What follows belongs to an exercise in optimizing a design on an open flow for small area, a short achievable clock period and few clock cycles; a production flow would make more cautious choices.
RTL that was checked went through simulation tests only; none was proved equivalent to the original.
Some runs may be left out. An edit can pass the tests and still lose a function that they never use.
The RTL of runs 2 to 8 was laid out without a check of its function.
Power and IR drop assume default switching activity.

**design.v**
```verilog
module ME(
	clk,
	rst_n,
    block_valid,
	area_valid,
    in_data,
    out_valid,
    out_vector
);
input clk, rst_n, block_valid, area_valid;
input [7:0] in_data;
output logic out_valid;
output logic signed [2:0] out_vector;
logic [7:0] curr_block[0:15];
logic [11:0] sum_array[0:63];
logic out_cnt;
logic IsInvalid;
logic signed [2:0] min_x, min_y;
logic signed [2:0] min_x_t, min_y_t;
logic [11:0] min_num;
logic [3:0] in_cnt;
logic [5:0] abs_cnt;
assign min_x_t = (min_num > sum_array[27])? 2: min_x;
assign min_y_t = (min_num > sum_array[27])? -2: min_y;
assign out_vector = (rst_n && out_valid)? ((out_cnt)? min_y_t: min_x_t): 0;
logic [0:2] x_cnt, y_cnt;
always @(posedge clk) begin
    if(block_valid) begin
        min_num <= 12'b111111111111;
        x_cnt <= 0;
        y_cnt <= 0;
    end
    if(abs_cnt >= 28 && (abs_cnt - 28) % 8 < 5) begin
        if(x_cnt == 4) begin
            y_cnt <= y_cnt + 1;
            x_cnt <= 0;
        end
        else
            x_cnt <= x_cnt + 1;
        if(min_num > sum_array[27]) begin
            min_x <=  x_cnt - 2;
            min_y <=  2 - y_cnt;
            min_num <= sum_array[27];
        end
    end
end
always @(posedge clk, negedge rst_n) begin
    if(!rst_n) begin
        out_valid <= 0;
        IsInvalid <= 0;
        in_cnt <= 0; 
        abs_cnt <= 0;
    end
    else begin
        if(block_valid) begin
            curr_block[in_cnt] <= in_data;
            in_cnt <= in_cnt + 1;
            IsInvalid <= 1;
            sum_array[0] <= 0;
            sum_array[1] <= 0;
            sum_array[2] <= 0;
            sum_array[3] <= 0;
            sum_array[4] <= 0;
            sum_array[5] <= 0;
            sum_array[6] <= 0;
            sum_array[7] <= 0;
            sum_array[8] <= 0;
            sum_array[9] <= 0;
            sum_array[10] <= 0;
            sum_array[11] <= 0;
            sum_array[12] <= 0;
            sum_array[13] <= 0;
            sum_array[14] <= 0;
            sum_array[15] <= 0;
            sum_array[16] <= 0;
            sum_array[17] <= 0;
            sum_array[18] <= 0;
            sum_array[19] <= 0;
            sum_array[20] <= 0;
            sum_array[21] <= 0;
            sum_array[22] <= 0;
            sum_array[23] <= 0;
            sum_array[24] <= 0;
            sum_array[25] <= 0;
            sum_array[26] <= 0;
            sum_array[27] <= 0;
            sum_array[28] <= 0;
            sum_array[29] <= 0;
            sum_array[30] <= 0;
            sum_array[31] <= 0;
            sum_array[32] <= 0;
            sum_array[33] <= 0;
            sum_array[34] <= 0;
            sum_array[35] <= 0;
            sum_array[36] <= 0;
            sum_array[37] <= 0;
            sum_array[38] <= 0;
            sum_array[39] <= 0;
            sum_array[40] <= 0;
            sum_array[41] <= 0;
            sum_array[42] <= 0;
            sum_array[43] <= 0;
            sum_array[44] <= 0;
            sum_array[45] <= 0;
            sum_array[46] <= 0;
            sum_array[47] <= 0;
            sum_array[48] <= 0;
            sum_array[49] <= 0;
            sum_array[50] <= 0;
            sum_array[51] <= 0;
            sum_array[52] <= 0;
            sum_array[53] <= 0;
            sum_array[54] <= 0;
            sum_array[55] <= 0;
            sum_array[56] <= 0;
            sum_array[57] <= 0;
            sum_array[58] <= 0;
            sum_array[59] <= 0;
            sum_array[60] <= 0;
            sum_array[61] <= 0;
            sum_array[62] <= 0;
            sum_array[63] <= 0;
        end
        if(area_valid)begin
            abs_cnt <= abs_cnt + 1;
            sum_array[0] <= (in_data > curr_block[0])? in_data - curr_block[0]: curr_block[0] - in_data;
            sum_array[1] <= sum_array[0] + ((in_data > curr_block[1])? in_data - curr_block[1]: curr_block[1] - in_data);
            sum_array[2] <= sum_array[1] + ((in_data > curr_block[2])? in_data - curr_block[2]: curr_block[2] - in_data);
            sum_array[3] <= sum_array[2] + ((in_data > curr_block[3])? in_data - curr_block[3]: curr_block[3] - in_data);
            sum_array[4] <= sum_array[3];
            sum_array[5] <= sum_array[4];
            sum_array[6] <= sum_array[5];
            sum_array[7] <= sum_array[6];
            sum_array[8] <= sum_array[7] + ((in_data > curr_block[4])? in_data - curr_block[4]: curr_block[4] - in_data);
            sum_array[9] <= sum_array[8] + ((in_data > curr_block[5])? in_data - curr_block[5]: curr_block[5] - in_data);
            sum_array[10] <= sum_array[9] + ((in_data > curr_block[6])? in_data - curr_block[6]: curr_block[6] - in_data);
            sum_array[11] <= sum_array[10] + ((in_data > curr_block[7])? in_data - curr_block[7]: curr_block[7] - in_data);
            sum_array[12] <= sum_array[11];
            sum_array[13] <= sum_array[12];
            sum_array[14] <= sum_array[13];
            sum_array[15] <= sum_array[14];
            sum_array[16] <= sum_array[15] + ((in_data > curr_block[8])? in_data - curr_block[8]: curr_block[8] - in_data);
            sum_array[17] <= sum_array[16] + ((in_data > curr_block[9])? in_data - curr_block[9]: curr_block[9] - in_data);
            sum_array[18] <= sum_array[17] + ((in_data > curr_block[10])? in_data - curr_block[10]: curr_block[10] - in_data);
            sum_array[19] <= sum_array[18] + ((in_data > curr_block[11])? in_data - curr_block[11]: curr_block[11] - in_data);
            sum_array[20] <= sum_array[19];
            sum_array[21] <= sum_array[20];
            sum_array[22] <= sum_array[21];
            sum_array[23] <= sum_array[22];
            sum_array[24] <= sum_array[23] + ((in_data > curr_block[12])? in_data - curr_block[12]: curr_block[12] - in_data);
            sum_array[25] <= sum_array[24] + ((in_data > curr_block[13])? in_data - curr_block[13]: curr_block[13] - in_data);
            sum_array[26] <= sum_array[25] + ((in_data > curr_block[14])? in_data - curr_block[14]: curr_block[14] - in_data);
            sum_array[27] <= sum_array[26] + ((in_data > curr_block[15])? in_data - curr_block[15]: curr_block[15] - in_data);
            sum_array[28] <= sum_array[27];
            sum_array[29] <= sum_array[28];
            sum_array[30] <= sum_array[29];
            sum_array[31] <= sum_array[30];
            sum_array[32] <= sum_array[31];
            sum_array[33] <= sum_array[32];
            sum_array[34] <= sum_array[33];
            sum_array[35] <= sum_array[34];
            sum_array[36] <= sum_array[35];
            sum_array[37] <= sum_array[36];
            sum_array[38] <= sum_array[37];
            sum_array[39] <= sum_array[38];
            sum_array[40] <= sum_array[39];
            sum_array[41] <= sum_array[40];
            sum_array[42] <= sum_array[41];
            sum_array[43] <= sum_array[42];
            sum_array[44] <= sum_array[43];
            sum_array[45] <= sum_array[44];
            sum_array[46] <= sum_array[45];
            sum_array[47] <= sum_array[46];
            sum_array[48] <= sum_array[47];
            sum_array[49] <= sum_array[48];
            sum_array[50] <= sum_array[49];
            sum_array[51] <= sum_array[50];
            sum_array[52] <= sum_array[51];
            sum_array[53] <= sum_array[52];
            sum_array[54] <= sum_array[53];
            sum_array[55] <= sum_array[54];
            sum_array[56] <= sum_array[55];
            sum_array[57] <= sum_array[56];
            sum_array[58] <= sum_array[57];
            sum_array[59] <= sum_array[58];
            sum_array[60] <= sum_array[59];
            sum_array[61] <= sum_array[60];
            sum_array[62] <= sum_array[61];
            sum_array[63] <= sum_array[62];
        end
        if(IsInvalid && !area_valid && !block_valid) begin
            out_valid <= 1;
        end
        if(out_valid) begin
            out_cnt <= out_cnt + 1;
        end
        else begin
            out_cnt <= 0;
        end
        if(out_cnt == 1) begin
            out_valid <= 0;
            IsInvalid <= 0;
        end
    end
end
endmodule
```
**run.sh**
```bash
#!/bin/bash
# synth_recipe.tcl (not shown) runs the flow's synth.tcl, then flattens the netlist and writes it again
# the make line also repeats each setting of config.mk as NAME=value (left out here)
make -C /OpenROAD-flow-scripts/flow DESIGN_CONFIG=/design/flow/config.mk WORK_HOME=/design/flow/orfs CLKGATE_MAP_FILE= SYNTH_SCRIPT=/design/flow/synth_recipe.tcl finish
```
**config.mk**
```make
export PLATFORM = sky130hd
export DESIGN_NAME = ME
export DESIGN_NICKNAME = ME
export VERILOG_FILES = /design/flow/design.v
export SDC_FILE = /design/flow/constraint.sdc
export NUM_CORES = 8
export LEC_CHECK = 0
export CAP_MARGIN = 20
export CORE_MARGIN = 2
export CORE_UTILIZATION = 40
export SLEW_MARGIN = 20
```
**constraint.sdc**
```tcl
create_clock -name core_clock -period 5.5 [get_ports {clk}]
set_input_delay 1.1000 -clock core_clock [delete_from_list [all_inputs] [get_ports {clk}]]
set_output_delay 1.1000 -clock core_clock [all_outputs]
set_load 0.01 [all_outputs]
```
==> metrics.log, run 1 <==
[metrics] outcome: finished clean
[metrics] post-layout util: 45.2%
[metrics] source of the worst hold timing path: abs_cnt[5]
[metrics] met2 wire len: between 30 and 40 mm
[metrics] most frequently used flop master after synthesis: sky130_fd_sc_hd__edfxtp_1
[metrics] placed wire-length estimate after detailed placement: approximately 54 mm
[metrics] fraction of area in multi-input gates: 48.8%
[metrics] aggregate negative setup slack: 0 ps
[metrics] kind of critical path: input port to flop
[metrics] most frequent cell after synthesis: sky130_fd_sc_hd__edfxtp_1
[metrics] DRC errors left: 0
[metrics] count of non-CTS buffers in the layout: 119
[metrics] fraction of the yosys area taken by sequential cells: 41.8%
[metrics] switching power summed over all nets: 4.24 mW
[metrics] combinational family with the most area after synthesis: adder cells
[metrics] global routing usage on met1: a little under a quarter
[metrics] number of cells in the design after placement: 4502
[metrics] Final Hold Violating Endpoints: 0
[metrics] vias in the first global route: 23500
[metrics] largest net degree at the start of global routing: 130
[metrics] share of flip-flops with an asynchronous set or reset: about 2.4%
[metrics] antenna violations before repair: 0
[metrics] unique cell type count in the Yosys netlist: 92
[metrics] number of synthesized flops with an enable pin: about 470
[metrics] Ant. Diodes: 1
[metrics] hold depth: 1
[metrics] area of the placeable core: just under 90000 um^2
[metrics] Iter 0 DRT Violations: between 1000 and 1500
[metrics] number of detailed-routing iterations run before antenna repair: 5
[metrics] flip-flop count of the largest register, all copies and words added: approximately 330
[metrics] register clock-pin slew on the reported worst setup and hold paths: roughly 60 ps
[metrics] leakage power of the design: 16.9 nW
[metrics] height of the die: 301 um
[metrics] critical-path cell with the highest stage delay: sky130_fd_sc_hd__a2111oi_0
[metrics] commonest cells after routing, fill and taps aside: sky130_fd_sc_hd__edfxtp_1 (471), sky130_fd_sc_hd__ha_1 (440), sky130_fd_sc_hd__nor2_1 (258), sky130_fd_sc_hd__inv_1 (254), sky130_fd_sc_hd__a21oi_1 (218)
[metrics] Final Non-Filler Cells: 4615
[metrics] net total in the final layout: between 3000 and 4000
[metrics] upper clock frequency limit: 205 MHz
[metrics] RR Startpoint: curr_block[13][2]
[metrics] Reg-to-Reg End: sum_array[25][10]
[metrics] leading post-synthesis cells by cell area: sky130_fd_sc_hd__edfxtp_1 (40%), sky130_fd_sc_hd__ha_1 (16%), sky130_fd_sc_hd__and2_1 (3.8%)
[metrics] number of gates on the worst path with buffers counted: 19
[metrics] simple-gate portion of the synthesized area: 12.7%
[metrics] FF/Latch Area: 14700 um^2
[metrics] clock insertion delay at the later pin of the skew report: 640 ps
[metrics] final RePlAce weighted congestion: 0.831
[metrics] CTS max path bufs: 3
[metrics] dominant class by area: multi-input combinational cells
[metrics] element type at the critical path end: flop
[metrics] hold_buf cts: 0
[metrics] launch point of the critical path: in_data[1]
[metrics] reported clock group power: 3.88 mW
[metrics] total of cells resized after clock tree synthesis: 0
[metrics] part of the total power dissipated in combinational logic: between 30% and 40%
[metrics] adder-cell share of the synthesized area: between 10% and 20%
[metrics] VDD IR-drop max: approximately 220 uV
[metrics] series of cell instances along the critical path: buf_2 -> clkinvlp_4 -> buf_12 -> buf_4 -> ha_1 -> nor2b_1 -> o21ai_0 -> o21ai_1 -> a21oi_4 -> mux2_2 -> ha_1 -> a21o_1 -> a21o_1 -> a2111oi_0 -> buf_4 -> o21a_1 -> a21oi_1 -> xor2_1 -> mux2i_1
[metrics] width of the die: roughly 300 um
[metrics] average vias per placed instance: 5.22
[metrics] buffers inserted by post-CTS timing repair: 0
[metrics] Final Cell Area: 39400 um^2
[metrics] wire length on met3: 2.74 mm
[metrics] Most flops, register: sum_array
[metrics] Cell Int Power: ~9 mW
[metrics] number of multi-input combinational cells: between 2000 and 2500
[metrics] synthesized area: approximately 35000 um^2
[metrics] warning count from the yosys run: 3
[metrics] count of clock-net buffers in the final layout: 72
[metrics] synthesized-area fraction occupied by xor and xnor cells: under 10%
[metrics] max-capacitance violation count: 0
[metrics] sequential fraction of total cell area: a little under two fifths
[metrics] # IOs: 16
[metrics] power dissipated in sequential cells: ~5.0 mW
[metrics] final setup skew: approximately 29 ps
[metrics] sequential fraction of design power: between 30% and 40%
Testbench counts for the RTL of run 1, summed over its fixed seeds: cycles 42,496.
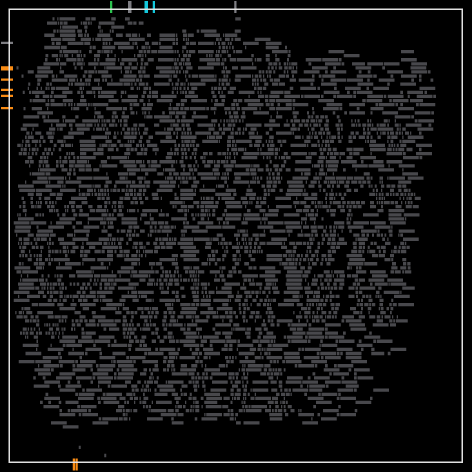
run_1/pinout.png
(1.5 px per um) Pins as bars across the die edge, other pins in gray.
Key: `block_valid` = green [pins 1, direction input, edge top]; `out_vector` = cyan [pins 3, direction output, edge top]; `in_data` = orange [pins 8, direction input, edge 6 left, 2 bottom]
All pins by edge: 7 top, 7 left, 2 bottom.

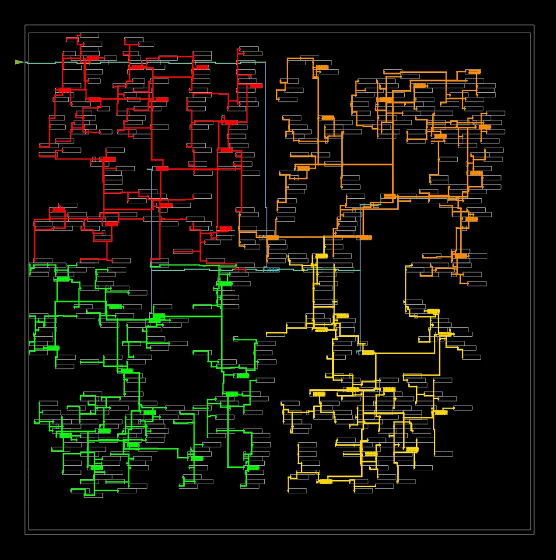
run_1/cts.png
number of clock sinks seen by CTS: 498
Seq Cell Count: 498
number of buffers created by CTS: 59

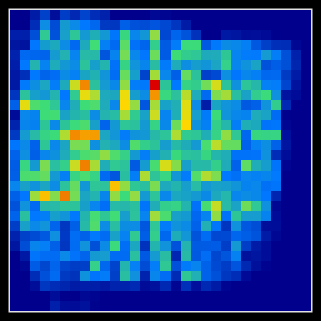
run_1/route_heat.png
(1 px per um) 30 x 30 tiles, from dark blue (low) to red (high), scaled to the fullest tile. Values are wire area over tile area, all layers added.
10% of the tiles are over half the peak. The mean over all tiles is 0.13. The emptiest ninth of the die: bottom right. The fullest tile reaches 0.52. 20% of the tiles are nearly empty.
via total after detailed routing: 24100
Total Routing Usage GR: 17.0%
Total Wirelength: 76.8 mm
routed length per placed instance: 16.6 um

run_1/closeup.png
Region (141, 201) to (161, 221) um. Cells in gray, sequential cells in the stronger gray; small squares are vias.
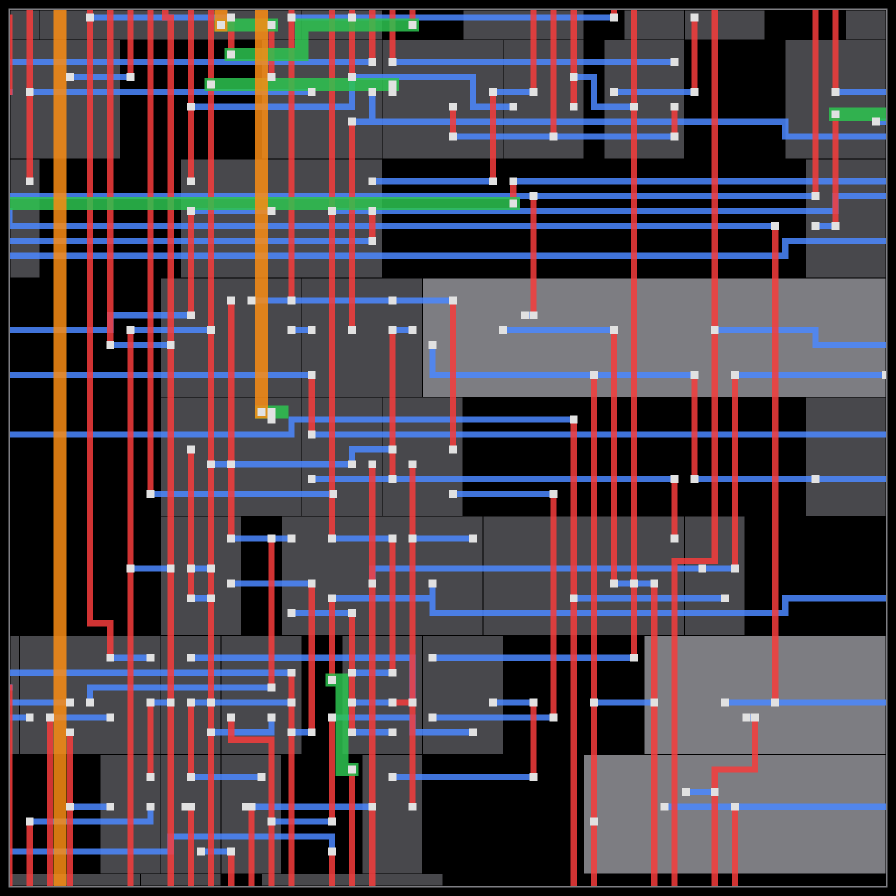

--- run 2 (diff from run 1) ---
==> design.v (replaced) <==
module ME(
    input clk,
    input rst_n,
    input block_valid,
    input area_valid,
    input [7:0] in_data,
    output logic out_valid,
    output logic signed [2:0] out_vector
);
logic [7:0] blk [0:15];
always_ff @(posedge clk)
    if (block_valid) begin
        for (int k = 0; k < 15; k++) blk[k] <= blk[k+1];
        blk[15] <= in_data;
    end
logic [7:0] pix [0:24];
always_ff @(posedge clk) begin
    pix[0] <= in_data;
    for (int d = 1; d < 25; d++) pix[d] <= pix[d-1];
end
function automatic [7:0] absdiff(input [7:0] a, input [7:0] b);
    absdiff = (a > b) ? a - b : b - a;
endfunction
logic [9:0] col [0:3];
always_comb
    for (int j = 0; j < 4; j++)
        col[j] = {2'b0, absdiff(pix[24], blk[j])}    + {2'b0, absdiff(pix[16], blk[4+j])}
               + {2'b0, absdiff(pix[8],  blk[8+j])}  + {2'b0, absdiff(pix[0],  blk[12+j])};
logic [9:0]  colr [0:3];
logic [9:0]  h0;
logic [10:0] h1;
logic [11:0] h2;
always_ff @(posedge clk) begin
    for (int j = 0; j < 4; j++) colr[j] <= col[j];
    h0 <= colr[0];
    h1 <= {1'b0, h0} + {1'b0, colr[1]};
    h2 <= {1'b0, h1} + {2'b0, colr[2]};
end
wire [11:0] sad = h2 + {2'b0, colr[3]};
logic [5:0] idx0, idx1;
logic v0, v1;
always_ff @(posedge clk, negedge rst_n)
    if (!rst_n) begin
        v0 <= 1'b0;
        v1 <= 1'b0;
    end else begin
        v0 <= area_valid;
        v1 <= v0;
    end
always_ff @(posedge clk) begin
    idx0 <= block_valid ? 6'd0 : idx0 + {5'd0, v0};
    idx1 <= idx0;
end
wire win_ok = v1 && idx1[5:3] >= 3'd3 && idx1[2:0] >= 3'd3;
wire first  = idx1 == 6'd27;
wire better = first || sad < min_sad;
logic [11:0] min_sad;
logic signed [2:0] min_x, min_y;
wire [2:0] cur_x = idx1[2:0] - 3'd5;    
wire [2:0] cur_y = 3'd5 - idx1[5:3];    
always_ff @(posedge clk)
    if (win_ok && better) begin
        min_sad <= sad;
        min_x   <= cur_x;
        min_y   <= cur_y;
    end
wire last = v1 && idx1 == 6'd63;
logic second;
always_ff @(posedge clk, negedge rst_n)
    if (!rst_n) begin
        out_valid  <= 1'b0;
        second     <= 1'b0;
        out_vector <= 3'd0;
    end else begin
        second <= 1'b0;
        if (last) begin
            out_valid  <= 1'b1;
            out_vector <= better ? cur_x : min_x;
            second     <= 1'b1;
        end else if (second) begin
            out_vector <= min_y;
        end else begin
            out_valid  <= 1'b0;
            out_vector <= 3'd0;
        end
    end
endmodule
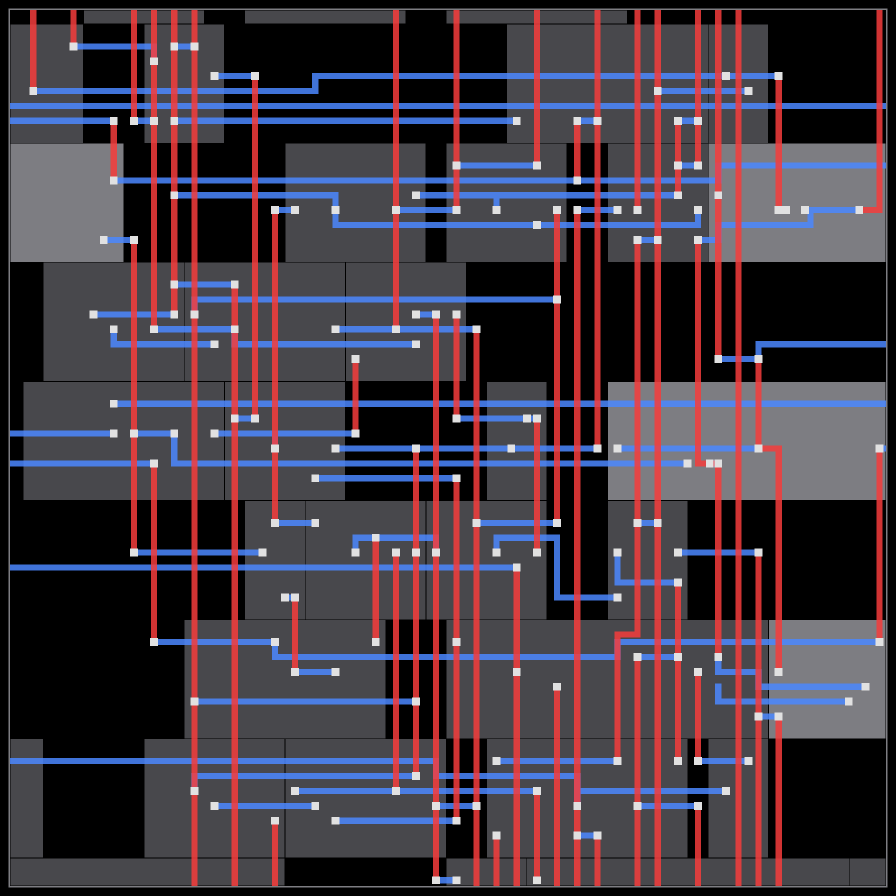
run_2/closeup.png
Region (117, 168) to (137, 188) um. Cells in gray, sequential cells in the stronger gray; small squares are vias.
Key: M1 = blue; M2 = red
23 logic cells have their middle in the window. Sequential cells in the window: 1. Netlist names of flops here include `blk` (1). Most frequent: inv_1 (4), ha_1 (4), a21o_1 (3).

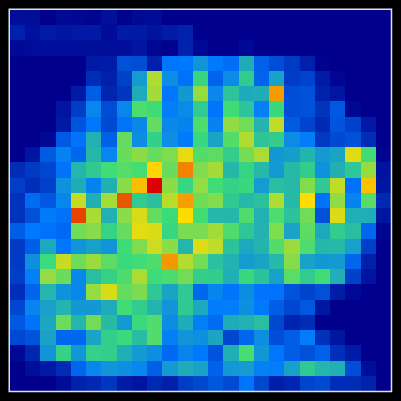
run_2/route_heat.png
(1.5 px per um) 25 x 25 tiles, from dark blue (low) to red (high), scaled to the fullest tile. Values are wire area over tile area, all layers added.
18% of the tiles are over half the peak. 19% of the tiles are nearly empty. The emptiest ninth of the die: top left. The fullest tile reaches 0.52.
Total Wirelength: 58.2 mm
via total after detailed routing: 16300
Total Routing Usage GR: 18.5%
routed length per placed instance: 18.1 um

==> run 2 against run 1 <==
  * Still clean
  * Worst hold slack worse by 160 ps
  * Global-route usage rose by 1.5 points
  * Sequential power shrank 17%
  * Maximum frequency shrank 6.9%
  * Die area down 29%
  * Utilization is essentially flat
  * Via count down 32%
  * Synthesized area shrank 29%
  * Critical path type is now flop to flop
  * Highest routed layer unchanged
==> metrics.log, run 2 <==
[metrics] fraction of area in multi-input gates: 47.1%
[metrics] warning count from the yosys run: 5
[metrics] post-layout util: 45.2%
[metrics] mean area per synthesized cell: 11.0 um^2
[metrics] switching power summed over all nets: 5.29 mW
[metrics] largest net degree at the start of global routing: 73
[metrics] wire length on met3: 2.31 mm
[metrics] commonest cells after routing, fill and taps aside: sky130_fd_sc_hd__inv_1 (379), sky130_fd_sc_hd__ha_1 (323), sky130_fd_sc_hd__dfxtp_1 (284), sky130_fd_sc_hd__a21oi_1 (146), sky130_fd_sc_hd__edfxtp_1 (146)
[metrics] pwr dens: between 500 and 600 nW/um^2
[metrics] met2 wire len: between 20 and 30 mm
[metrics] top metal layer carrying routed signals: met4
[metrics] net total in the final layout: between 2000 and 3000
[metrics] multi-input gate area in the final layout: 13100 um^2
[metrics] average vias per placed instance: 5.04
[metrics] unique cell type count in the Yosys netlist: between 60 and 70
[metrics] clock insertion delay at the later pin of the skew report: 590 ps
[metrics] Most flops, register: pix
[metrics] power dissipated in sequential cells: 4.14 mW
[metrics] ratio of cells with drive above 1 in the final layout: 8.51%
[metrics] synthesized-area fraction occupied by xor and xnor cells: 4.94%
[metrics] register clock-pin slew on the reported worst setup and hold paths: 70 ps
[metrics] count of non-CTS buffers in the layout: between 40 and 50
[metrics] Reg-to-Reg End: colr[1][9]
[metrics] simple-gate portion of the synthesized area: 5.41%
[metrics] Final Hold Violating Endpoints: 0
[metrics] sequential fraction of design power: 29.4%
[metrics] total of cells resized after clock tree synthesis: 0
[metrics] number of multi-input combinational cells: 1437
[metrics] max-capacitance violation count: 0
[metrics] global routing usage on met1: 24.7%
[metrics] Hold WC Path Type: flop to flop
[metrics] number of buffers created by CTS: 48
[metrics] Setup crit start kind: flop
[metrics] FF/Latch Area: 10300 um^2
[metrics] part of the total power dissipated in combinational logic: between 40% and 50%
[metrics] antenna viol nets, final: 0
[metrics] aggregate negative setup slack: 0 ps
[metrics] buffers inserted by post-CTS timing repair: 0
[metrics] height of the die: 254 um
[metrics] width of the die: 254 um
[metrics] hold_buf cts: 0
[metrics] element type at the critical path end: flop
[metrics] placed wire-length estimate after detailed placement: 46.8 mm
[metrics] source of the worst hold timing path: pix[15][2]
[metrics] Final Non-Filler Cells: roughly 3200
[metrics] synthesized-area fraction occupied by ao, oa, aoi and oai cells: 13.1%
[metrics] number of cells in the design after placement: 3138
[metrics] Post-Place Setup Slack: approximately 320 ps
[metrics] kind of critical path: flop to flop
[metrics] Worst path max stage delay: 560 ps
[metrics] number of detailed-routing iterations run before antenna repair: 7
[metrics] endpoint arrival time on the critical path: 5690 ps
[metrics] CTS max path bufs: 3
[metrics] VDD IR-drop max: 306 uV
[metrics] sequential fraction of total cell area: 36.8%
[metrics] DRC errors left: 0
[metrics] area share of the largest cell type after synthesis: 22.8%
[metrics] post-synthesis cell type with the largest combined area: sky130_fd_sc_hd__dfxtp_1
[metrics] share of flip-flops with an asynchronous set or reset: 1.60%
[metrics] Seq Cell Count: roughly 440
[metrics] Final Cell Area: 27900 um^2
[metrics] flip-flop count of the largest register, all copies and words added: 200
[metrics] area of the placeable core: 61700 um^2
[metrics] transition time of the tightest slew-check pin: 859 ps
[metrics] Iter 0 DRT Violations: 1041
[metrics] proportion of cell area spent on the clock network: 5.88%
[metrics] share of total power consumed by net switching: 37.6%
[metrics] synthesized area: 25000 um^2
[metrics] final RePlAce weighted congestion: 0.903
[metrics] fraction of the yosys area taken by sequential cells: between 40 and 50%
[metrics] power in combinational cells: ~6.6 mW
[metrics] clock root cell: sky130_fd_sc_hd__clkbuf_16
[metrics] layout overhead on the synthesized area: 11.7%
[metrics] Buf/Inv on CP: 3
[metrics] non-clock buffer contribution to total cell area: 1.40%
[metrics] hold depth: 0
[metrics] Clock power frac: around a quarter
[metrics] Worst Hold End: pix[16][2]
[metrics] grt ovf: 0
[metrics] RR Startpoint: blk[1][4]
[metrics] final setup skew: 36.0 ps
[metrics] series of cell instances along the critical path: inv_1 -> ha_1 -> nand4_1 -> nor3_1 -> a21o_2 -> mux2_2 -> nor3b_1 -> nor3_1 -> fa_1 -> inv_1 -> fa_1 -> inv_1 -> ha_1 -> a21o_1 -> a21oi_1 -> o21bai_1 -> a21oi_1 -> nor2b_1 -> o21ai_0 -> nand2b_1
[metrics] number of tapcells: 837
[metrics] number of gates on the worst path with buffers counted: 20
[metrics] vias in the first global route: 16400
[metrics] number of placement rows: 91
[metrics] critical-path cell with the highest stage delay: sky130_fd_sc_hd__fa_1
[metrics] most frequently used flop master after synthesis: sky130_fd_sc_hd__dfxtp_1
[metrics] number of synthesized flops with an enable pin: 146
[metrics] combinational family with the most area after synthesis: adder cells
[metrics] # IOs: 16
[metrics] upper clock frequency limit: roughly 190 MHz
[metrics] first-pass GRT wire length: 91.6 mm
[metrics] Ant. Diodes: 0
[metrics] layout inverter count without the clock tree: approximately 380
[metrics] adder-cell share of the synthesized area: 24.1%
[metrics] dominant class by area: multi-input combinational cells
[metrics] leading post-synthesis cells by cell area: sky130_fd_sc_hd__dfxtp_1 (23%), sky130_fd_sc_hd__edfxtp_1 (18%), sky130_fd_sc_hd__ha_1 (16%)
[metrics] setup repair after global routing missed its margin: false
[metrics] met2 track demand over resource in global routing: 30.9%
[metrics] flop and latch count out of synthesis: 438
[metrics] Initial Util: around two fifths
[metrics] antenna violations before repair: 0
[metrics] synthesized instance count: between 2000 and 2500
[metrics] highest fanout seen on the critical path: 14
[metrics] reported clock group power: 3.28 mW
[metrics] launch point of the critical path: blk[1][4]
[metrics] Cell Int Power: 8.78 mW
[metrics] number of clock sinks seen by CTS: around 440
[metrics] most frequent cell after synthesis: sky130_fd_sc_hd__inv_1
[metrics] top contributor to total power: combinational cells
[metrics] outcome: finished clean
[metrics] leakage power of the design: about 13 nW
[metrics] total routed wire length on the met1 layer: around 27 mm
[metrics] count of clock-net buffers in the final layout: 65
[metrics] total power after layout: 14.1 mW
[metrics] CTS tree: done
run_2/critical_path.png
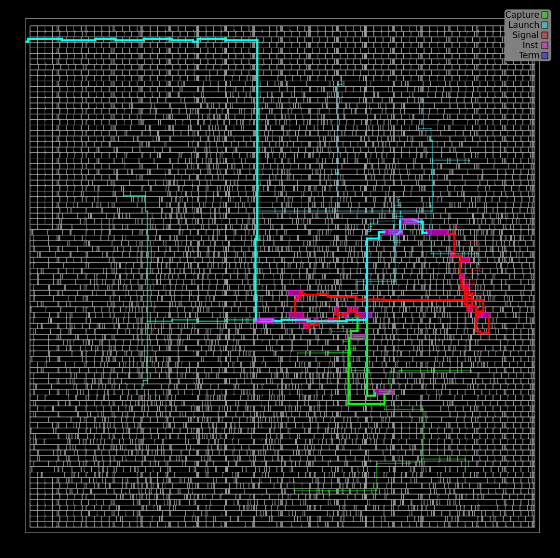

--- run 3 (diff from run 2) ---
--- a/design.v
+++ b/design.v
@@ -14,28 +14,22 @@
         blk[15] <= in_data;
     end
-logic [7:0] pix [0:24];
-always_ff @(posedge clk) begin
-    pix[0] <= in_data;
-    for (int d = 1; d < 25; d++) pix[d] <= pix[d-1];
-end
+logic [7:0] pix;
+always_ff @(posedge clk) pix <= in_data;
 function automatic [7:0] absdiff(input [7:0] a, input [7:0] b);
     absdiff = (a > b) ? a - b : b - a;
 endfunction
-logic [9:0] col [0:3];
-always_comb
-    for (int j = 0; j < 4; j++)
-        col[j] = {2'b0, absdiff(pix[24], blk[j])}    + {2'b0, absdiff(pix[16], blk[4+j])}
-               + {2'b0, absdiff(pix[8],  blk[8+j])}  + {2'b0, absdiff(pix[0],  blk[12+j])};
-logic [9:0]  colr [0:3];
-logic [9:0]  h0;
-logic [10:0] h1;
-logic [11:0] h2;
-always_ff @(posedge clk) begin
-    for (int j = 0; j < 4; j++) colr[j] <= col[j];
-    h0 <= colr[0];
-    h1 <= {1'b0, h0} + {1'b0, colr[1]};
-    h2 <= {1'b0, h1} + {2'b0, colr[2]};
-end
-wire [11:0] sad = h2 + {2'b0, colr[3]};
+function automatic [11:0] psmask(input integer s);
+    integer n;
+    n = (s / 8) * 4 + ((s % 8) < 3 ? (s % 8) : 3) + 1;    
+    psmask = n == 1 ? 12'h0ff : n == 2 ? 12'h1ff : n <= 4 ? 12'h3ff : n <= 8 ? 12'h7ff : 12'hfff;
+endfunction
+logic [11:0] ps [0:27];
+always_ff @(posedge clk)
+    for (int s = 0; s < 28; s++)
+        if (s % 8 < 4)
+            ps[s] <= ((s == 0 ? 12'd0 : ps[s-1]) + {4'd0, absdiff(pix, blk[(s/8)*4 + s%8])}) & psmask(s);
+        else
+            ps[s] <= ps[s-1];
+wire [11:0] sad = ps[27];
 logic [5:0] idx0, idx1;
 logic v0, v1;
@@ -54,7 +48,7 @@
 wire win_ok = v1 && idx1[5:3] >= 3'd3 && idx1[2:0] >= 3'd3;
 wire first  = idx1 == 6'd27;
+logic [11:0] min_sad;
 wire better = first || sad < min_sad;
-logic [11:0] min_sad;
-logic signed [2:0] min_x, min_y;
+logic [2:0] min_x, min_y;
 wire [2:0] cur_x = idx1[2:0] - 3'd5;    
 wire [2:0] cur_y = 3'd5 - idx1[5:3];    
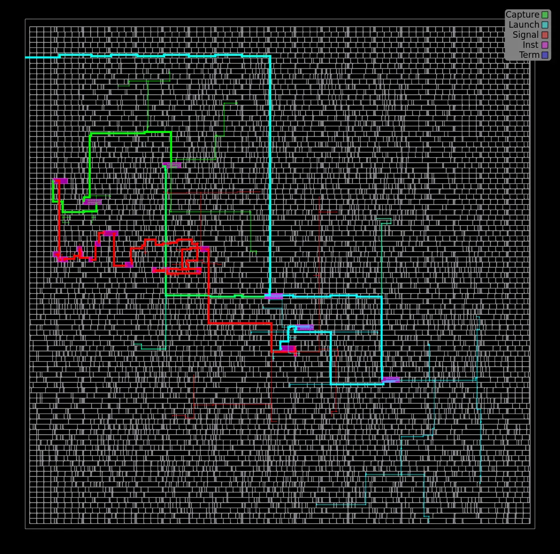
run_3/critical_path.png
final critical-path required period: 4600 ps
aggregate negative setup slack: 0 ps

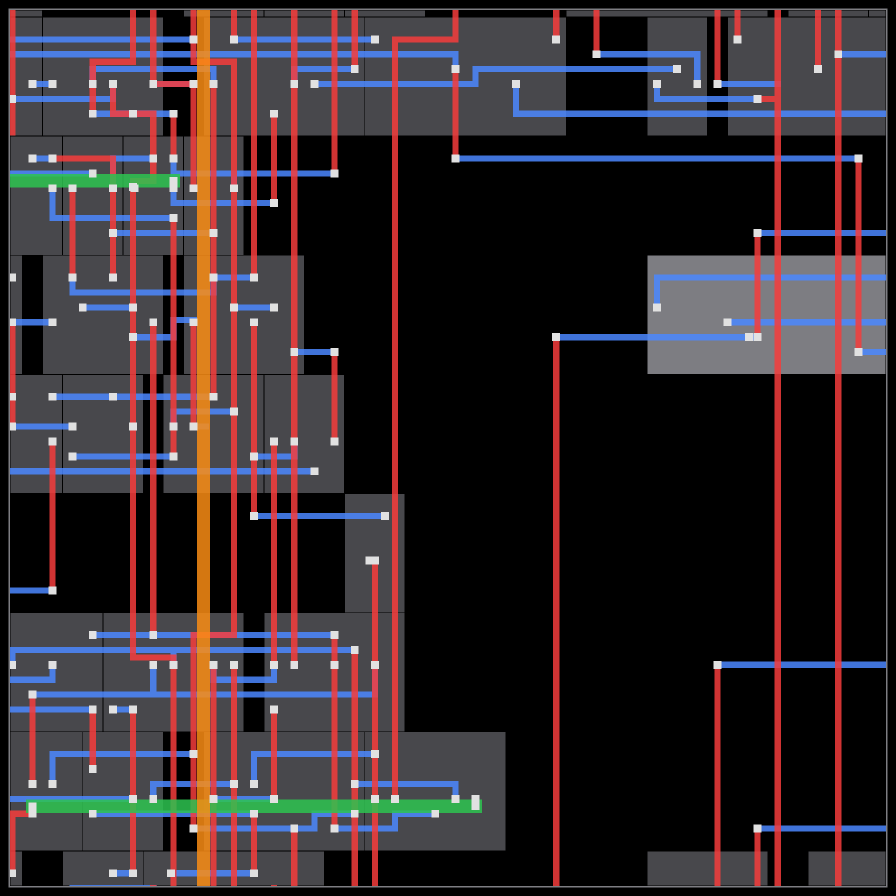
run_3/closeup.png
Region (123, 176) to (143, 196) um. Cells in gray, sequential cells in the stronger gray; small squares are vias.
Key: M3 = green; M4 = orange; M1 = blue; M2 = red
21 logic cells have their middle in the window. Most frequent: a21oi_1 (3). Sequential cells in the window: 0.

==> run 3 against run 2 <==
  * Still clean
  * Routed wire length is 5.0% higher
  * Largest power group unchanged
  * Sequential power grew 35%
  * First-iteration DRC count is 8.0% higher
==> metrics.log, run 3 <==
[metrics] total of cells resized after clock tree synthesis: 0
[metrics] VDD IR-drop max: about 360 uV
[metrics] wire length on met3: 2.19 mm
[metrics] average vias per placed instance: 5.17
[metrics] power dissipated in sequential cells: between 5 and 6 mW
[metrics] critical-path cell with the highest stage delay: sky130_fd_sc_hd__inv_1
[metrics] layout overhead on the synthesized area: 11.1%
[metrics] share of total power consumed by net switching: 34.5%
[metrics] endpoint arrival time on the critical path: between 5000 and 6000 ps
[metrics] met2 track demand over resource in global routing: 28.3%
[metrics] Post-Place Setup Slack: 913 ps
[metrics] area of the placeable core: 67300 um^2
[metrics] max-capacitance violation count: 0
[metrics] # IOs: 16
[metrics] clock insertion delay at the later pin of the skew report: 620 ps
[metrics] DRC errors left: 0
[metrics] routed length per placed instance: 17.1 um
[metrics] number of synthesized flops with an enable pin: 146
[metrics] number of multi-input combinational cells: 1837
[metrics] CTS max path bufs: 3
[metrics] fraction of the yosys area taken by sequential cells: 40.9%
[metrics] vias in the first global route: 18500
[metrics] transition time of the tightest slew-check pin: approximately 960 ps
[metrics] FF/Latch Area: 11100 um^2
[metrics] Total Routing Usage GR: between 10% and 20%
[metrics] power in combinational cells: 5.61 mW
[metrics] net total in the final layout: 3099
[metrics] layout inverter count without the clock tree: 251
[metrics] dominant class by area: multi-input combinational cells
[metrics] met2 wire len: about 27 mm
[metrics] combinational family with the most area after synthesis: adder cells
[metrics] hold depth: 0
[metrics] synthesized-area fraction occupied by xor and xnor cells: under 10%
[metrics] most frequent cell after synthesis: sky130_fd_sc_hd__ha_1
[metrics] simple-gate portion of the synthesized area: 8.26%
[metrics] flip-flop count of the largest register, all copies and words added: 309
[metrics] Most flops, register: ps
[metrics] sequential fraction of design power: 37.9%
[metrics] post-layout util: 45.0%
[metrics] adder-cell share of the synthesized area: between 20% and 30%
[metrics] leakage power of the design: between 10 and 15 nW
[metrics] outcome: finished clean
[metrics] RR Startpoint: pix[4]
[metrics] kind of cell adding the most delay to the critical path: compound AO/OA/AOI/OAI gates
[metrics] synthesized area: 27300 um^2
[metrics] ratio of cells with drive above 1 in the final layout: approximately 7.5%
[metrics] final RePlAce weighted congestion: 0.878
[metrics] reported clock group power: 3.57 mW
[metrics] Seq Cell Count: 482
[metrics] non-clock buffer contribution to total cell area: 1.09%
[metrics] unique cell type count in the Yosys netlist: 63
[metrics] width of the die: roughly 270 um
[metrics] highest fanout seen on the critical path: 16
[metrics] total routed wire length on the met1 layer: 29.9 mm
[metrics] buffers inserted by post-CTS timing repair: 0
[metrics] commonest cells after routing, fill and taps aside: sky130_fd_sc_hd__ha_1 (378), sky130_fd_sc_hd__dfxtp_1 (328), sky130_fd_sc_hd__inv_1 (250), sky130_fd_sc_hd__a21oi_1 (210), sky130_fd_sc_hd__nand2_1 (178)
[metrics] pwr dens: 488 nW/um^2
[metrics] register clock-pin slew on the reported worst setup and hold paths: 60 ps
[metrics] leading post-synthesis cells by cell area: sky130_fd_sc_hd__dfxtp_1 (24%), sky130_fd_sc_hd__ha_1 (17%), sky130_fd_sc_hd__edfxtp_1 (16%)
[metrics] share of flip-flops with an asynchronous set or reset: 1.45%
[metrics] setup repair after global routing missed its margin: false
[metrics] final worst-path setup slack: 896 ps
[metrics] warning count from the yosys run: 3
[metrics] Reg-to-Reg End: ps[10][10]
[metrics] CTS tree: done
[metrics] Worst Hold End: ps[12][3]
[metrics] number of placement rows: 95
[metrics] via total after detailed routing: between 15000 and 20000
[metrics] Ant. Diodes: 0
[metrics] number of buffers created by CTS: 53
[metrics] most frequently used flop master after synthesis: sky130_fd_sc_hd__dfxtp_1
[metrics] Total Wirelength: about 61 mm
[metrics] series of cell instances along the critical path: inv_1 -> ha_1 -> nand4_1 -> nor3_1 -> a21o_1 -> mux2_2 -> fa_1 -> a21o_1 -> a21oi_1 -> nor2b_1 -> o21ai_0 -> a211o_1 -> nor2_1 -> xor2_1
[metrics] multi-input gate area in the final layout: 15000 um^2
[metrics] grt ovf: 0
[metrics] synthesized instance count: 2598
[metrics] Initial Util: slightly above 40%
[metrics] Clock power frac: between 20% and 30%
[metrics] number of tapcells: about 870
[metrics] source of the worst hold timing path: ps[11][3]
[metrics] clock root cell: sky130_fd_sc_hd__clkbuf_16
[metrics] part of the total power dissipated in combinational logic: 38.0%
[metrics] area share of the largest cell type after synthesis: around a quarter
[metrics] count of clock-net buffers in the final layout: 69
[metrics] Iter 0 DRT Violations: 1124
[metrics] Cell Int Power: 9.68 mW
[metrics] element type at the critical path end: flop
[metrics] kind of critical path: flop to flop
[metrics] antenna violations before repair: 2
[metrics] number of clock sinks seen by CTS: a little under 500
[metrics] placed wire-length estimate after detailed placement: 45.8 mm
[metrics] antenna viol nets, final: 0
[metrics] global routing usage on met1: 24.3%
[metrics] Final Cell Area: approximately 30000 um^2
[metrics] height of the die: 265 um
[metrics] number of cells in the design after placement: 3480
[metrics] top contributor to total power: combinational cells
[metrics] Worst path max stage delay: 690 ps
[metrics] fraction of area in multi-input gates: approximately half
[metrics] number of gates on the worst path with buffers counted: 14
[metrics] Buf/Inv on CP: 1
[metrics] final setup skew: 25.2 ps
[metrics] Hold WC Path Type: flop to flop
[metrics] synthesized-area fraction occupied by ao, oa, aoi and oai cells: 14.3%
[metrics] post-synthesis cell type with the largest combined area: sky130_fd_sc_hd__dfxtp_1
[metrics] upper clock frequency limit: 217 MHz
[metrics] launch point of the critical path: pix[4]
[metrics] number of detailed-routing iterations run before antenna repair: 5
[metrics] hold_buf cts: 0
run_3/cts.png
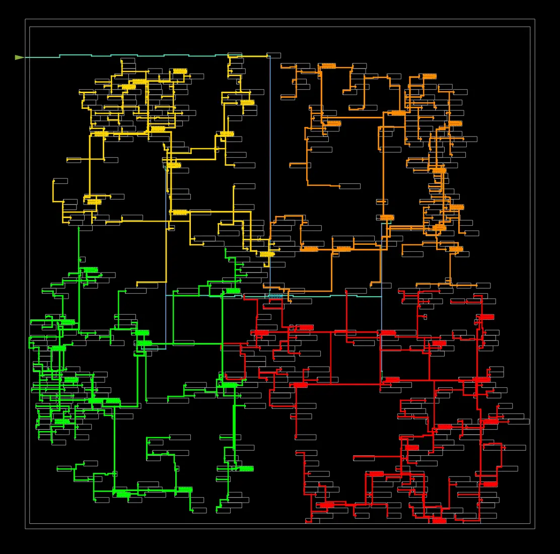

--- run 4 (diff from run 3) ---
--- a/config.mk
+++ b/config.mk
@@ -6,6 +6,9 @@
 export NUM_CORES = 8
 export LEC_CHECK = 0
+export ABC_CLOCK_PERIOD_IN_PS = 3000
 export CAP_MARGIN = 20
 export CORE_MARGIN = 2
 export CORE_UTILIZATION = 40
+export SETUP_SLACK_MARGIN = 2.5
 export SLEW_MARGIN = 20
+export TNS_END_PERCENT = 100
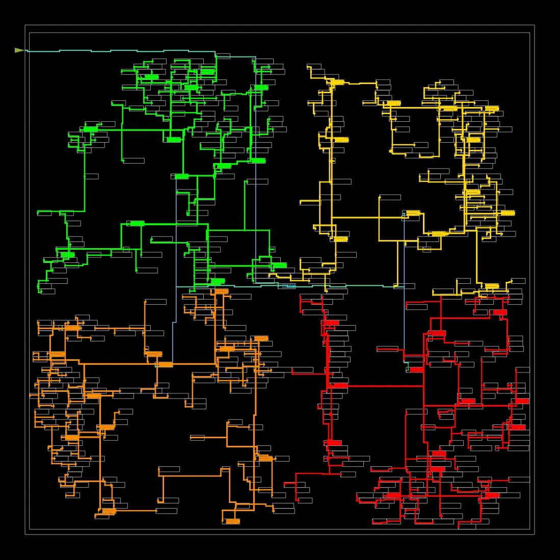
run_4/cts.png
number of clock sinks seen by CTS: 482
number of buffers created by CTS: 52

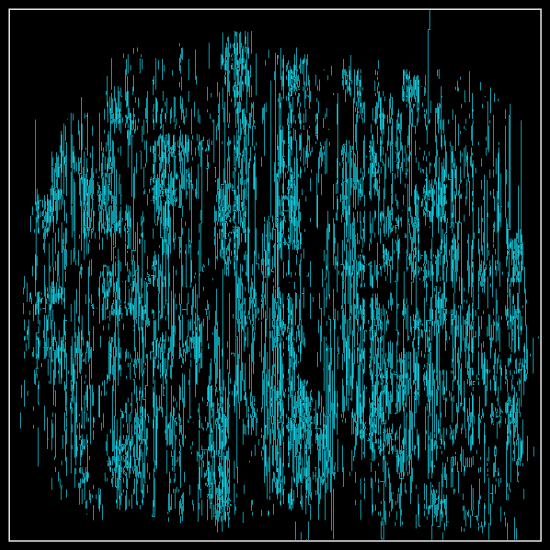
run_4/m2.png
(2 px per um)
The wires run mostly vertical. The longest straight run is 87.0 um.

==> run 4 against run 3 <==
  * Worst hold slack barely moved
  * Clock-buffer cell count fell by 6
  * Sequential power rose by 2%
  * Critical path depth rose by 3
  * First-iteration DRC count fell by 14%
  * Highest routed layer unchanged
  * Via count rose by 8.9%
  * Synthesized cell count did not move
==> metrics.log, run 4 <==
[metrics] outcome: finished clean
[metrics] most frequently used flop master after synthesis: sky130_fd_sc_hd__dfxtp_1
[metrics] upper clock frequency limit: 264 MHz
[metrics] Reg-to-Reg End: ps[16][10]
[metrics] number of placement rows: between 90 and 100
[metrics] clock root cell: sky130_fd_sc_hd__clkbuf_16
[metrics] required time reported for the critical path endpoint: 6020 ps
[metrics] number of gates on the worst path with buffers counted: 17
[metrics] Seq Cell Count: about 480
[metrics] number of slew-limit violations in the final report: 0
[metrics] mean area per synthesized cell: between 10 and 15 um^2
[metrics] routed length per placed instance: 18.6 um
[metrics] area of the placeable core: 67300 um^2
[metrics] final RePlAce weighted congestion: 0.828
[metrics] met2 wire len: 35.6 mm
[metrics] Buf/Inv on CP: 4
[metrics] Most Used Layer, Global Route: met2
[metrics] grt ovf: 0
[metrics] net total in the final layout: 3388
[metrics] final setup skew: 19.0 ps
[metrics] global routing usage on met1: 24.8%
[metrics] via total after detailed routing: 20100
[metrics] CTS tree: done
[metrics] most common library cell in the layout ignoring fill and taps: sky130_fd_sc_hd__dfxtp_1
[metrics] total of cells resized after clock tree synthesis: ~350
[metrics] worst setup path end: ps[16][10]
[metrics] first-pass GRT wire length: about 110 mm
[metrics] flop and latch count out of synthesis: 482
[metrics] largest net degree at the start of global routing: 59
[metrics] Final Hold Violating Endpoints: 0
[metrics] pwr dens: 491 nW/um^2
[metrics] endpoint arrival time on the critical path: 4310 ps
[metrics] area share of the largest cell type after synthesis: 24.2%
[metrics] Iter 0 DRT Violations: 967
[metrics] kind of cell adding the most delay to the critical path: compound AO/OA/AOI/OAI gates
[metrics] highest fanout seen on the critical path: 5
[metrics] sequential fraction of total cell area: 30.4%
[metrics] synthesized-area fraction occupied by ao, oa, aoi and oai cells: 14.3%
[metrics] commonest cells after routing, fill and taps aside: sky130_fd_sc_hd__dfxtp_1 (321), sky130_fd_sc_hd__ha_1 (255), sky130_fd_sc_hd__inv_1 (226), sky130_fd_sc_hd__buf_4 (208), sky130_fd_sc_hd__nand2_1 (154)
[metrics] proportion of cell area spent on the clock network: under 10%
[metrics] ratio of cells with drive above 1 in the final layout: 33.2%
[metrics] # IOs: 16
[metrics] simple-gate portion of the synthesized area: 8.26%
[metrics] post-layout util: 54.5%
[metrics] remaining max-slew budget at the tightest pin: around 44%
[metrics] total routed wire length on the met1 layer: around 32 mm
[metrics] placed wire-length estimate after detailed placement: 46.2 mm
[metrics] flip-flop count of the largest register, all copies and words added: around 310
[metrics] number of synthesized flops with an enable pin: 146
[metrics] count of clock-net buffers in the final layout: 63
[metrics] warning count from the yosys run: 3
[metrics] fraction of the yosys area taken by sequential cells: 40.9%
[metrics] critical-path cell with the highest stage delay: sky130_fd_sc_hd__dfxtp_2
[metrics] kind of critical path: flop to flop
[metrics] series of cell instances along the critical path: clkinvlp_4 -> buf_12 -> buf_16 -> ha_4 -> nand4_1 -> a21o_1 -> a21o_4 -> mux2_4 -> o31ai_4 -> nand2b_1 -> xor2_2 -> ha_4 -> buf_6 -> nand2_2 -> a211o_1 -> nor2_2 -> xor2_1
[metrics] die outline area: between 70000 and 80000 um^2
[metrics] layout overhead on the synthesized area: 34.5%
[metrics] height of the die: 265 um
[metrics] hold_buf cts: 0
[metrics] reported clock group power: 3.54 mW
[metrics] Setup crit start kind: flop
[metrics] share of total power consumed by net switching: 35.4%
[metrics] average vias per placed instance: 5.21
[metrics] total power after layout: between 15 and 20 mW
[metrics] Syn Nets: 3035
[metrics] number of multi-input combinational cells: 1841
[metrics] antenna violations before repair: 0
[metrics] power in combinational cells: about 8.8 mW
[metrics] Clock power frac: 19.6%
[metrics] top metal layer carrying routed signals: met4
[metrics] Worst Hold End: ps[14][10]
[metrics] aggregate negative setup slack: 0 ps
[metrics] wire length on met3: around 2 mm
[metrics] synthesized instance count: about 2600
[metrics] number of cells in the design after placement: 3475
[metrics] transition time of the tightest slew-check pin: 832 ps
[metrics] post-synthesis cell type with the largest combined area: sky130_fd_sc_hd__dfxtp_1
[metrics] part of the total power dissipated in combinational logic: 48.6%
[metrics] synthesized-area fraction occupied by xor and xnor cells: 7.26%
[metrics] buffers inserted by post-CTS timing repair: approximately 170
[metrics] layout inverter count without the clock tree: between 200 and 300
[metrics] DRC errors left: 0
[metrics] RR Startpoint: pix[5]
[metrics] leakage power of the design: 15.9 nW
[metrics] Post-Place Setup Slack: 939 ps
[metrics] most frequent cell after synthesis: sky130_fd_sc_hd__ha_1
[metrics] top contributor to total power: combinational cells
[metrics] hold depth: 0
[metrics] Cell Int Power: 11.6 mW
[metrics] dominant class by area: multi-input combinational cells
[metrics] power dissipated in sequential cells: 5.71 mW
[metrics] leading post-synthesis cells by cell area: sky130_fd_sc_hd__dfxtp_1 (24%), sky130_fd_sc_hd__ha_1 (17%), sky130_fd_sc_hd__edfxtp_1 (16%)
[metrics] element type at the critical path end: flop
[metrics] worst reg-to-reg setup slack: 1720 ps
[metrics] multi-input gate area in the final layout: 18700 um^2
[metrics] Final Cell Area: 36700 um^2
[metrics] Final Non-Filler Cells: 3865
[metrics] Total Wirelength: 71.8 mm
[metrics] Most flops, register: ps
[metrics] Initial Util: between 40% and 50%
[metrics] number of tapcells: 873
[metrics] Total Routing Usage GR: about a fifth
[metrics] Setup-failing EPs final: 0
[metrics] adder-cell share of the synthesized area: 20.8%
[metrics] final critical-path required period: between 3000 and 4000 ps
[metrics] vias in the first global route: roughly 20000
[metrics] source of the worst hold timing path: ps[13][10]
[metrics] most frequent cells after synthesis: sky130_fd_sc_hd__ha_1 (378), sky130_fd_sc_hd__dfxtp_1 (329), sky130_fd_sc_hd__inv_1 (251), sky130_fd_sc_hd__a21oi_1 (210), sky130_fd_sc_hd__nand2_1 (178)
[metrics] non-clock buffer contribution to total cell area: 8.32%
[metrics] Hold WC Path Type: flop to flop
[metrics] clock insertion delay at the later pin of the skew report: 600 ps
[metrics] launch point of the critical path: pix[5]
[metrics] count of non-CTS buffers in the layout: roughly 320
[metrics] mux cell area share after synthesis: 4.45%
[metrics] share of flip-flops with an asynchronous set or reset: 1.45%
[metrics] Worst path max stage delay: roughly 350 ps
[metrics] most used cell, CP: sky130_fd_sc_hd__ha_4
[metrics] Ant. Diodes: 0
[metrics] unique cell type count in the Yosys netlist: between 60 and 70
[metrics] width of the die: approximately 270 um
[metrics] sequential fraction of design power: 31.7%
[metrics] max-capacitance violation count: 0
[metrics] synthesized area: 27300 um^2
[metrics] fraction of area in multi-input gates: 50.9%
[metrics] input/output buffers: 15
[metrics] switching power summed over all nets: 6.37 mW
[metrics] antenna viol nets, final: 0
[metrics] combinational family with the most area after synthesis: adder cells
[metrics] register clock-pin slew on the reported worst setup and hold paths: 60 ps
[metrics] CTS max path bufs: 3
[metrics] FF/Latch Area: 11200 um^2
[metrics] met2 track demand over resource in global routing: 33.5%
[metrics] number of detailed-routing iterations run before antenna repair: 5
[metrics] fin crit share: 68.8%
[metrics] final worst-path setup slack: 1720 ps
[metrics] setup repair after global routing missed its margin: true
[metrics] VDD IR-drop max: 428 uV
run_4/route_heat.png
(1.5 px per um) 27 x 27 tiles, from dark blue (low) to red (high), scaled to the fullest tile. Values are wire area over tile area, all layers added.
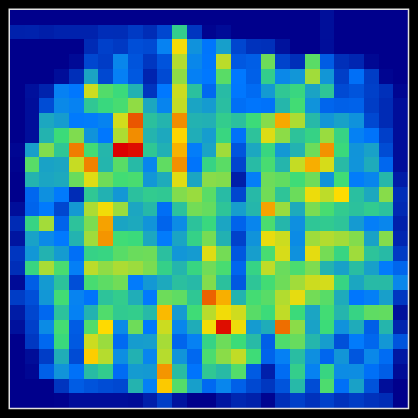

--- run 5 (diff from run 4) ---
--- a/design.v
+++ b/design.v
@@ -16,7 +16,13 @@
 logic [7:0] pix;
 always_ff @(posedge clk) pix <= in_data;
-function automatic [7:0] absdiff(input [7:0] a, input [7:0] b);
-    absdiff = (a > b) ? a - b : b - a;
-endfunction
+logic [7:0] adv [0:15];
+logic       adc [0:15];
+always_ff @(posedge clk)
+    for (int k = 0; k < 16; k++) begin
+        logic [8:0] e;
+        e = {1'b0, pix} + {1'b0, ~blk[k]};
+        adv[k] <= e[7:0] ^ {8{~e[8]}};
+        adc[k] <= e[8];
+    end
 function automatic [11:0] psmask(input integer s);
     integer n;
@@ -28,29 +34,33 @@
     for (int s = 0; s < 28; s++)
         if (s % 8 < 4)
-            ps[s] <= ((s == 0 ? 12'd0 : ps[s-1]) + {4'd0, absdiff(pix, blk[(s/8)*4 + s%8])}) & psmask(s);
+            ps[s] <= ((s == 0 ? 12'd0 : ps[s-1]) + {4'd0, adv[(s/8)*4 + s%8]}
+                      + {11'd0, adc[(s/8)*4 + s%8]}) & psmask(s);
         else
             ps[s] <= ps[s-1];
 wire [11:0] sad = ps[27];
-logic [5:0] idx0, idx1;
-logic v0, v1;
+logic [5:0] idx0, idx1, idx2;
+logic v0, v1, v2;
 always_ff @(posedge clk, negedge rst_n)
     if (!rst_n) begin
         v0 <= 1'b0;
         v1 <= 1'b0;
+        v2 <= 1'b0;
     end else begin
         v0 <= area_valid;
         v1 <= v0;
+        v2 <= v1;
     end
 always_ff @(posedge clk) begin
     idx0 <= block_valid ? 6'd0 : idx0 + {5'd0, v0};
     idx1 <= idx0;
+    idx2 <= idx1;
 end
-wire win_ok = v1 && idx1[5:3] >= 3'd3 && idx1[2:0] >= 3'd3;
-wire first  = idx1 == 6'd27;
+wire win_ok = v2 && idx2[5:3] >= 3'd3 && idx2[2:0] >= 3'd3;
+wire first  = idx2 == 6'd27;
 logic [11:0] min_sad;
 wire better = first || sad < min_sad;
 logic [2:0] min_x, min_y;
-wire [2:0] cur_x = idx1[2:0] - 3'd5;    
-wire [2:0] cur_y = 3'd5 - idx1[5:3];    
+wire [2:0] cur_x = idx2[2:0] - 3'd5;    
+wire [2:0] cur_y = 3'd5 - idx2[5:3];    
 always_ff @(posedge clk)
     if (win_ok && better) begin
@@ -59,5 +69,5 @@
         min_y   <= cur_y;
     end
-wire last = v1 && idx1 == 6'd63;
+wire last = v2 && idx2 == 6'd63;
 logic second;
 always_ff @(posedge clk, negedge rst_n)
--- a/config.mk
+++ b/config.mk
@@ -6,9 +6,9 @@
 export NUM_CORES = 8
 export LEC_CHECK = 0
-export ABC_CLOCK_PERIOD_IN_PS = 3000
+export ABC_CLOCK_PERIOD_IN_PS = 2500
 export CAP_MARGIN = 20
 export CORE_MARGIN = 2
 export CORE_UTILIZATION = 40
-export SETUP_SLACK_MARGIN = 2.5
+export SETUP_SLACK_MARGIN = 3.0
 export SLEW_MARGIN = 20
 export TNS_END_PERCENT = 100
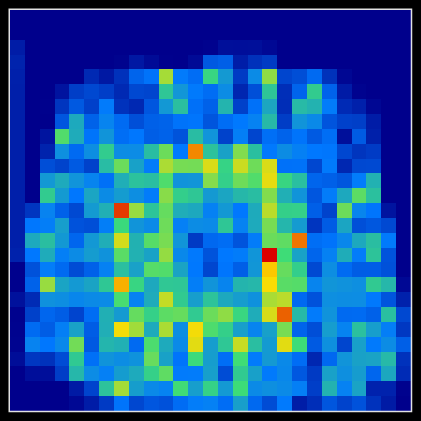
run_5/route_heat.png
(1.5 px per um) 27 x 27 tiles, from dark blue (low) to red (high), scaled to the fullest tile. Values are wire area over tile area, all layers added.
via total after detailed routing: 16800
routed length per placed instance: 14.7 um
Total Wirelength: 51.7 mm

==> run 5 against run 4 <==
  * First-iteration DRC count decreased by 26%
  * Largest cell class is now sequential cells
  * Utilization fell by 8.2 points
  * Clock-buffer cell count rose by 30
  * Clock power up 31%
  * Global-route usage is 4.4 points lower
  * Still clean
  * Highest routed layer unchanged
  * Die area increased by 1.6%
==> metrics.log, run 5 <==
[metrics] # IOs: 16
[metrics] FF-to-FF path depth: 9
[metrics] FF/Latch Area: 14200 um^2
[metrics] RR Startpoint: pix[0]
[metrics] placed wire-length estimate after detailed placement: 36.5 mm
[metrics] non-clock buffer contribution to total cell area: 1.04%
[metrics] synthesized-area fraction occupied by xor and xnor cells: 10.4%
[metrics] part of the total power dissipated in combinational logic: between 30% and 40%
[metrics] number of multi-input combinational cells: between 1500 and 2000
[metrics] simple-gate portion of the synthesized area: 6.10%
[metrics] Final Non-Filler Cells: 3526
[metrics] ratio of cells with drive above 1 in the final layout: under 10%
[metrics] DRC errors left: 0
[metrics] net total in the final layout: ~2900
[metrics] Setup-failing EPs final: 0
[metrics] setup repair after global routing missed its margin: true
[metrics] final RePlAce weighted congestion: 0.799
[metrics] Initial Util: between 40% and 50%
[metrics] mean area per synthesized cell: roughly 11 um^2
[metrics] Post-Route Hold Slack: 318 ps
[metrics] element type at the critical path end: flop
[metrics] hold_buf cts: 0
[metrics] average vias per placed instance: approximately 4.8
[metrics] synthesized area: roughly 28000 um^2
[metrics] Buf/Inv on CP: 1
[metrics] remaining max-slew budget at the tightest pin: 33.7%
[metrics] commonest cells after routing, fill and taps aside: sky130_fd_sc_hd__dfxtp_1 (474), sky130_fd_sc_hd__inv_1 (287), sky130_fd_sc_hd__ha_1 (245), sky130_fd_sc_hd__xnor2_1 (231), sky130_fd_sc_hd__edfxtp_1 (146)
[metrics] number of detailed-routing iterations run before antenna repair: 5
[metrics] most frequent cells after synthesis: sky130_fd_sc_hd__dfxtp_1 (479), sky130_fd_sc_hd__inv_1 (287), sky130_fd_sc_hd__ha_1 (252), sky130_fd_sc_hd__xnor2_1 (231), sky130_fd_sc_hd__edfxtp_1 (146)
[metrics] share of flip-flops with an asynchronous set or reset: 1.26%
[metrics] top contributor to total power: sequential cells
[metrics] fraction of the yosys area taken by sequential cells: between 50% and 60%
[metrics] buffers inserted by post-CTS timing repair: 8
[metrics] count of non-CTS buffers in the layout: 36
[metrics] unique cell type count in the Yosys netlist: 57
[metrics] width of the die: 267 um
[metrics] endpoint arrival time on the critical path: 2970 ps
[metrics] Total Routing Usage GR: 14.9%
[metrics] proportion of cell area spent on the clock network: 7.33%
[metrics] flip-flop count of the largest register, all copies and words added: 309
[metrics] Most flops, register: ps
[metrics] grt ovf: 0
[metrics] CTS max path bufs: 3
[metrics] share of total power consumed by net switching: 31.6%
[metrics] total routed wire length on the met1 layer: approximately 24 mm
[metrics] power in combinational cells: slightly below 6 mW
[metrics] met2 wire len: between 20 and 25 mm
[metrics] kind of cell adding the most delay to the critical path: compound AO/OA/AOI/OAI gates
[metrics] dominant class by area: sequential cells
[metrics] met3 routing resource usage after global routing: 2.88%
[metrics] antenna viol nets, final: 0
[metrics] switching power summed over all nets: 5.58 mW
[metrics] reported clock group power: 4.64 mW
[metrics] antenna violations before repair: 0
[metrics] clock insertion delay at the later pin of the skew report: 600 ps
[metrics] warning count from the yosys run: 5
[metrics] fill count: 6189
[metrics] Cell Int Power: 12.1 mW
[metrics] total of cells resized after clock tree synthesis: 14
[metrics] synthesized-area fraction occupied by ao, oa, aoi and oai cells: 13.0%
[metrics] final setup skew: 25.2 ps
[metrics] Syn Nets: roughly 2700
[metrics] wire length on met3: roughly 1.6 mm
[metrics] vias in the first global route: roughly 18000
[metrics] largest net degree at the start of global routing: 75
[metrics] CTS tree: done
[metrics] count of clock-net buffers in the final layout: 93
[metrics] source of the worst hold timing path: ps[13][0]
[metrics] die outline area: 71400 um^2
[metrics] Hold WC Path Type: flop to flop
[metrics] layout overhead on the synthesized area: 14.5%
[metrics] multi-input gate area in the final layout: 12700 um^2
[metrics] input/output buffers: 15
[metrics] register clock-pin slew on the reported worst setup and hold paths: around 60 ps
[metrics] number of synthesized flops with an enable pin: 146
[metrics] height of the die: 267 um
[metrics] number of placement rows: 96
[metrics] number of buffers created by CTS: 68
[metrics] sequential fraction of total cell area: 44.7%
[metrics] required time reported for the critical path endpoint: ~6000 ps
[metrics] most frequent cell after synthesis: sky130_fd_sc_hd__dfxtp_1
[metrics] highest fanout seen on the critical path: 8
[metrics] most used cell, CP: sky130_fd_sc_hd__a211o_1
[metrics] Iter 0 DRT Violations: 716
[metrics] number of slew-limit violations in the final report: 0
[metrics] max-capacitance violation count: 0
[metrics] most frequently used flop master after synthesis: sky130_fd_sc_hd__dfxtp_1
[metrics] Clock power frac: 26.3%
[metrics] launch point of the critical path: pix[0]
[metrics] Worst path max stage delay: 380 ps
[metrics] layout inverter count without the clock tree: 287
[metrics] area share of the largest cell type after synthesis: about a third
[metrics] area of the placeable core: 68600 um^2
[metrics] Final Hold Violating Endpoints: 0
[metrics] number of cells in the design after placement: 3387
[metrics] global routing usage on met1: 19.2%
[metrics] number of clock sinks seen by CTS: 633
[metrics] Ant. Diodes: 0
[metrics] upper clock frequency limit: approximately 400 MHz
[metrics] aggregate negative setup slack: 0 ps
[metrics] top metal layer carrying routed signals: met4
[metrics] sequential fraction of design power: between 40 and 50%
[metrics] number of gates on the worst path with buffers counted: 9
[metrics] fraction of area in multi-input gates: 39.9%
[metrics] critical-path cell with the highest stage delay: sky130_fd_sc_hd__fa_2
[metrics] Setup crit start kind: flop
[metrics] post-layout util: 46.3%
[metrics] transition time of the tightest slew-check pin: 994 ps
[metrics] placed cell areas: 29100 um^2
[metrics] post-synthesis cell type with the largest combined area: sky130_fd_sc_hd__dfxtp_1
[metrics] fin crit share: 45.0%
[metrics] leakage power of the design: 13.6 nW
[metrics] met2 track demand over resource in global routing: 24.9%
[metrics] worst setup path end: adv[8][7]
[metrics] worst reg-to-reg setup slack: 3030 ps
[metrics] kind of critical path: flop to flop
[metrics] Post-Place Setup Slack: 2590 ps
[metrics] final critical-path required period: 2470 ps
[metrics] series of cell instances along the critical path: buf_6 -> ha_1 -> fa_2 -> a211o_1 -> nand2_1 -> a21oi_1 -> a211o_1 -> mux2_2 -> o311ai_1
[metrics] number of tapcells: about 930
[metrics] pwr dens: 556 nW/um^2
[metrics] Worst Hold End: ps[14][0]
[metrics] combinational family with the most area after synthesis: adder cells
[metrics] most common library cell in the layout ignoring fill and taps: sky130_fd_sc_hd__dfxtp_1
[metrics] hold depth: 0
[metrics] Most Used Layer, Global Route: met2
[metrics] mux cell area share after synthesis: 0.813%
[metrics] outcome: finished clean
[metrics] power dissipated in sequential cells: 7.11 mW
[metrics] VDD IR-drop max: 229 uV
[metrics] final worst-path setup slack: 3030 ps
[metrics] Final Cell Area: 31700 um^2
[metrics] leading post-synthesis cells by cell area: sky130_fd_sc_hd__dfxtp_1 (35%), sky130_fd_sc_hd__edfxtp_1 (16%), sky130_fd_sc_hd__ha_1 (11%)
[metrics] Reg-to-Reg End: adv[8][7]
[metrics] flop and latch count out of synthesis: 633
[metrics] total power after layout: roughly 18 mW
[metrics] first-pass GRT wire length: 86.0 mm
[metrics] adder-cell share of the synthesized area: 14.7%
[metrics] synthesized instance count: 2435
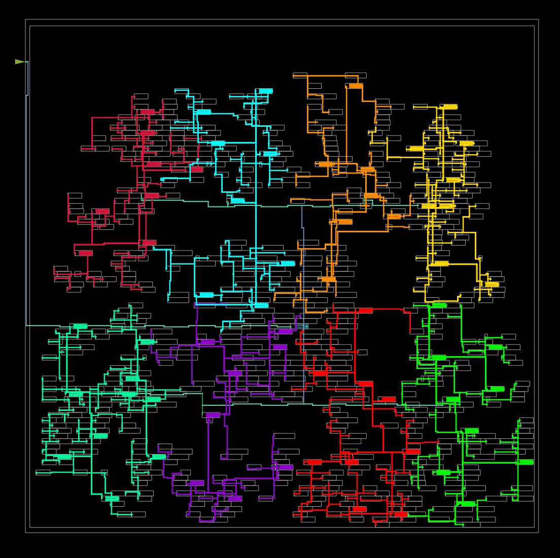
run_5/cts.png
Seq Cell Count: 633
H-tree Lvls: 3
clock root cell: sky130_fd_sc_hd__clkbuf_16

run_5/m2.png
(2 px per um)
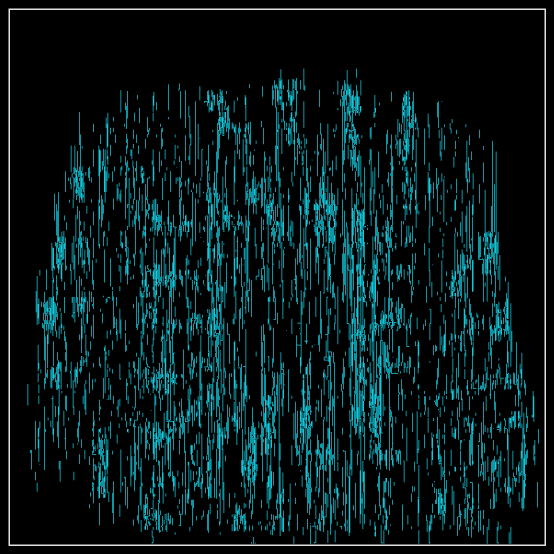

--- run 6 (diff from run 5) ---
--- a/config.mk
+++ b/config.mk
@@ -6,9 +6,9 @@
 export NUM_CORES = 8
 export LEC_CHECK = 0
-export ABC_CLOCK_PERIOD_IN_PS = 2500
+export ABC_CLOCK_PERIOD_IN_PS = 3000
 export CAP_MARGIN = 20
 export CORE_MARGIN = 2
 export CORE_UTILIZATION = 40
-export SETUP_SLACK_MARGIN = 3.0
+export SETUP_SLACK_MARGIN = 2.5
 export SLEW_MARGIN = 20
 export TNS_END_PERCENT = 100
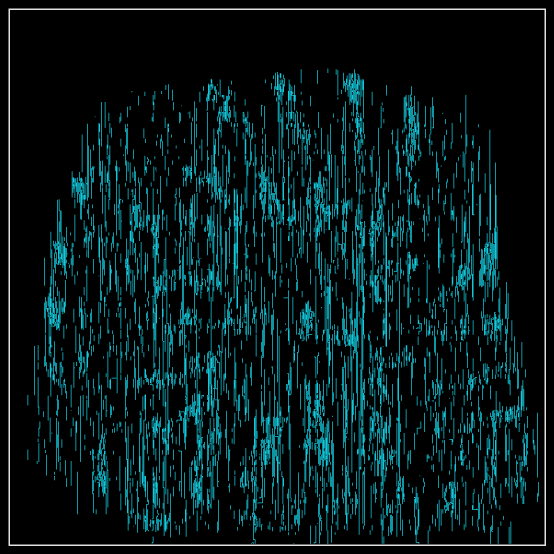
run_6/m2.png
(2 px per um)
The longest straight run is 61.9 um. 2432 nets have wire on it. The layer holds 46% of the routed length. The layer carries 23.5 mm of wire. The wires run mostly vertical.
via total after detailed routing: 16800
Total Wirelength: 51.0 mm
met2 track demand over resource in global routing: 24.4%

==> run 6 against run 5 <==
  * First-iteration DRC count up 9.5%
  * Critical endpoint is now adv[5][7]
  * Sequential power is essentially flat
  * Setup slack lost 270 ps
==> metrics.log, run 6 <==
[metrics] part of the total power dissipated in combinational logic: 33.0%
[metrics] endpoint arrival time on the critical path: 3240 ps
[metrics] number of detailed-routing iterations run before antenna repair: 5
[metrics] Final Cell Area: ~31000 um^2
[metrics] element type at the critical path end: flop
[metrics] FF/Latch Area: 14200 um^2
[metrics] DRC errors left: 0
[metrics] simple-gate portion of the synthesized area: under 10%
[metrics] height of the die: ~270 um
[metrics] kind of cell adding the most delay to the critical path: flip-flops
[metrics] placed wire-length estimate after detailed placement: roughly 37 mm
[metrics] max-capacitance violation count: 0
[metrics] worst setup path end: adv[5][7]
[metrics] net total in the final layout: ~2800
[metrics] proportion of cell area spent on the clock network: 7.45%
[metrics] post-synthesis cell type with the largest combined area: sky130_fd_sc_hd__dfxtp_1
[metrics] Seq Cell Count: ~630
[metrics] final critical-path required period: 2750 ps
[metrics] power in combinational cells: 5.80 mW
[metrics] series of cell instances along the critical path: ha_1 -> o21a_1 -> nand2_1 -> a21oi_1 -> a211o_1 -> mux2_2 -> o311ai_1
[metrics] synthesized area: 27700 um^2
[metrics] RR Startpoint: pix[3]
[metrics] Reg-to-Reg End: adv[5][7]
[metrics] aggregate negative setup slack: 0 ps
[metrics] remaining max-slew budget at the tightest pin: 26.7%
[metrics] combinational family with the most area after synthesis: adder cells
[metrics] sequential fraction of design power: between 40 and 50%
[metrics] hold depth: 0
[metrics] wire length on met3: roughly 1.7 mm
[metrics] Cell Int Power: 12.0 mW
[metrics] leakage power of the design: between 10 and 15 nW
[metrics] Post-Place Setup Slack: around 2500 ps
[metrics] Worst Hold End: ps[21][0]
[metrics] grt ovf: 0
[metrics] placed cell areas: a little under 30000 um^2
[metrics] final worst-path setup slack: 2750 ps
[metrics] count of non-CTS buffers in the layout: 22
[metrics] most frequent cell after synthesis: sky130_fd_sc_hd__dfxtp_1
[metrics] transition time of the tightest slew-check pin: 1100 ps
[metrics] register clock-pin slew on the reported worst setup and hold paths: around 60 ps
[metrics] top metal layer carrying routed signals: met4
[metrics] mux cell area share after synthesis: 0.813%
[metrics] outcome: finished clean
[metrics] clock root cell: sky130_fd_sc_hd__clkbuf_16
[metrics] share of flip-flops with an asynchronous set or reset: 1.26%
[metrics] multi-input gate area in the final layout: between 10000 and 15000 um^2
[metrics] top contributor to total power: sequential cells
[metrics] critical-path cell with the highest stage delay: sky130_fd_sc_hd__dfxtp_1
[metrics] average vias per placed instance: 4.77
[metrics] vias in the first global route: 17100
[metrics] hold_buf cts: 0
[metrics] synthesized-area fraction occupied by xor and xnor cells: 10.4%
[metrics] fraction of area in multi-input gates: 39.7%
[metrics] reported clock group power: 4.64 mW
[metrics] unique cell type count in the Yosys netlist: 57
[metrics] antenna violations before repair: 0
[metrics] first-pass GRT wire length: 84.5 mm
[metrics] global routing usage on met1: between 10% and 20%
[metrics] FF-to-FF path depth: 7
[metrics] Hold WC Path Type: flop to flop
[metrics] area of the placeable core: between 60000 and 70000 um^2
[metrics] CTS max path bufs: 3
[metrics] number of synthesized flops with an enable pin: 146
[metrics] number of tapcells: 931
[metrics] Final Non-Filler Cells: 3510
[metrics] setup repair after global routing missed its margin: false
[metrics] H-tree Lvls: 3
[metrics] total of cells resized after clock tree synthesis: 1
[metrics] highest fanout seen on the critical path: 16
[metrics] source of the worst hold timing path: ps[20][0]
[metrics] dominant class by area: sequential cells
[metrics] Post-Route Hold Slack: 318 ps
[metrics] number of gates on the worst path with buffers counted: 7
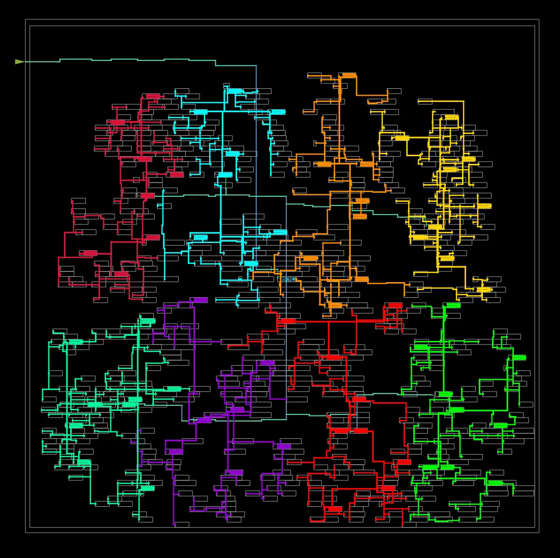
run_6/cts.png
number of buffers created by CTS: 68
number of clock sinks seen by CTS: 633

run_6/route_heat.png
(1.5 px per um) 27 x 27 tiles, from dark blue (low) to red (high), scaled to the fullest tile. Values are wire area over tile area, all layers added.
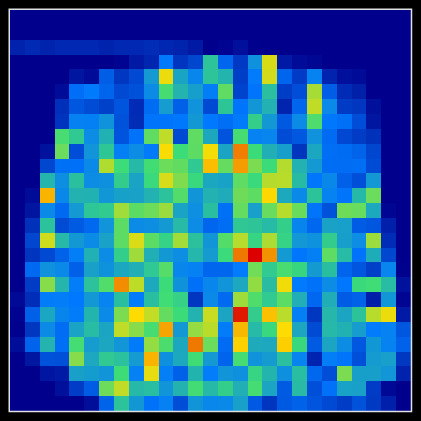

--- run 7 (diff from run 6) ---
--- a/config.mk
+++ b/config.mk
@@ -6,9 +6,9 @@
 export NUM_CORES = 8
 export LEC_CHECK = 0
-export ABC_CLOCK_PERIOD_IN_PS = 3000
+export ABC_CLOCK_PERIOD_IN_PS = 2000
 export CAP_MARGIN = 20
 export CORE_MARGIN = 2
 export CORE_UTILIZATION = 40
-export SETUP_SLACK_MARGIN = 2.5
+export SETUP_SLACK_MARGIN = 3.5
 export SLEW_MARGIN = 20
 export TNS_END_PERCENT = 100
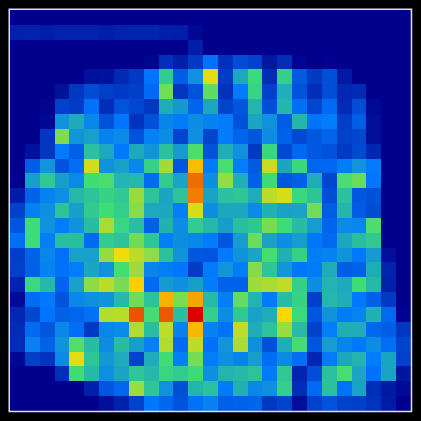
run_7/route_heat.png
(1.5 px per um) 27 x 27 tiles, from dark blue (low) to red (high), scaled to the fullest tile. Values are wire area over tile area, all layers added.
21% of the tiles are nearly empty. The mean over all tiles is 0.12. 10% of the tiles are over half the peak.

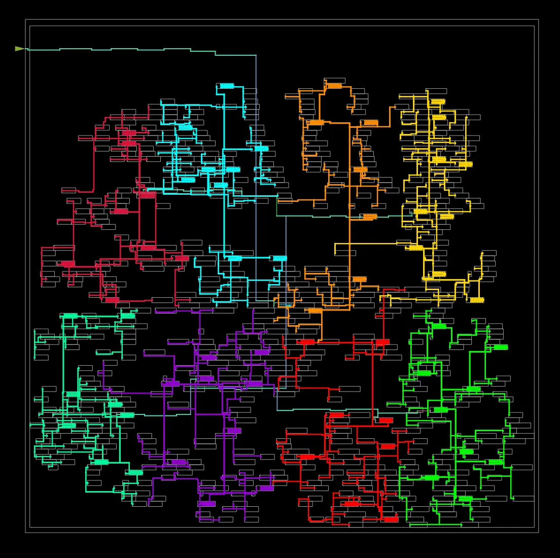
run_7/cts.png

==> run 7 against run 6 <==
  * Still clean on timing, DRC and antenna
  * Setup slack gained 320 ps
  * First-iteration DRC count fell by 19%
  * Die area unchanged
  * Sequential power barely moved
  * Utilization up 4.3 points
  * Synthesized area is the same
  * Cell count grew 3.7%
  * Largest power group unchanged
==> metrics.log, run 7 <==
[metrics] share of flip-flops with an asynchronous set or reset: 1.26%
[metrics] highest fanout seen on the critical path: 7
[metrics] routed length per placed instance: around 15 um
[metrics] Most flops, register: ps
[metrics] antenna viol nets, final: 0
[metrics] number of detailed-routing iterations run before antenna repair: 5
[metrics] VDD IR-drop max: between 300 and 400 uV
[metrics] FF-to-FF path depth: 9
[metrics] Ant. Diodes: 0
[metrics] placed cell areas: roughly 29000 um^2
[metrics] most frequently used flop master after synthesis: sky130_fd_sc_hd__dfxtp_1
[metrics] pwr dens: 556 nW/um^2
[metrics] fraction of the yosys area taken by sequential cells: 51.1%
[metrics] Clock power frac: 25.4%
[metrics] Cell Int Power: 13.0 mW
[metrics] fin crit share: 44.1%
[metrics] dominant class by area: sequential cells
[metrics] register clock-pin slew on the reported worst setup and hold paths: 60 ps
[metrics] launch point of the critical path: pix[0]
[metrics] Setup crit start kind: flop
[metrics] most used cell, CP: sky130_fd_sc_hd__a211o_1
[metrics] multi-input gate area in the final layout: around 14000 um^2
[metrics] layout overhead on the synthesized area: 24.0%
[metrics] transition time of the tightest slew-check pin: 834 ps
[metrics] synthesized-area fraction occupied by ao, oa, aoi and oai cells: 13.0%
[metrics] placed wire-length estimate after detailed placement: 36.4 mm
[metrics] Buf/Inv on CP: 1
[metrics] Most Used Layer, Global Route: met2
[metrics] mean area per synthesized cell: 11.4 um^2
[metrics] synthesized area: between 20000 and 30000 um^2
[metrics] number of synthesized flops with an enable pin: 146
[metrics] proportion of cell area spent on the clock network: 7.06%
[metrics] worst setup path end: adv[3][7]
[metrics] synthesized instance count: 2435
[metrics] power dissipated in sequential cells: 7.15 mW
[metrics] FF/Latch Area: 14200 um^2
[metrics] most frequent cells after synthesis: sky130_fd_sc_hd__dfxtp_1 (479), sky130_fd_sc_hd__inv_1 (287), sky130_fd_sc_hd__ha_1 (252), sky130_fd_sc_hd__xnor2_1 (231), sky130_fd_sc_hd__edfxtp_1 (146)
[metrics] # IOs: 16
[metrics] reported clock group power: 4.86 mW
[metrics] global routing usage on met1: 19.3%
[metrics] width of the die: 267 um
[metrics] buffers inserted by post-CTS timing repair: 87
[metrics] antenna violations before repair: 0
[metrics] met3 routing resource usage after global routing: 2.66%
[metrics] Final Hold Violating Endpoints: 0
[metrics] critical-path cell with the highest stage delay: sky130_fd_sc_hd__dfxtp_4
[metrics] most frequent cell after synthesis: sky130_fd_sc_hd__dfxtp_1
[metrics] clock root cell: sky130_fd_sc_hd__clkbuf_16
[metrics] number of slew-limit violations in the final report: 0
[metrics] first-pass GRT wire length: 88.6 mm
[metrics] number of cells in the design after placement: 3383
[metrics] flop and latch count out of synthesis: 633
[metrics] Initial Util: 40.4%
[metrics] outcome: finished clean
[metrics] count of clock-net buffers in the final layout: 91
[metrics] grt ovf: 0
[metrics] average vias per placed instance: roughly 4.8
[metrics] height of the die: roughly 270 um
[metrics] Seq Cell Count: 633
[metrics] Setup-failing EPs final: 0
[metrics] fill count: 5943
[metrics] element type at the critical path end: flop
[metrics] vias in the first global route: 17900
[metrics] RR Startpoint: pix[0]
[metrics] Total Wirelength: between 50 and 60 mm
[metrics] worst reg-to-reg setup slack: 3080 ps
[metrics] kind of cell adding the most delay to the critical path: compound AO/OA/AOI/OAI gates
[metrics] number of buffers created by CTS: 68
[metrics] total routed wire length on the met1 layer: around 25 mm
[metrics] hold depth: 0
[metrics] Reg-to-Reg End: adv[3][7]
[metrics] count of non-CTS buffers in the layout: ~150
[metrics] endpoint arrival time on the critical path: 2910 ps
[metrics] via total after detailed routing: 17400
[metrics] number of tapcells: between 900 and 1000
[metrics] post-layout util: 50.1%
[metrics] combinational family with the most area after synthesis: adder cells
[metrics] largest net degree at the start of global routing: between 50 and 60
[metrics] hold_buf cts: 0
[metrics] final worst-path setup slack: 3080 ps
[metrics] leakage power of the design: between 10 and 15 nW
[metrics] die outline area: ~70000 um^2
[metrics] CTS tree: done
[metrics] number of placement rows: 96
[metrics] flip-flop count of the largest register, all copies and words added: 309
[metrics] part of the total power dissipated in combinational logic: ~37%
[metrics] switching power summed over all nets: 6.09 mW
[metrics] adder-cell share of the synthesized area: 14.7%
[metrics] ratio of cells with drive above 1 in the final layout: 23.0%
[metrics] number of clock sinks seen by CTS: roughly 630
[metrics] H-tree Lvls: 3
[metrics] mux cell area share after synthesis: less than 1%
[metrics] Post-Place Setup Slack: 2760 ps
[metrics] Final Cell Area: 34400 um^2
[metrics] layout inverter count without the clock tree: about 290
[metrics] Total Routing Usage GR: 15.5%
[metrics] remaining max-slew budget at the tightest pin: 43.7%
run_7/critical_path.png
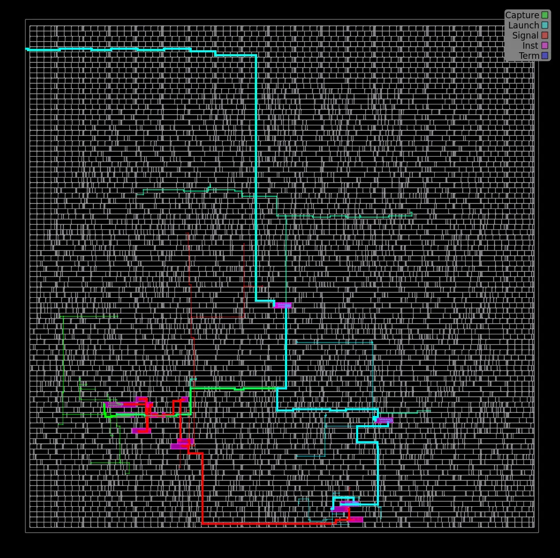

--- run 8 (diff from run 7) ---
--- a/config.mk
+++ b/config.mk
@@ -6,9 +6,9 @@
 export NUM_CORES = 8
 export LEC_CHECK = 0
-export ABC_CLOCK_PERIOD_IN_PS = 2000
+export ABC_CLOCK_PERIOD_IN_PS = 2200
 export CAP_MARGIN = 20
 export CORE_MARGIN = 2
 export CORE_UTILIZATION = 40
-export SETUP_SLACK_MARGIN = 3.5
+export SETUP_SLACK_MARGIN = 3.3
 export SLEW_MARGIN = 20
 export TNS_END_PERCENT = 100
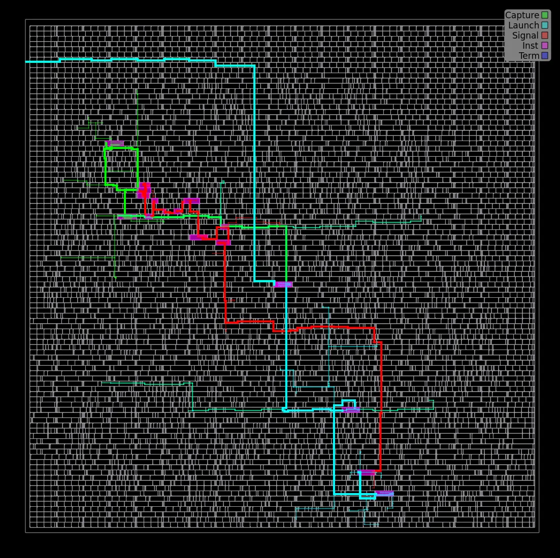
run_8/critical_path.png
post-layout util: 49.2%
final worst-path setup slack: 3060 ps
Final Non-Filler Cells: 3617
final critical-path required period: 2440 ps

==> run 8 against run 7 <==
  * Still clean
  * Critical path type unchanged
  * Synthesized area did not move
  * Combinational power fell by 7.0%
  * Largest cell class unchanged
  * Clock power fell by 3%
  * Final area fell by 1.9%
  * Clock-buffer cell count fell by 3
  * Sequential share of layout area rose by 0.75 points
  * Largest power group unchanged
  * Clock skew rose by 12 ps
==> metrics.log, run 8 <==
[metrics] ratio of cells with drive above 1 in the final layout: 18.4%
[metrics] hold depth: 0
[metrics] total routed wire length on the met1 layer: between 20 and 30 mm
[metrics] aggregate negative setup slack: 0 ps
[metrics] warning count from the yosys run: 5
[metrics] kind of critical path: flop to flop
[metrics] fin crit share: 44.4%
[metrics] Post-Route Hold Slack: 317 ps
[metrics] multi-input gate area in the final layout: 13700 um^2
[metrics] number of gates on the worst path with buffers counted: 10
[metrics] Seq Cell Count: ~630
[metrics] number of synthesized flops with an enable pin: 146
[metrics] most frequent cells after synthesis: sky130_fd_sc_hd__dfxtp_1 (479), sky130_fd_sc_hd__inv_1 (287), sky130_fd_sc_hd__ha_1 (252), sky130_fd_sc_hd__xnor2_1 (231), sky130_fd_sc_hd__edfxtp_1 (146)
[metrics] Reg-to-Reg End: adv[7][7]
[metrics] setup repair after global routing missed its margin: true
[metrics] antenna violations before repair: 0
[metrics] FF-to-FF path depth: 10
[metrics] total power after layout: between 15 and 20 mW
[metrics] count of clock-net buffers in the final layout: 88
[metrics] first-pass GRT wire length: roughly 88 mm
[metrics] leading post-synthesis cells by cell area: sky130_fd_sc_hd__dfxtp_1 (35%), sky130_fd_sc_hd__edfxtp_1 (16%), sky130_fd_sc_hd__ha_1 (11%)
[metrics] met2 wire len: about 25 mm
[metrics] Clock power frac: 25.5%
[metrics] Most Used Layer, Global Route: met2
[metrics] placed wire-length estimate after detailed placement: 36.9 mm
[metrics] die outline area: 71400 um^2
[metrics] unique cell type count in the Yosys netlist: 57
[metrics] hold_buf cts: 0
[metrics] area of the placeable core: around 69000 um^2
[metrics] element type at the critical path end: flop
[metrics] met2 track demand over resource in global routing: 25.1%
[metrics] adder-cell share of the synthesized area: 14.7%
[metrics] power dissipated in sequential cells: 7.13 mW
[metrics] Worst path max stage delay: 410 ps
[metrics] dominant class by area: sequential cells
[metrics] number of detailed-routing iterations run before antenna repair: 5
[metrics] mux cell area share after synthesis: 0.813%
[metrics] Syn Nets: 2745
[metrics] clock insertion delay at the later pin of the skew report: 610 ps
[metrics] global routing usage on met1: 20.6%
[metrics] Worst Hold End: ps[13][2]
[metrics] synthesized area: 27700 um^2
[metrics] # IOs: 16
[metrics] DRC errors left: 0
[metrics] Final Hold Violating Endpoints: 0
[metrics] number of cells in the design after placement: 3386
[metrics] Final Cell Area: ~34000 um^2
[metrics] flop and latch count out of synthesis: 633
[metrics] Buf/Inv on CP: 2
[metrics] average vias per placed instance: 4.80
[metrics] switching power summed over all nets: 5.92 mW
[metrics] Cell Int Power: 12.5 mW
[metrics] most frequent cell after synthesis: sky130_fd_sc_hd__dfxtp_1
[metrics] source of the worst hold timing path: ps[12][2]
[metrics] kind of cell adding the most delay to the critical path: compound AO/OA/AOI/OAI gates
[metrics] reported clock group power: 4.70 mW
[metrics] fraction of the yosys area taken by sequential cells: 51.1%
[metrics] transition time of the tightest slew-check pin: 873 ps
[metrics] top metal layer carrying routed signals: met4
[metrics] power in combinational cells: ~6.6 mW
[metrics] number of slew-limit violations in the final report: 0
[metrics] number of buffers created by CTS: 69
[metrics] vias in the first global route: 17500
[metrics] synthesized-area fraction occupied by ao, oa, aoi and oai cells: 13.0%
[metrics] remaining max-slew budget at the tightest pin: 41.8%
[metrics] non-clock buffer contribution to total cell area: under 10%
[metrics] part of the total power dissipated in combinational logic: a little over a third
[metrics] Total Wirelength: 54.7 mm
[metrics] via total after detailed routing: 17400
[metrics] Hold WC Path Type: flop to flop
[metrics] placed cell areas: a little under 30000 um^2
[metrics] Iter 0 DRT Violations: 869
[metrics] leakage power of the design: 14.6 nW
[metrics] Setup crit start kind: flop
[metrics] area share of the largest cell type after synthesis: 34.6%
[metrics] post-synthesis cell type with the largest combined area: sky130_fd_sc_hd__dfxtp_1
[metrics] Ant. Diodes: 0
[metrics] count of non-CTS buffers in the layout: 125
[metrics] outcome: finished clean
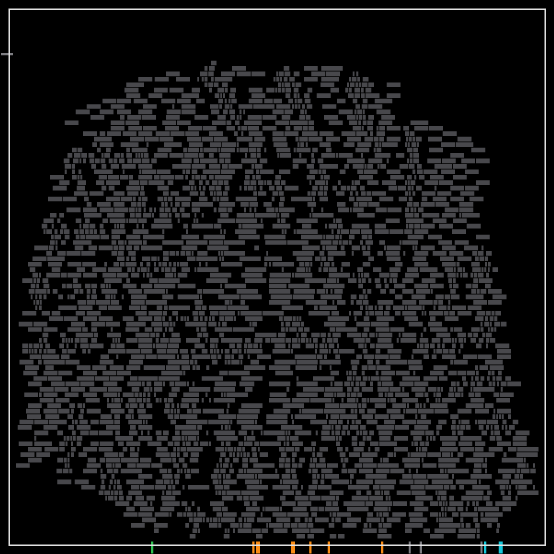
run_8/pinout.png
(2 px per um) Pins as bars across the die edge, other pins in gray.
input/output buffers: 15
height of the die: 267 um
width of the die: 267 um

run_8/closeup.png
Region (124, 177) to (144, 197) um. Cells in gray, sequential cells in the stronger gray; small squares are vias.
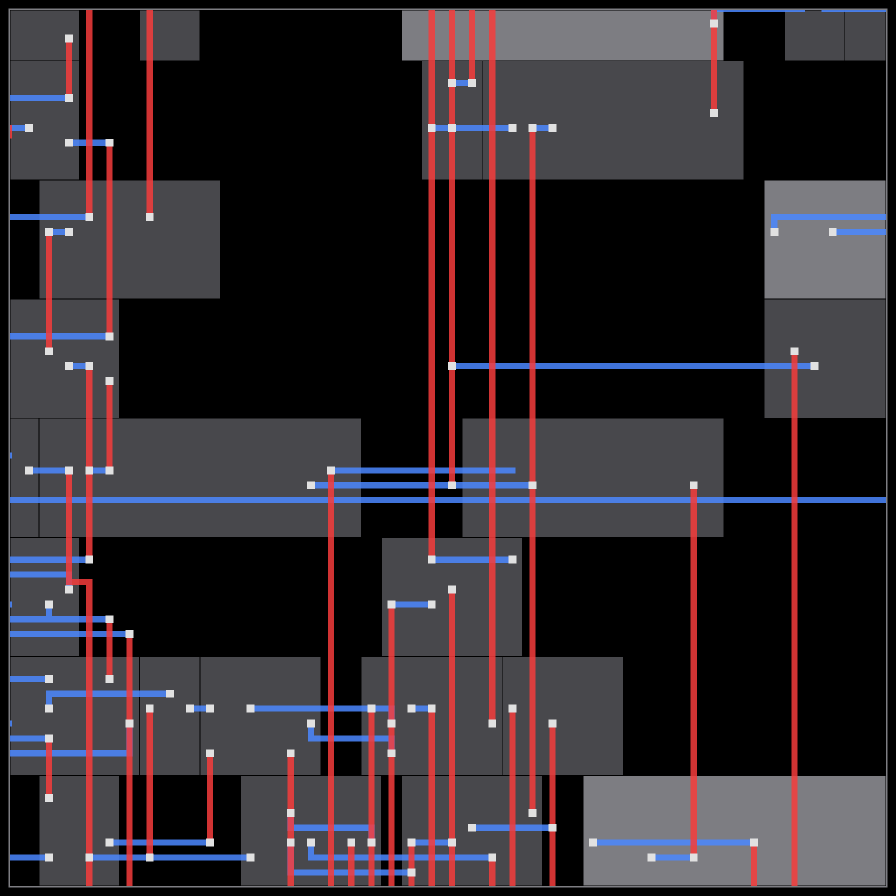

--- run 9 (diff from run 8) ---
--- a/design.v
+++ b/design.v
@@ -19,10 +19,6 @@
 logic       adc [0:15];
 always_ff @(posedge clk)
-    for (int k = 0; k < 16; k++) begin
-        logic [8:0] e;
-        e = {1'b0, pix} + {1'b0, ~blk[k]};
-        adv[k] <= e[7:0] ^ {8{~e[8]}};
-        adc[k] <= e[8];
-    end
+    for (int k = 0; k < 16; k++)
+        {adc[k], adv[k]} <= {1'b0, pix} + {1'b0, ~blk[k]};
 function automatic [11:0] psmask(input integer s);
     integer n;
@@ -34,5 +30,6 @@
     for (int s = 0; s < 28; s++)
         if (s % 8 < 4)
-            ps[s] <= ((s == 0 ? 12'd0 : ps[s-1]) + {4'd0, adv[(s/8)*4 + s%8]}
+            ps[s] <= ((s == 0 ? 12'd0 : ps[s-1])
+                      + {4'd0, adv[(s/8)*4 + s%8] ^ {8{~adc[(s/8)*4 + s%8]}}}
                       + {11'd0, adc[(s/8)*4 + s%8]}) & psmask(s);
         else
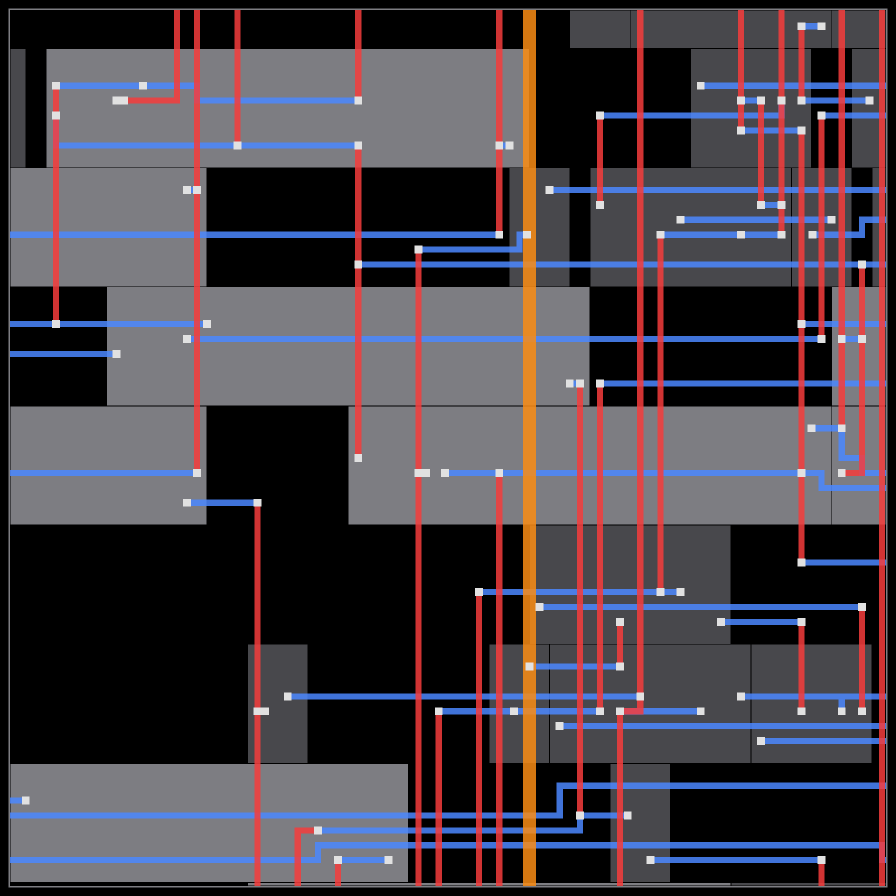
run_9/closeup.png
Region (122, 174) to (142, 194) um. Cells in gray, sequential cells in the stronger gray; small squares are vias.
Key: M1 = blue; M4 = orange; M2 = red
Most frequent: inv_1 (6), edfxtp_1 (4), ha_1 (3). Netlist names of flops here include `blk` (4). Sequential cells in the window: 4. 15 logic cells have their middle in the window.

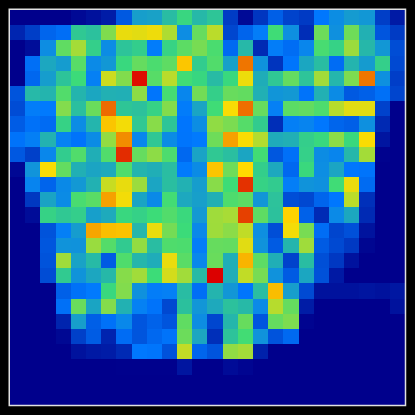
run_9/route_heat.png
(1.5 px per um) 26 x 26 tiles, from dark blue (low) to red (high), scaled to the fullest tile. Values are wire area over tile area, all layers added.
The fullest tile reaches 0.37. The mean over all tiles is 0.11. 25% of the tiles are nearly empty.
routed length per placed instance: 14.5 um
Total Routing Usage GR: 14.3%
via total after detailed routing: 15900
Total Wirelength: 48.6 mm

==> run 9 against run 8 <==
  * Still clean
  * Flip-flop and latch count did not move
  * Total power fell by 1.4%
  * Sequential power barely moved
  * Maximum frequency rose by 11%
  * Clock-buffer cell count rose by 4
==> metrics.log, run 9 <==
[metrics] outcome: finished clean
[metrics] Clock power frac: 25.4%
[metrics] Worst Hold End: ps[14][0]
[metrics] power in combinational cells: about 6.4 mW
[metrics] count of clock-net buffers in the final layout: 92
[metrics] unique cell type count in the Yosys netlist: 67
[metrics] synthesized instance count: 2342
[metrics] required time reported for the critical path endpoint: 4400 ps
[metrics] H-tree Lvls: 3
[metrics] Most Used Layer, Global Route: met2
[metrics] number of multi-input combinational cells: 1462
[metrics] final setup skew: 12.8 ps
[metrics] average vias per placed instance: around 4.7
[metrics] sequential fraction of total cell area: 46.3%
[metrics] part of the total power dissipated in combinational logic: 35.4%
[metrics] sequential fraction of design power: 39.2%
[metrics] power dissipated in sequential cells: 7.12 mW
[metrics] largest net degree at the start of global routing: 81
[metrics] number of cells in the design after placement: 3217
[metrics] element type at the critical path end: output pin
[metrics] Iter 0 DRT Violations: 617
[metrics] met2 wire len: 22.4 mm
[metrics] ratio of cells with drive above 1 in the final layout: 10.2%
[metrics] Seq Cell Count: 633
[metrics] area share of the largest cell type after synthesis: 35.7%
[metrics] most common library cell in the layout ignoring fill and taps: sky130_fd_sc_hd__dfxtp_1
[metrics] Reg-to-Reg End: ps[11][10]
[metrics] mux cell area share after synthesis: 0.917%
[metrics] warning count from the yosys run: 5
[metrics] grt ovf: 0
[metrics] transition time of the tightest slew-check pin: 799 ps
[metrics] post-synthesis cell type with the largest combined area: sky130_fd_sc_hd__dfxtp_1
[metrics] series of cell instances along the critical path: buf_2
[metrics] Setup crit start kind: flop
[metrics] launch point of the critical path: out_valid
[metrics] commonest cells after routing, fill and taps aside: sky130_fd_sc_hd__dfxtp_1 (453), sky130_fd_sc_hd__xnor2_1 (282), sky130_fd_sc_hd__ha_1 (252), sky130_fd_sc_hd__inv_1 (229), sky130_fd_sc_hd__edfxtp_1 (146)
[metrics] synthesized area: 26900 um^2
[metrics] Post-Place Setup Slack: 2650 ps
[metrics] kind of cell adding the most delay to the critical path: flip-flops
[metrics] met3 routing resource usage after global routing: 3.00%
[metrics] met2 track demand over resource in global routing: roughly a quarter
[metrics] post-layout util: 46.0%
[metrics] endpoint arrival time on the critical path: 1110 ps
[metrics] total power after layout: 18.2 mW
[metrics] Syn Nets: 2637
[metrics] leading post-synthesis cells by cell area: sky130_fd_sc_hd__dfxtp_1 (36%), sky130_fd_sc_hd__edfxtp_1 (16%), sky130_fd_sc_hd__ha_1 (12%)
[metrics] count of non-CTS buffers in the layout: 37
[metrics] fill count: ~6100
[metrics] number of gates on the worst path with buffers counted: 1
[metrics] dominant class by area: sequential cells
[metrics] layout overhead on the synthesized area: 14.4%
[metrics] highest fanout seen on the critical path: 2
[metrics] number of buffers created by CTS: 67
[metrics] adder-cell share of the synthesized area: 14.0%
[metrics] critical-path cell with the highest stage delay: sky130_fd_sc_hd__dfrtp_1
[metrics] fraction of area in multi-input gates: 38.7%
[metrics] non-clock buffer contribution to total cell area: 1.12%
[metrics] wire length on met3: 1.64 mm
[metrics] hold_buf cts: 0
[metrics] net total in the final layout: between 2000 and 3000
[metrics] source of the worst hold timing path: ps[13][0]
[metrics] clock root cell: sky130_fd_sc_hd__clkbuf_16
[metrics] remaining max-slew budget at the tightest pin: 46.8%
[metrics] Worst path max stage delay: 380 ps
[metrics] worst reg-to-reg setup slack: 3390 ps
[metrics] input/output buffers: 15
[metrics] synthesized-area fraction occupied by xor and xnor cells: 11.3%
[metrics] hold depth: 0
[metrics] Final Hold Violating Endpoints: 0
[metrics] fraction of the yosys area taken by sequential cells: 52.7%
[metrics] kind of critical path: flop to output pin
[metrics] Post-Route Hold Slack: 320 ps
[metrics] register clock-pin slew on the reported worst setup and hold paths: 60 ps
[metrics] placed wire-length estimate after detailed placement: 34.4 mm
[metrics] DRC errors left: 0
[metrics] antenna violations before repair: 0
[metrics] FF/Latch Area: 14200 um^2
[metrics] clock insertion delay at the later pin of the skew report: 600 ps
[metrics] number of detailed-routing iterations run before antenna repair: 4
[metrics] vias in the first global route: 16400
[metrics] number of synthesized flops with an enable pin: 146
[metrics] die outline area: 69300 um^2
[metrics] height of the die: 263 um
[metrics] RR Startpoint: adv[7][0]
[metrics] width of the die: 263 um
Testbench counts for the RTL of run 9, summed over its fixed seeds: cycles 43,520.
run_9/critical_path.png
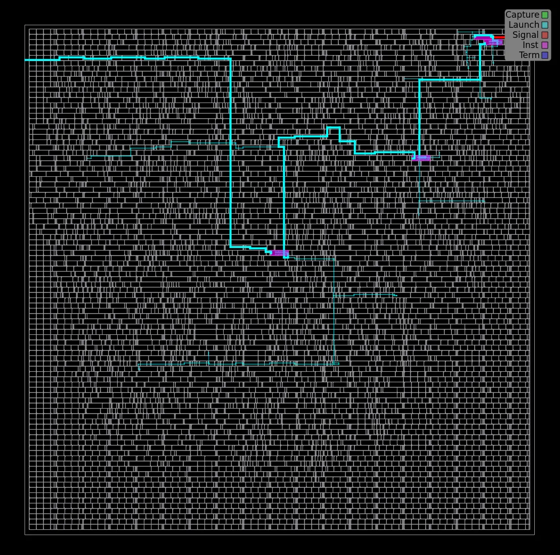

--- run 10 (diff from run 9) ---
--- a/config.mk
+++ b/config.mk
@@ -10,4 +10,5 @@
 export CORE_MARGIN = 2
 export CORE_UTILIZATION = 40
+export CTS_BUF_LIST = sky130_fd_sc_hd__clkbuf_8
 export SETUP_SLACK_MARGIN = 3.3
 export SLEW_MARGIN = 20
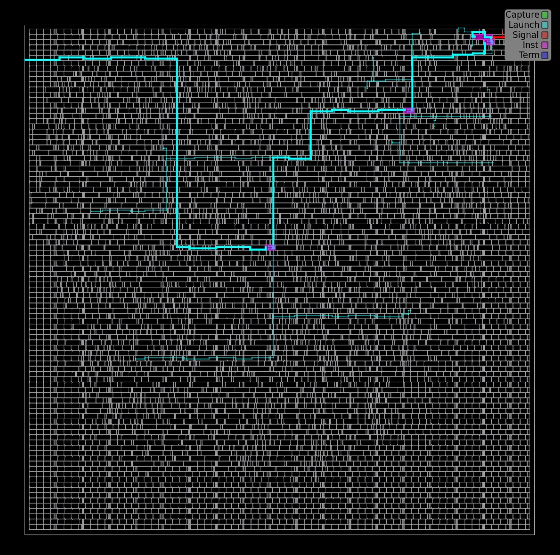
run_10/critical_path.png
post-layout util: 46.0%
final worst-path setup slack: 3210 ps
final critical-path required period: 2290 ps

==> run 10 against run 9 <==
  * Total power shrank 1.2%
  * Non-clock buffer count is 1 higher
  * Via count is 1.2% higher
  * Register-to-register slack about the same
  * Flip-flop and latch count is the same
  * Sequential share of layout area about the same
  * Routed wire length increased by 0.65%
  * Utilization barely moved
==> metrics.log, run 10 <==
[metrics] sequential fraction of total cell area: 46.4%
[metrics] Cell Int Power: 12.0 mW
[metrics] setup repair after global routing missed its margin: true
[metrics] H-tree Lvls: 3
[metrics] most frequently used flop master after synthesis: sky130_fd_sc_hd__dfxtp_1
[metrics] power in combinational cells: 6.44 mW
[metrics] switching power summed over all nets: 5.91 mW
[metrics] hold_buf cts: 0
[metrics] FF-to-FF path depth: 9
[metrics] number of slew-limit violations in the final report: 0
[metrics] launch point of the critical path: out_valid
[metrics] share of flip-flops with an asynchronous set or reset: 1.26%
[metrics] fraction of the yosys area taken by sequential cells: 52.7%
[metrics] number of synthesized flops with an enable pin: 146
[metrics] ratio of cells with drive above 1 in the final layout: 12.3%
[metrics] count of clock-net buffers in the final layout: 127
[metrics] VDD IR-drop max: 339 uV
[metrics] synthesized instance count: 2342
[metrics] max-capacitance violation count: 0
[metrics] grt ovf: 0
[metrics] Buf/Inv on CP: 1
[metrics] Seq Cell Count: 633
[metrics] net total in the final layout: 2763
[metrics] met3 routing resource usage after global routing: 3.11%
[metrics] first-pass GRT wire length: 81.4 mm
[metrics] CTS tree: done
[metrics] Final Cell Area: slightly above 30000 um^2
[metrics] FF/Latch Area: 14200 um^2
[metrics] Setup crit start kind: flop
[metrics] post-synthesis cell type with the largest combined area: sky130_fd_sc_hd__dfxtp_1
[metrics] number of multi-input combinational cells: 1462
[metrics] number of placement rows: 95
[metrics] Worst path max stage delay: 370 ps
[metrics] layout inverter count without the clock tree: 230
[metrics] most frequent cells after synthesis: sky130_fd_sc_hd__dfxtp_1 (479), sky130_fd_sc_hd__xnor2_1 (293), sky130_fd_sc_hd__ha_1 (252), sky130_fd_sc_hd__inv_1 (230), sky130_fd_sc_hd__edfxtp_1 (146)
[metrics] Most flops, register: ps
[metrics] share of total power consumed by net switching: 32.9%
[metrics] power dissipated in sequential cells: 7.13 mW
[metrics] antenna viol nets, final: 0
[metrics] worst setup path end: out_valid
[metrics] number of cells in the design after placement: 3217
[metrics] outcome: finished clean
[metrics] fraction of area in multi-input gates: approximately two fifths
[metrics] required time reported for the critical path endpoint: 4400 ps
[metrics] kind of cell adding the most delay to the critical path: flip-flops
[metrics] count of non-CTS buffers in the layout: 38
[metrics] number of buffers created by CTS: roughly 100
[metrics] clock insertion delay at the later pin of the skew report: 680 ps
[metrics] kind of critical path: flop to output pin
[metrics] top contributor to total power: sequential cells
[metrics] width of the die: about 260 um
[metrics] placed wire-length estimate after detailed placement: 34.4 mm
[metrics] warning count from the yosys run: 5
[metrics] leading post-synthesis cells by cell area: sky130_fd_sc_hd__dfxtp_1 (36%), sky130_fd_sc_hd__edfxtp_1 (16%), sky130_fd_sc_hd__ha_1 (12%)
[metrics] total of cells resized after clock tree synthesis: 60
[metrics] remaining max-slew budget at the tightest pin: a little under half
[metrics] register clock-pin slew on the reported worst setup and hold paths: around 60 ps
[metrics] element type at the critical path end: output pin
[metrics] clock root cell: sky130_fd_sc_hd__clkbuf_8
[metrics] number of detailed-routing iterations run before antenna repair: 5
[metrics] fin crit share: 41.6%
[metrics] transition time of the tightest slew-check pin: 805 ps
[metrics] source of the worst hold timing path: ps[13][2]
[metrics] global routing usage on met1: 18.6%
[metrics] aggregate negative setup slack: 0 ps
[metrics] CTS max path bufs: 3
[metrics] most frequent cell after synthesis: sky130_fd_sc_hd__dfxtp_1
[metrics] area of the placeable core: 66800 um^2
[metrics] via total after detailed routing: 16100
[metrics] adder-cell share of the synthesized area: 14.0%
[metrics] synthesized-area fraction occupied by xor and xnor cells: between 10% and 20%
[metrics] number of tapcells: 873
[metrics] Most Used Layer, Global Route: met2
[metrics] largest net degree at the start of global routing: 81
[metrics] flop and latch count out of synthesis: 633
[metrics] synthesized area: around 27000 um^2
[metrics] buffers inserted by post-CTS timing repair: 10
[metrics] average vias per placed instance: 4.70
[metrics] placed cell areas: between 20000 and 30000 um^2
[metrics] reported clock group power: 4.39 mW
[metrics] total power after layout: 18.0 mW
[metrics] hold depth: 0
[metrics] Ant. Diodes: 0
[metrics] Syn Nets: 2637
[metrics] Setup-failing EPs final: 0
[metrics] leakage power of the design: 13.2 nW
[metrics] unique cell type count in the Yosys netlist: 67
[metrics] synthesized-area fraction occupied by ao, oa, aoi and oai cells: 9.99%
[metrics] Worst Hold End: ps[14][2]
[metrics] antenna violations before repair: 0
[metrics] sequential fraction of design power: roughly two fifths
[metrics] top metal layer carrying routed signals: met4
[metrics] Initial Util: 40.2%
[metrics] part of the total power dissipated in combinational logic: 35.9%
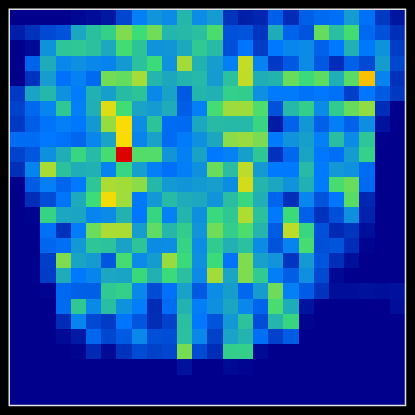
run_10/route_heat.png
(1.5 px per um) 26 x 26 tiles, from dark blue (low) to red (high), scaled to the fullest tile. Values are wire area over tile area, all layers added.
25% of the tiles are nearly empty. 9.6% of the tiles are over half the peak. The mean over all tiles is 0.11. The densest ninth of the die: middle.

run_10/cts.png
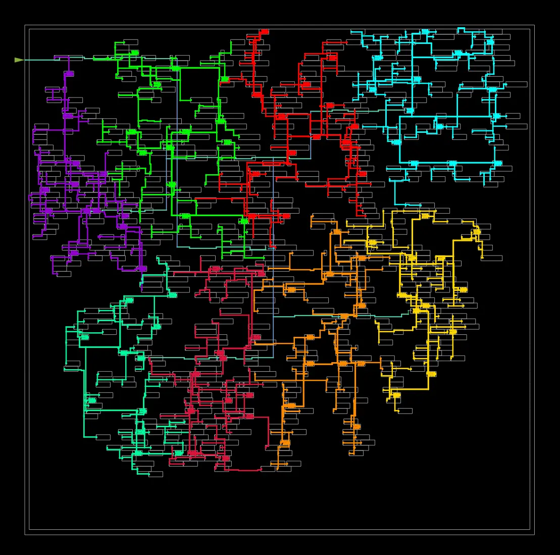

--- run 11 (diff from run 10) ---
==> config.mk (replaced) <==
export PLATFORM = sky130hd
export DESIGN_NAME = ME
export DESIGN_NICKNAME = ME
export VERILOG_FILES = /design/flow/design.v
export SDC_FILE = /design/flow/constraint.sdc
export NUM_CORES = 8
export LEC_CHECK = 0
export ABC_CLOCK_PERIOD_IN_PS = 2500
export CAP_MARGIN = 20
export CORE_MARGIN = 2
export CORE_UTILIZATION = 40
export SETUP_SLACK_MARGIN = 3.0
export SLEW_MARGIN = 20
export TNS_END_PERCENT = 100
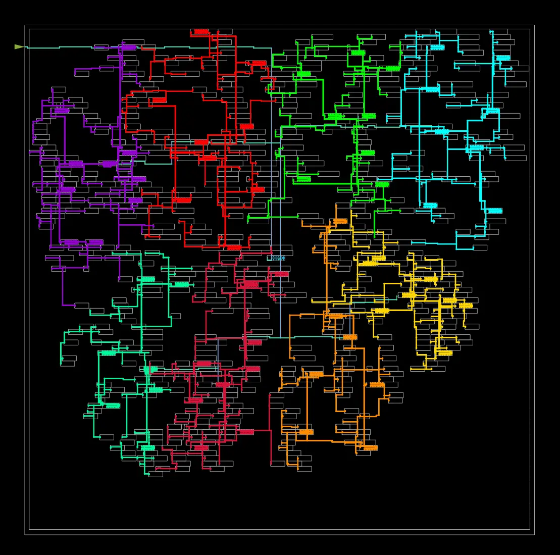
run_11/cts.png
number of buffers created by CTS: 67

==> run 11 against run 10 <==
  * Still clean
  * Combinational power down 4.0%
  * Clock-buffer cell count down 40
  * Routed wire length down 0.84%
  * Synthesized cell count unchanged
  * Worst hold slack worse by 5.7 ps
==> metrics.log, run 11 <==
[metrics] number of detailed-routing iterations run before antenna repair: 7
[metrics] input/output buffers: 15
[metrics] # IOs: 16
[metrics] flip-flop count of the largest register, all copies and words added: 309
[metrics] height of the die: 263 um
[metrics] kind of critical path: flop to flop
[metrics] Ant. Diodes: 0
[metrics] count of non-CTS buffers in the layout: 25
[metrics] sequential fraction of design power: 39.6%
[metrics] remaining max-slew budget at the tightest pin: 38.8%
[metrics] Post-Route Hold Slack: 313 ps
[metrics] mux cell area share after synthesis: less than 1%
[metrics] most frequent cells after synthesis: sky130_fd_sc_hd__dfxtp_1 (479), sky130_fd_sc_hd__xnor2_1 (293), sky130_fd_sc_hd__ha_1 (252), sky130_fd_sc_hd__inv_1 (230), sky130_fd_sc_hd__edfxtp_1 (146)
[metrics] first-pass GRT wire length: 81.2 mm
[metrics] DRC errors left: 0
[metrics] register clock-pin slew on the reported worst setup and hold paths: 60 ps
[metrics] number of gates on the worst path with buffers counted: 9
[metrics] routed length per placed instance: 14.5 um
[metrics] Iter 0 DRT Violations: 641
[metrics] most used cell, CP: sky130_fd_sc_hd__o21ai_0
[metrics] total of cells resized after clock tree synthesis: 8
[metrics] vias in the first global route: 16300
[metrics] simple-gate portion of the synthesized area: 7.13%
[metrics] Worst path max stage delay: 580 ps
[metrics] Buf/Inv on CP: 1
[metrics] most frequent cell after synthesis: sky130_fd_sc_hd__dfxtp_1
[metrics] series of cell instances along the critical path: xnor2_1 -> inv_1 -> fa_1 -> nor2b_1 -> o21ai_0 -> a21boi_0 -> o21ai_0 -> nor2_1 -> xor2_1
[metrics] net total in the final layout: 2714
[metrics] launch point of the critical path: adc[9]
[metrics] count of clock-net buffers in the final layout: 87
[metrics] outcome: finished clean
[metrics] unique cell type count in the Yosys netlist: 67
[metrics] Clock power frac: 25.9%
[metrics] share of total power consumed by net switching: 32.4%
[metrics] max-capacitance violation count: 0
[metrics] pwr dens: 591 nW/um^2
[metrics] FF-to-FF path depth: 9
[metrics] leakage power of the design: 12.9 nW
[metrics] CTS max path bufs: 3
[metrics] number of placement rows: 95
[metrics] dominant class by area: sequential cells
[metrics] met2 track demand over resource in global routing: 23.6%
[metrics] Post-Place Setup Slack: 2720 ps
[metrics] met2 wire len: between 20 and 25 mm
[metrics] area of the placeable core: 66800 um^2
[metrics] switching power summed over all nets: between 5 and 6 mW
[metrics] antenna violations before repair: 0
[metrics] Final Non-Filler Cells: 3346
[metrics] warning count from the yosys run: 5
[metrics] aggregate negative setup slack: 0 ps
[metrics] part of the total power dissipated in combinational logic: ~34%
[metrics] number of cells in the design after placement: 3219
[metrics] average vias per placed instance: ~4.7
[metrics] Setup crit start kind: flop
[metrics] upper clock frequency limit: 420 MHz
[metrics] total power after layout: roughly 18 mW
[metrics] multi-input gate area in the final layout: 11700 um^2
[metrics] placed cell areas: 28000 um^2
[metrics] ratio of cells with drive above 1 in the final layout: 7.89%
[metrics] via total after detailed routing: 15800
[metrics] worst setup path end: ps[17][10]
[metrics] met3 routing resource usage after global routing: 2.67%
[metrics] share of flip-flops with an asynchronous set or reset: 1.26%
[metrics] number of multi-input combinational cells: 1462
[metrics] commonest cells after routing, fill and taps aside: sky130_fd_sc_hd__dfxtp_1 (463), sky130_fd_sc_hd__xnor2_1 (293), sky130_fd_sc_hd__ha_1 (252), sky130_fd_sc_hd__inv_1 (230), sky130_fd_sc_hd__edfxtp_1 (146)
[metrics] fraction of area in multi-input gates: 38.5%
[metrics] required time reported for the critical path endpoint: roughly 6000 ps
[metrics] transition time of the tightest slew-check pin: a little over 900 ps
[metrics] final RePlAce weighted congestion: 0.785
[metrics] critical-path cell with the highest stage delay: sky130_fd_sc_hd__dfxtp_1
[metrics] RR Startpoint: adc[9]
[metrics] fin crit share: 43.3%
[metrics] number of clock sinks seen by CTS: between 600 and 700
[metrics] Initial Util: between 40% and 50%
[metrics] combinational family with the most area after synthesis: adder cells
[metrics] Setup-failing EPs final: 0
[metrics] power in combinational cells: 6.18 mW
[metrics] Hold WC Path Type: flop to flop
[metrics] Final Cell Area: 30400 um^2
[metrics] antenna viol nets, final: 0
[metrics] hold_buf cts: 0
[metrics] worst reg-to-reg setup slack: 3120 ps
[metrics] die outline area: 69300 um^2
[metrics] post-layout util: 45.5%
[metrics] H-tree Lvls: 3
[metrics] total routed wire length on the met1 layer: ~23 mm
[metrics] endpoint arrival time on the critical path: 2910 ps
[metrics] fraction of the yosys area taken by sequential cells: 52.7%
[metrics] global routing usage on met1: a little under a fifth
[metrics] synthesized instance count: 2342
[metrics] element type at the critical path end: flop
[metrics] layout inverter count without the clock tree: 230
[metrics] clock insertion delay at the later pin of the skew report: 600 ps
[metrics] Total Routing Usage GR: between 10% and 20%
[metrics] number of slew-limit violations in the final report: 0
[metrics] Reg-to-Reg End: ps[17][10]
[metrics] VDD IR-drop max: 325 uV
[metrics] buffers inserted by post-CTS timing repair: 0
[metrics] post-synthesis cell type with the largest combined area: sky130_fd_sc_hd__dfxtp_1
[metrics] Most Used Layer, Global Route: met2
[metrics] power dissipated in sequential cells: 7.12 mW
[metrics] CTS tree: done
[metrics] final worst-path setup slack: 3120 ps
[metrics] highest fanout seen on the critical path: 8
[metrics] setup repair after global routing missed its margin: true
[metrics] final setup skew: 23.1 ps
[metrics] number of tapcells: 873
[metrics] sequential fraction of total cell area: 46.7%
[metrics] reported clock group power: between 4 and 5 mW
[metrics] placed wire-length estimate after detailed placement: 34.4 mm
[metrics] kind of cell adding the most delay to the critical path: compound AO/OA/AOI/OAI gates
[metrics] clock root cell: sky130_fd_sc_hd__clkbuf_16
[metrics] hold depth: 0
[metrics] synthesized-area fraction occupied by xor and xnor cells: 11.3%
[metrics] number of synthesized flops with an enable pin: 146
[metrics] largest net degree at the start of global routing: 96
[metrics] leading post-synthesis cells by cell area: sky130_fd_sc_hd__dfxtp_1 (36%), sky130_fd_sc_hd__edfxtp_1 (16%), sky130_fd_sc_hd__ha_1 (12%)
[metrics] Worst Hold End: ps[12][4]
[metrics] proportion of cell area spent on the clock network: 7.66%
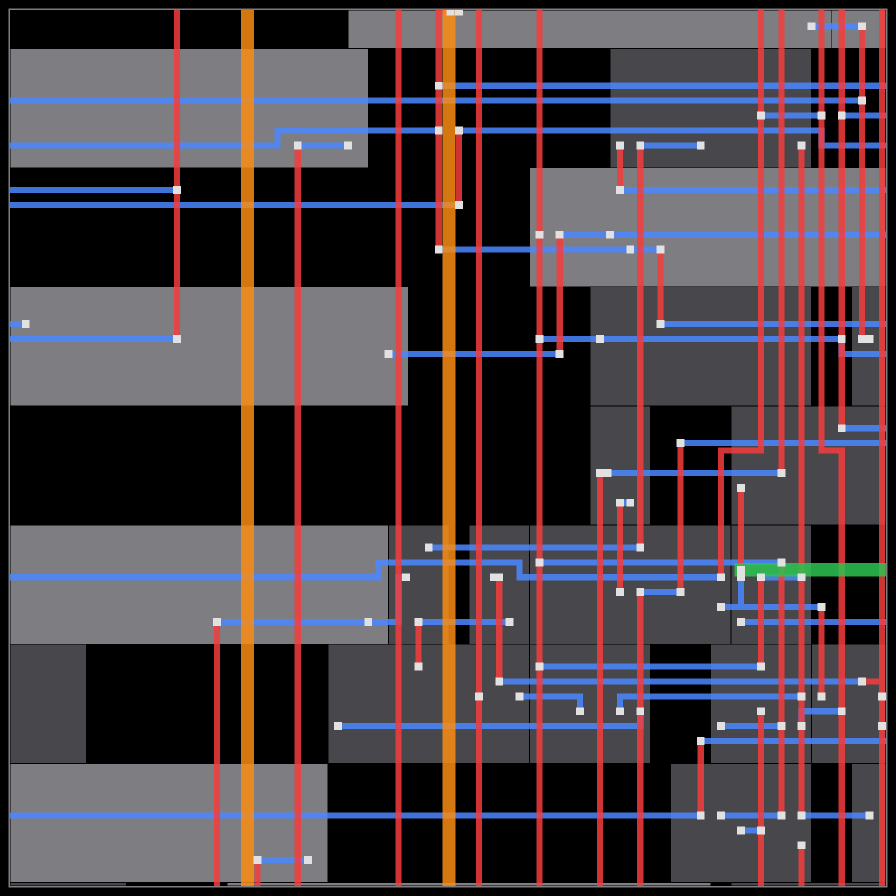
run_11/closeup.png
Region (122, 174) to (142, 194) um. Cells in gray, sequential cells in the stronger gray; small squares are vias.
Key: M1 = blue; M4 = orange; M3 = green; M2 = red
Most frequent: inv_1 (5), edfxtp_1 (5), ha_1 (3). Sequential cells in the window: 5. 19 logic cells have their middle in the window. Netlist names of flops here include `blk` (5).

run_11/route_heat.png
(1.5 px per um) 26 x 26 tiles, from dark blue (low) to red (high), scaled to the fullest tile. Values are wire area over tile area, all layers added.
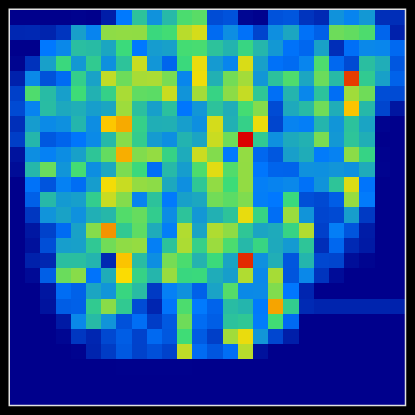

--- run 12 (diff from run 11) ---
--- a/config.mk
+++ b/config.mk
@@ -6,9 +6,9 @@
 export NUM_CORES = 8
 export LEC_CHECK = 0
-export ABC_CLOCK_PERIOD_IN_PS = 2500
+export ABC_CLOCK_PERIOD_IN_PS = 2000
 export CAP_MARGIN = 20
 export CORE_MARGIN = 2
 export CORE_UTILIZATION = 40
-export SETUP_SLACK_MARGIN = 3.0
+export SETUP_SLACK_MARGIN = 3.5
 export SLEW_MARGIN = 20
 export TNS_END_PERCENT = 100
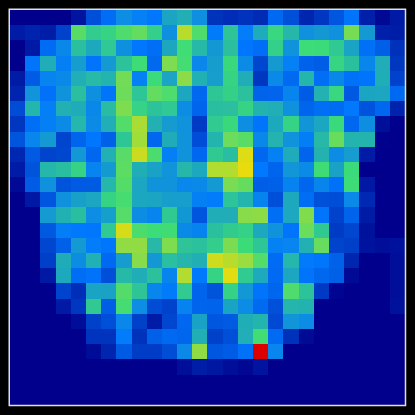
run_12/route_heat.png
(1.5 px per um) 26 x 26 tiles, from dark blue (low) to red (high), scaled to the fullest tile. Values are wire area over tile area, all layers added.
24% of the tiles are nearly empty. The mean over all tiles is 0.12. 9.2% of the tiles are over half the peak. The emptiest ninth of the die: bottom right. The fullest tile reaches 0.49. The densest ninth of the die: middle.

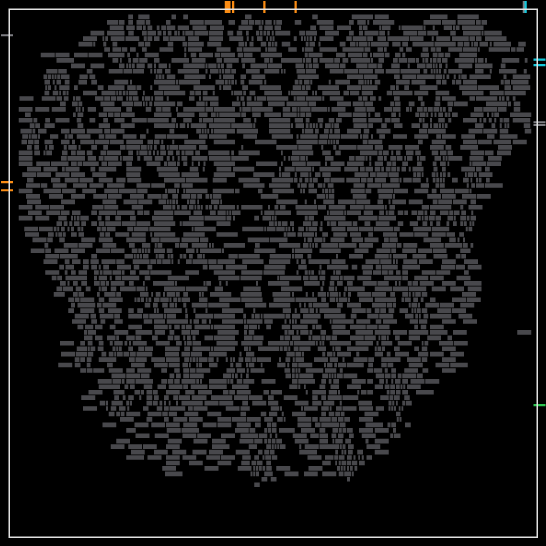
run_12/pinout.png
(2 px per um) Pins as bars across the die edge, other pins in gray.
Key: `out_vector` = cyan [pins 3, direction output, edge 2 right, 1 top]; `block_valid` = green [pins 1, direction input, edge right]; `in_data` = orange [pins 8, direction input, edge 6 top, 2 left]
All pins by edge: 8 top, 5 right, 3 left.

==> run 12 against run 11 <==
  * Critical endpoint is now out_valid
  * Total power is 8.9% higher
  * Non-clock buffer count is 117 higher
  * Highest routed layer unchanged
  * Clock skew is 0.96 ps lower
  * Final area is 8.2% higher
  * Utilization is 3.7 points higher
  * First-iteration DRC count is 14% higher
  * Sequential share of layout area is 3.3 points lower
  * Largest cell class unchanged
  * Global-route usage is 0.30 points higher
==> metrics.log, run 12 <==
[metrics] outcome: finished clean
[metrics] worst reg-to-reg setup slack: 3390 ps
[metrics] part of the total power dissipated in combinational logic: 39.1%
[metrics] aggregate negative setup slack: 0 ps
[metrics] reported clock group power: 4.72 mW
[metrics] fraction of area in multi-input gates: 39.5%
[metrics] Worst path max stage delay: 380 ps
[metrics] Initial Util: 40.2%
[metrics] post-layout util: 49.2%
[metrics] element type at the critical path end: output pin
[metrics] total of cells resized after clock tree synthesis: 120
[metrics] sequential fraction of total cell area: roughly 43%
[metrics] Ant. Diodes: 0
[metrics] multi-input gate area in the final layout: 13000 um^2
[metrics] remaining max-slew budget at the tightest pin: 53.1%
[metrics] routed length per placed instance: between 15 and 20 um
[metrics] total routed wire length on the met1 layer: 24.0 mm
[metrics] synthesized area: 26900 um^2
[metrics] number of slew-limit violations in the final report: 0
[metrics] synthesized-area fraction occupied by ao, oa, aoi and oai cells: 9.99%
[metrics] number of detailed-routing iterations run before antenna repair: 5
[metrics] top metal layer carrying routed signals: met4
[metrics] via total after detailed routing: 16500
[metrics] required time reported for the critical path endpoint: around 4400 ps
[metrics] combinational family with the most area after synthesis: adder cells
[metrics] critical-path cell with the highest stage delay: sky130_fd_sc_hd__dfrtp_1
[metrics] RR Startpoint: min_sad[7]
[metrics] number of synthesized flops with an enable pin: 146
[metrics] hold depth: 0
[metrics] final worst-path setup slack: ~3300 ps
[metrics] fill count: around 5900
[metrics] Post-Route Hold Slack: 320 ps
[metrics] CTS tree: done
[metrics] final setup skew: ~22 ps
[metrics] adder-cell share of the synthesized area: 14.0%
[metrics] H-tree Lvls: 3
[metrics] post-synthesis cell type with the largest combined area: sky130_fd_sc_hd__dfxtp_1
[metrics] mean area per synthesized cell: 11.5 um^2
[metrics] met2 track demand over resource in global routing: 24.7%
[metrics] kind of critical path: flop to output pin
[metrics] Hold WC Path Type: flop to flop
[metrics] launch point of the critical path: out_valid
[metrics] Seq Cell Count: 633
[metrics] met2 wire len: between 20 and 30 mm
[metrics] commonest cells after routing, fill and taps aside: sky130_fd_sc_hd__dfxtp_1 (448), sky130_fd_sc_hd__xnor2_1 (255), sky130_fd_sc_hd__ha_1 (227), sky130_fd_sc_hd__inv_1 (224), sky130_fd_sc_hd__edfxtp_1 (146)
[metrics] Total Wirelength: 52.2 mm
[metrics] highest fanout seen on the critical path: 2
[metrics] number of gates on the worst path with buffers counted: 1
[metrics] Iter 0 DRT Violations: between 700 and 800
[metrics] non-clock buffer contribution to total cell area: 3.95%
[metrics] area of the placeable core: roughly 67000 um^2
[metrics] transition time of the tightest slew-check pin: 703 ps
[metrics] unique cell type count in the Yosys netlist: 67
[metrics] Cell Int Power: about 13 mW
[metrics] Setup crit start kind: flop
[metrics] most frequent cell after synthesis: sky130_fd_sc_hd__dfxtp_1
[metrics] number of cells in the design after placement: 3216
[metrics] wire length on met3: 1.54 mm
[metrics] Total Routing Usage GR: 14.7%
[metrics] DRC errors left: 0
[metrics] first-pass GRT wire length: 82.9 mm
[metrics] Most flops, register: ps
[metrics] area share of the largest cell type after synthesis: 35.7%
[metrics] antenna viol nets, final: 0
[metrics] upper clock frequency limit: approximately 450 MHz
[metrics] Clock power frac: approximately a quarter

==> re-timing with driven ports <==
No port has a modelled driver above. Below, the same layouts with a new extraction and two added sets of constraints.
Step 1 (the two cells are an assumption about what drives the block):
set clk [get_ports {clk}]
set_driving_cell -lib_cell sky130_fd_sc_hd__clkbuf_16 $clk
set_driving_cell -lib_cell sky130_fd_sc_hd__buf_2 [delete_from_list [all_inputs] $clk]
Step 2 times the ports against the registers' clock, not the clock port: input delays grow and output delays shrink by t, the midpoint of the rising clock arrivals with the driver on.
Slacks: ideal ports / drivers / drivers and shift; pairs: ideal ports / drivers.
run	shift t [ns]	setup slack, ns	slew at the worst register clock pin (ns)	cell pins on the clock port's net
run 1	0.693	0.626 / 0.673 / -0.020	0.06 / 0.06	1
run 2	0.633	0.265 / 0.265 / 0.265	0.07 / 0.07	1
run 3	0.667	0.896 / 0.896 / 0.896	0.07 / 0.07	1
run 4	0.651	1.717 / 1.717 / 1.717	0.07 / 0.07	1
run 5	0.646	3.026 / 3.026 / 2.590	0.06 / 0.06	1
run 6	0.643	2.752 / 2.752 / 2.752	0.06 / 0.06	1
run 7	0.639	3.075 / 3.075 / 3.025	0.07 / 0.07	1
run 8	0.653	3.057 / 3.057 / 2.764	0.07 / 0.07	1
run 9	0.651	3.293 / 3.233 / 2.829	0.06 / 0.06	1
run 10	0.728	3.210 / 3.153 / 2.627	0.06 / 0.06	1
run 11	0.655	3.117 / 3.082 / 2.632	0.06 / 0.06	1
run 12	0.653	3.300 / 3.240 / 2.963	0.07 / 0.07	1
With both steps, setup timing fails in run 1, where it was met with ideal ports. For run 1, which loses most, drivers alone change the setup slack by +0.047 ns; drivers and shift together by -0.646 ns.
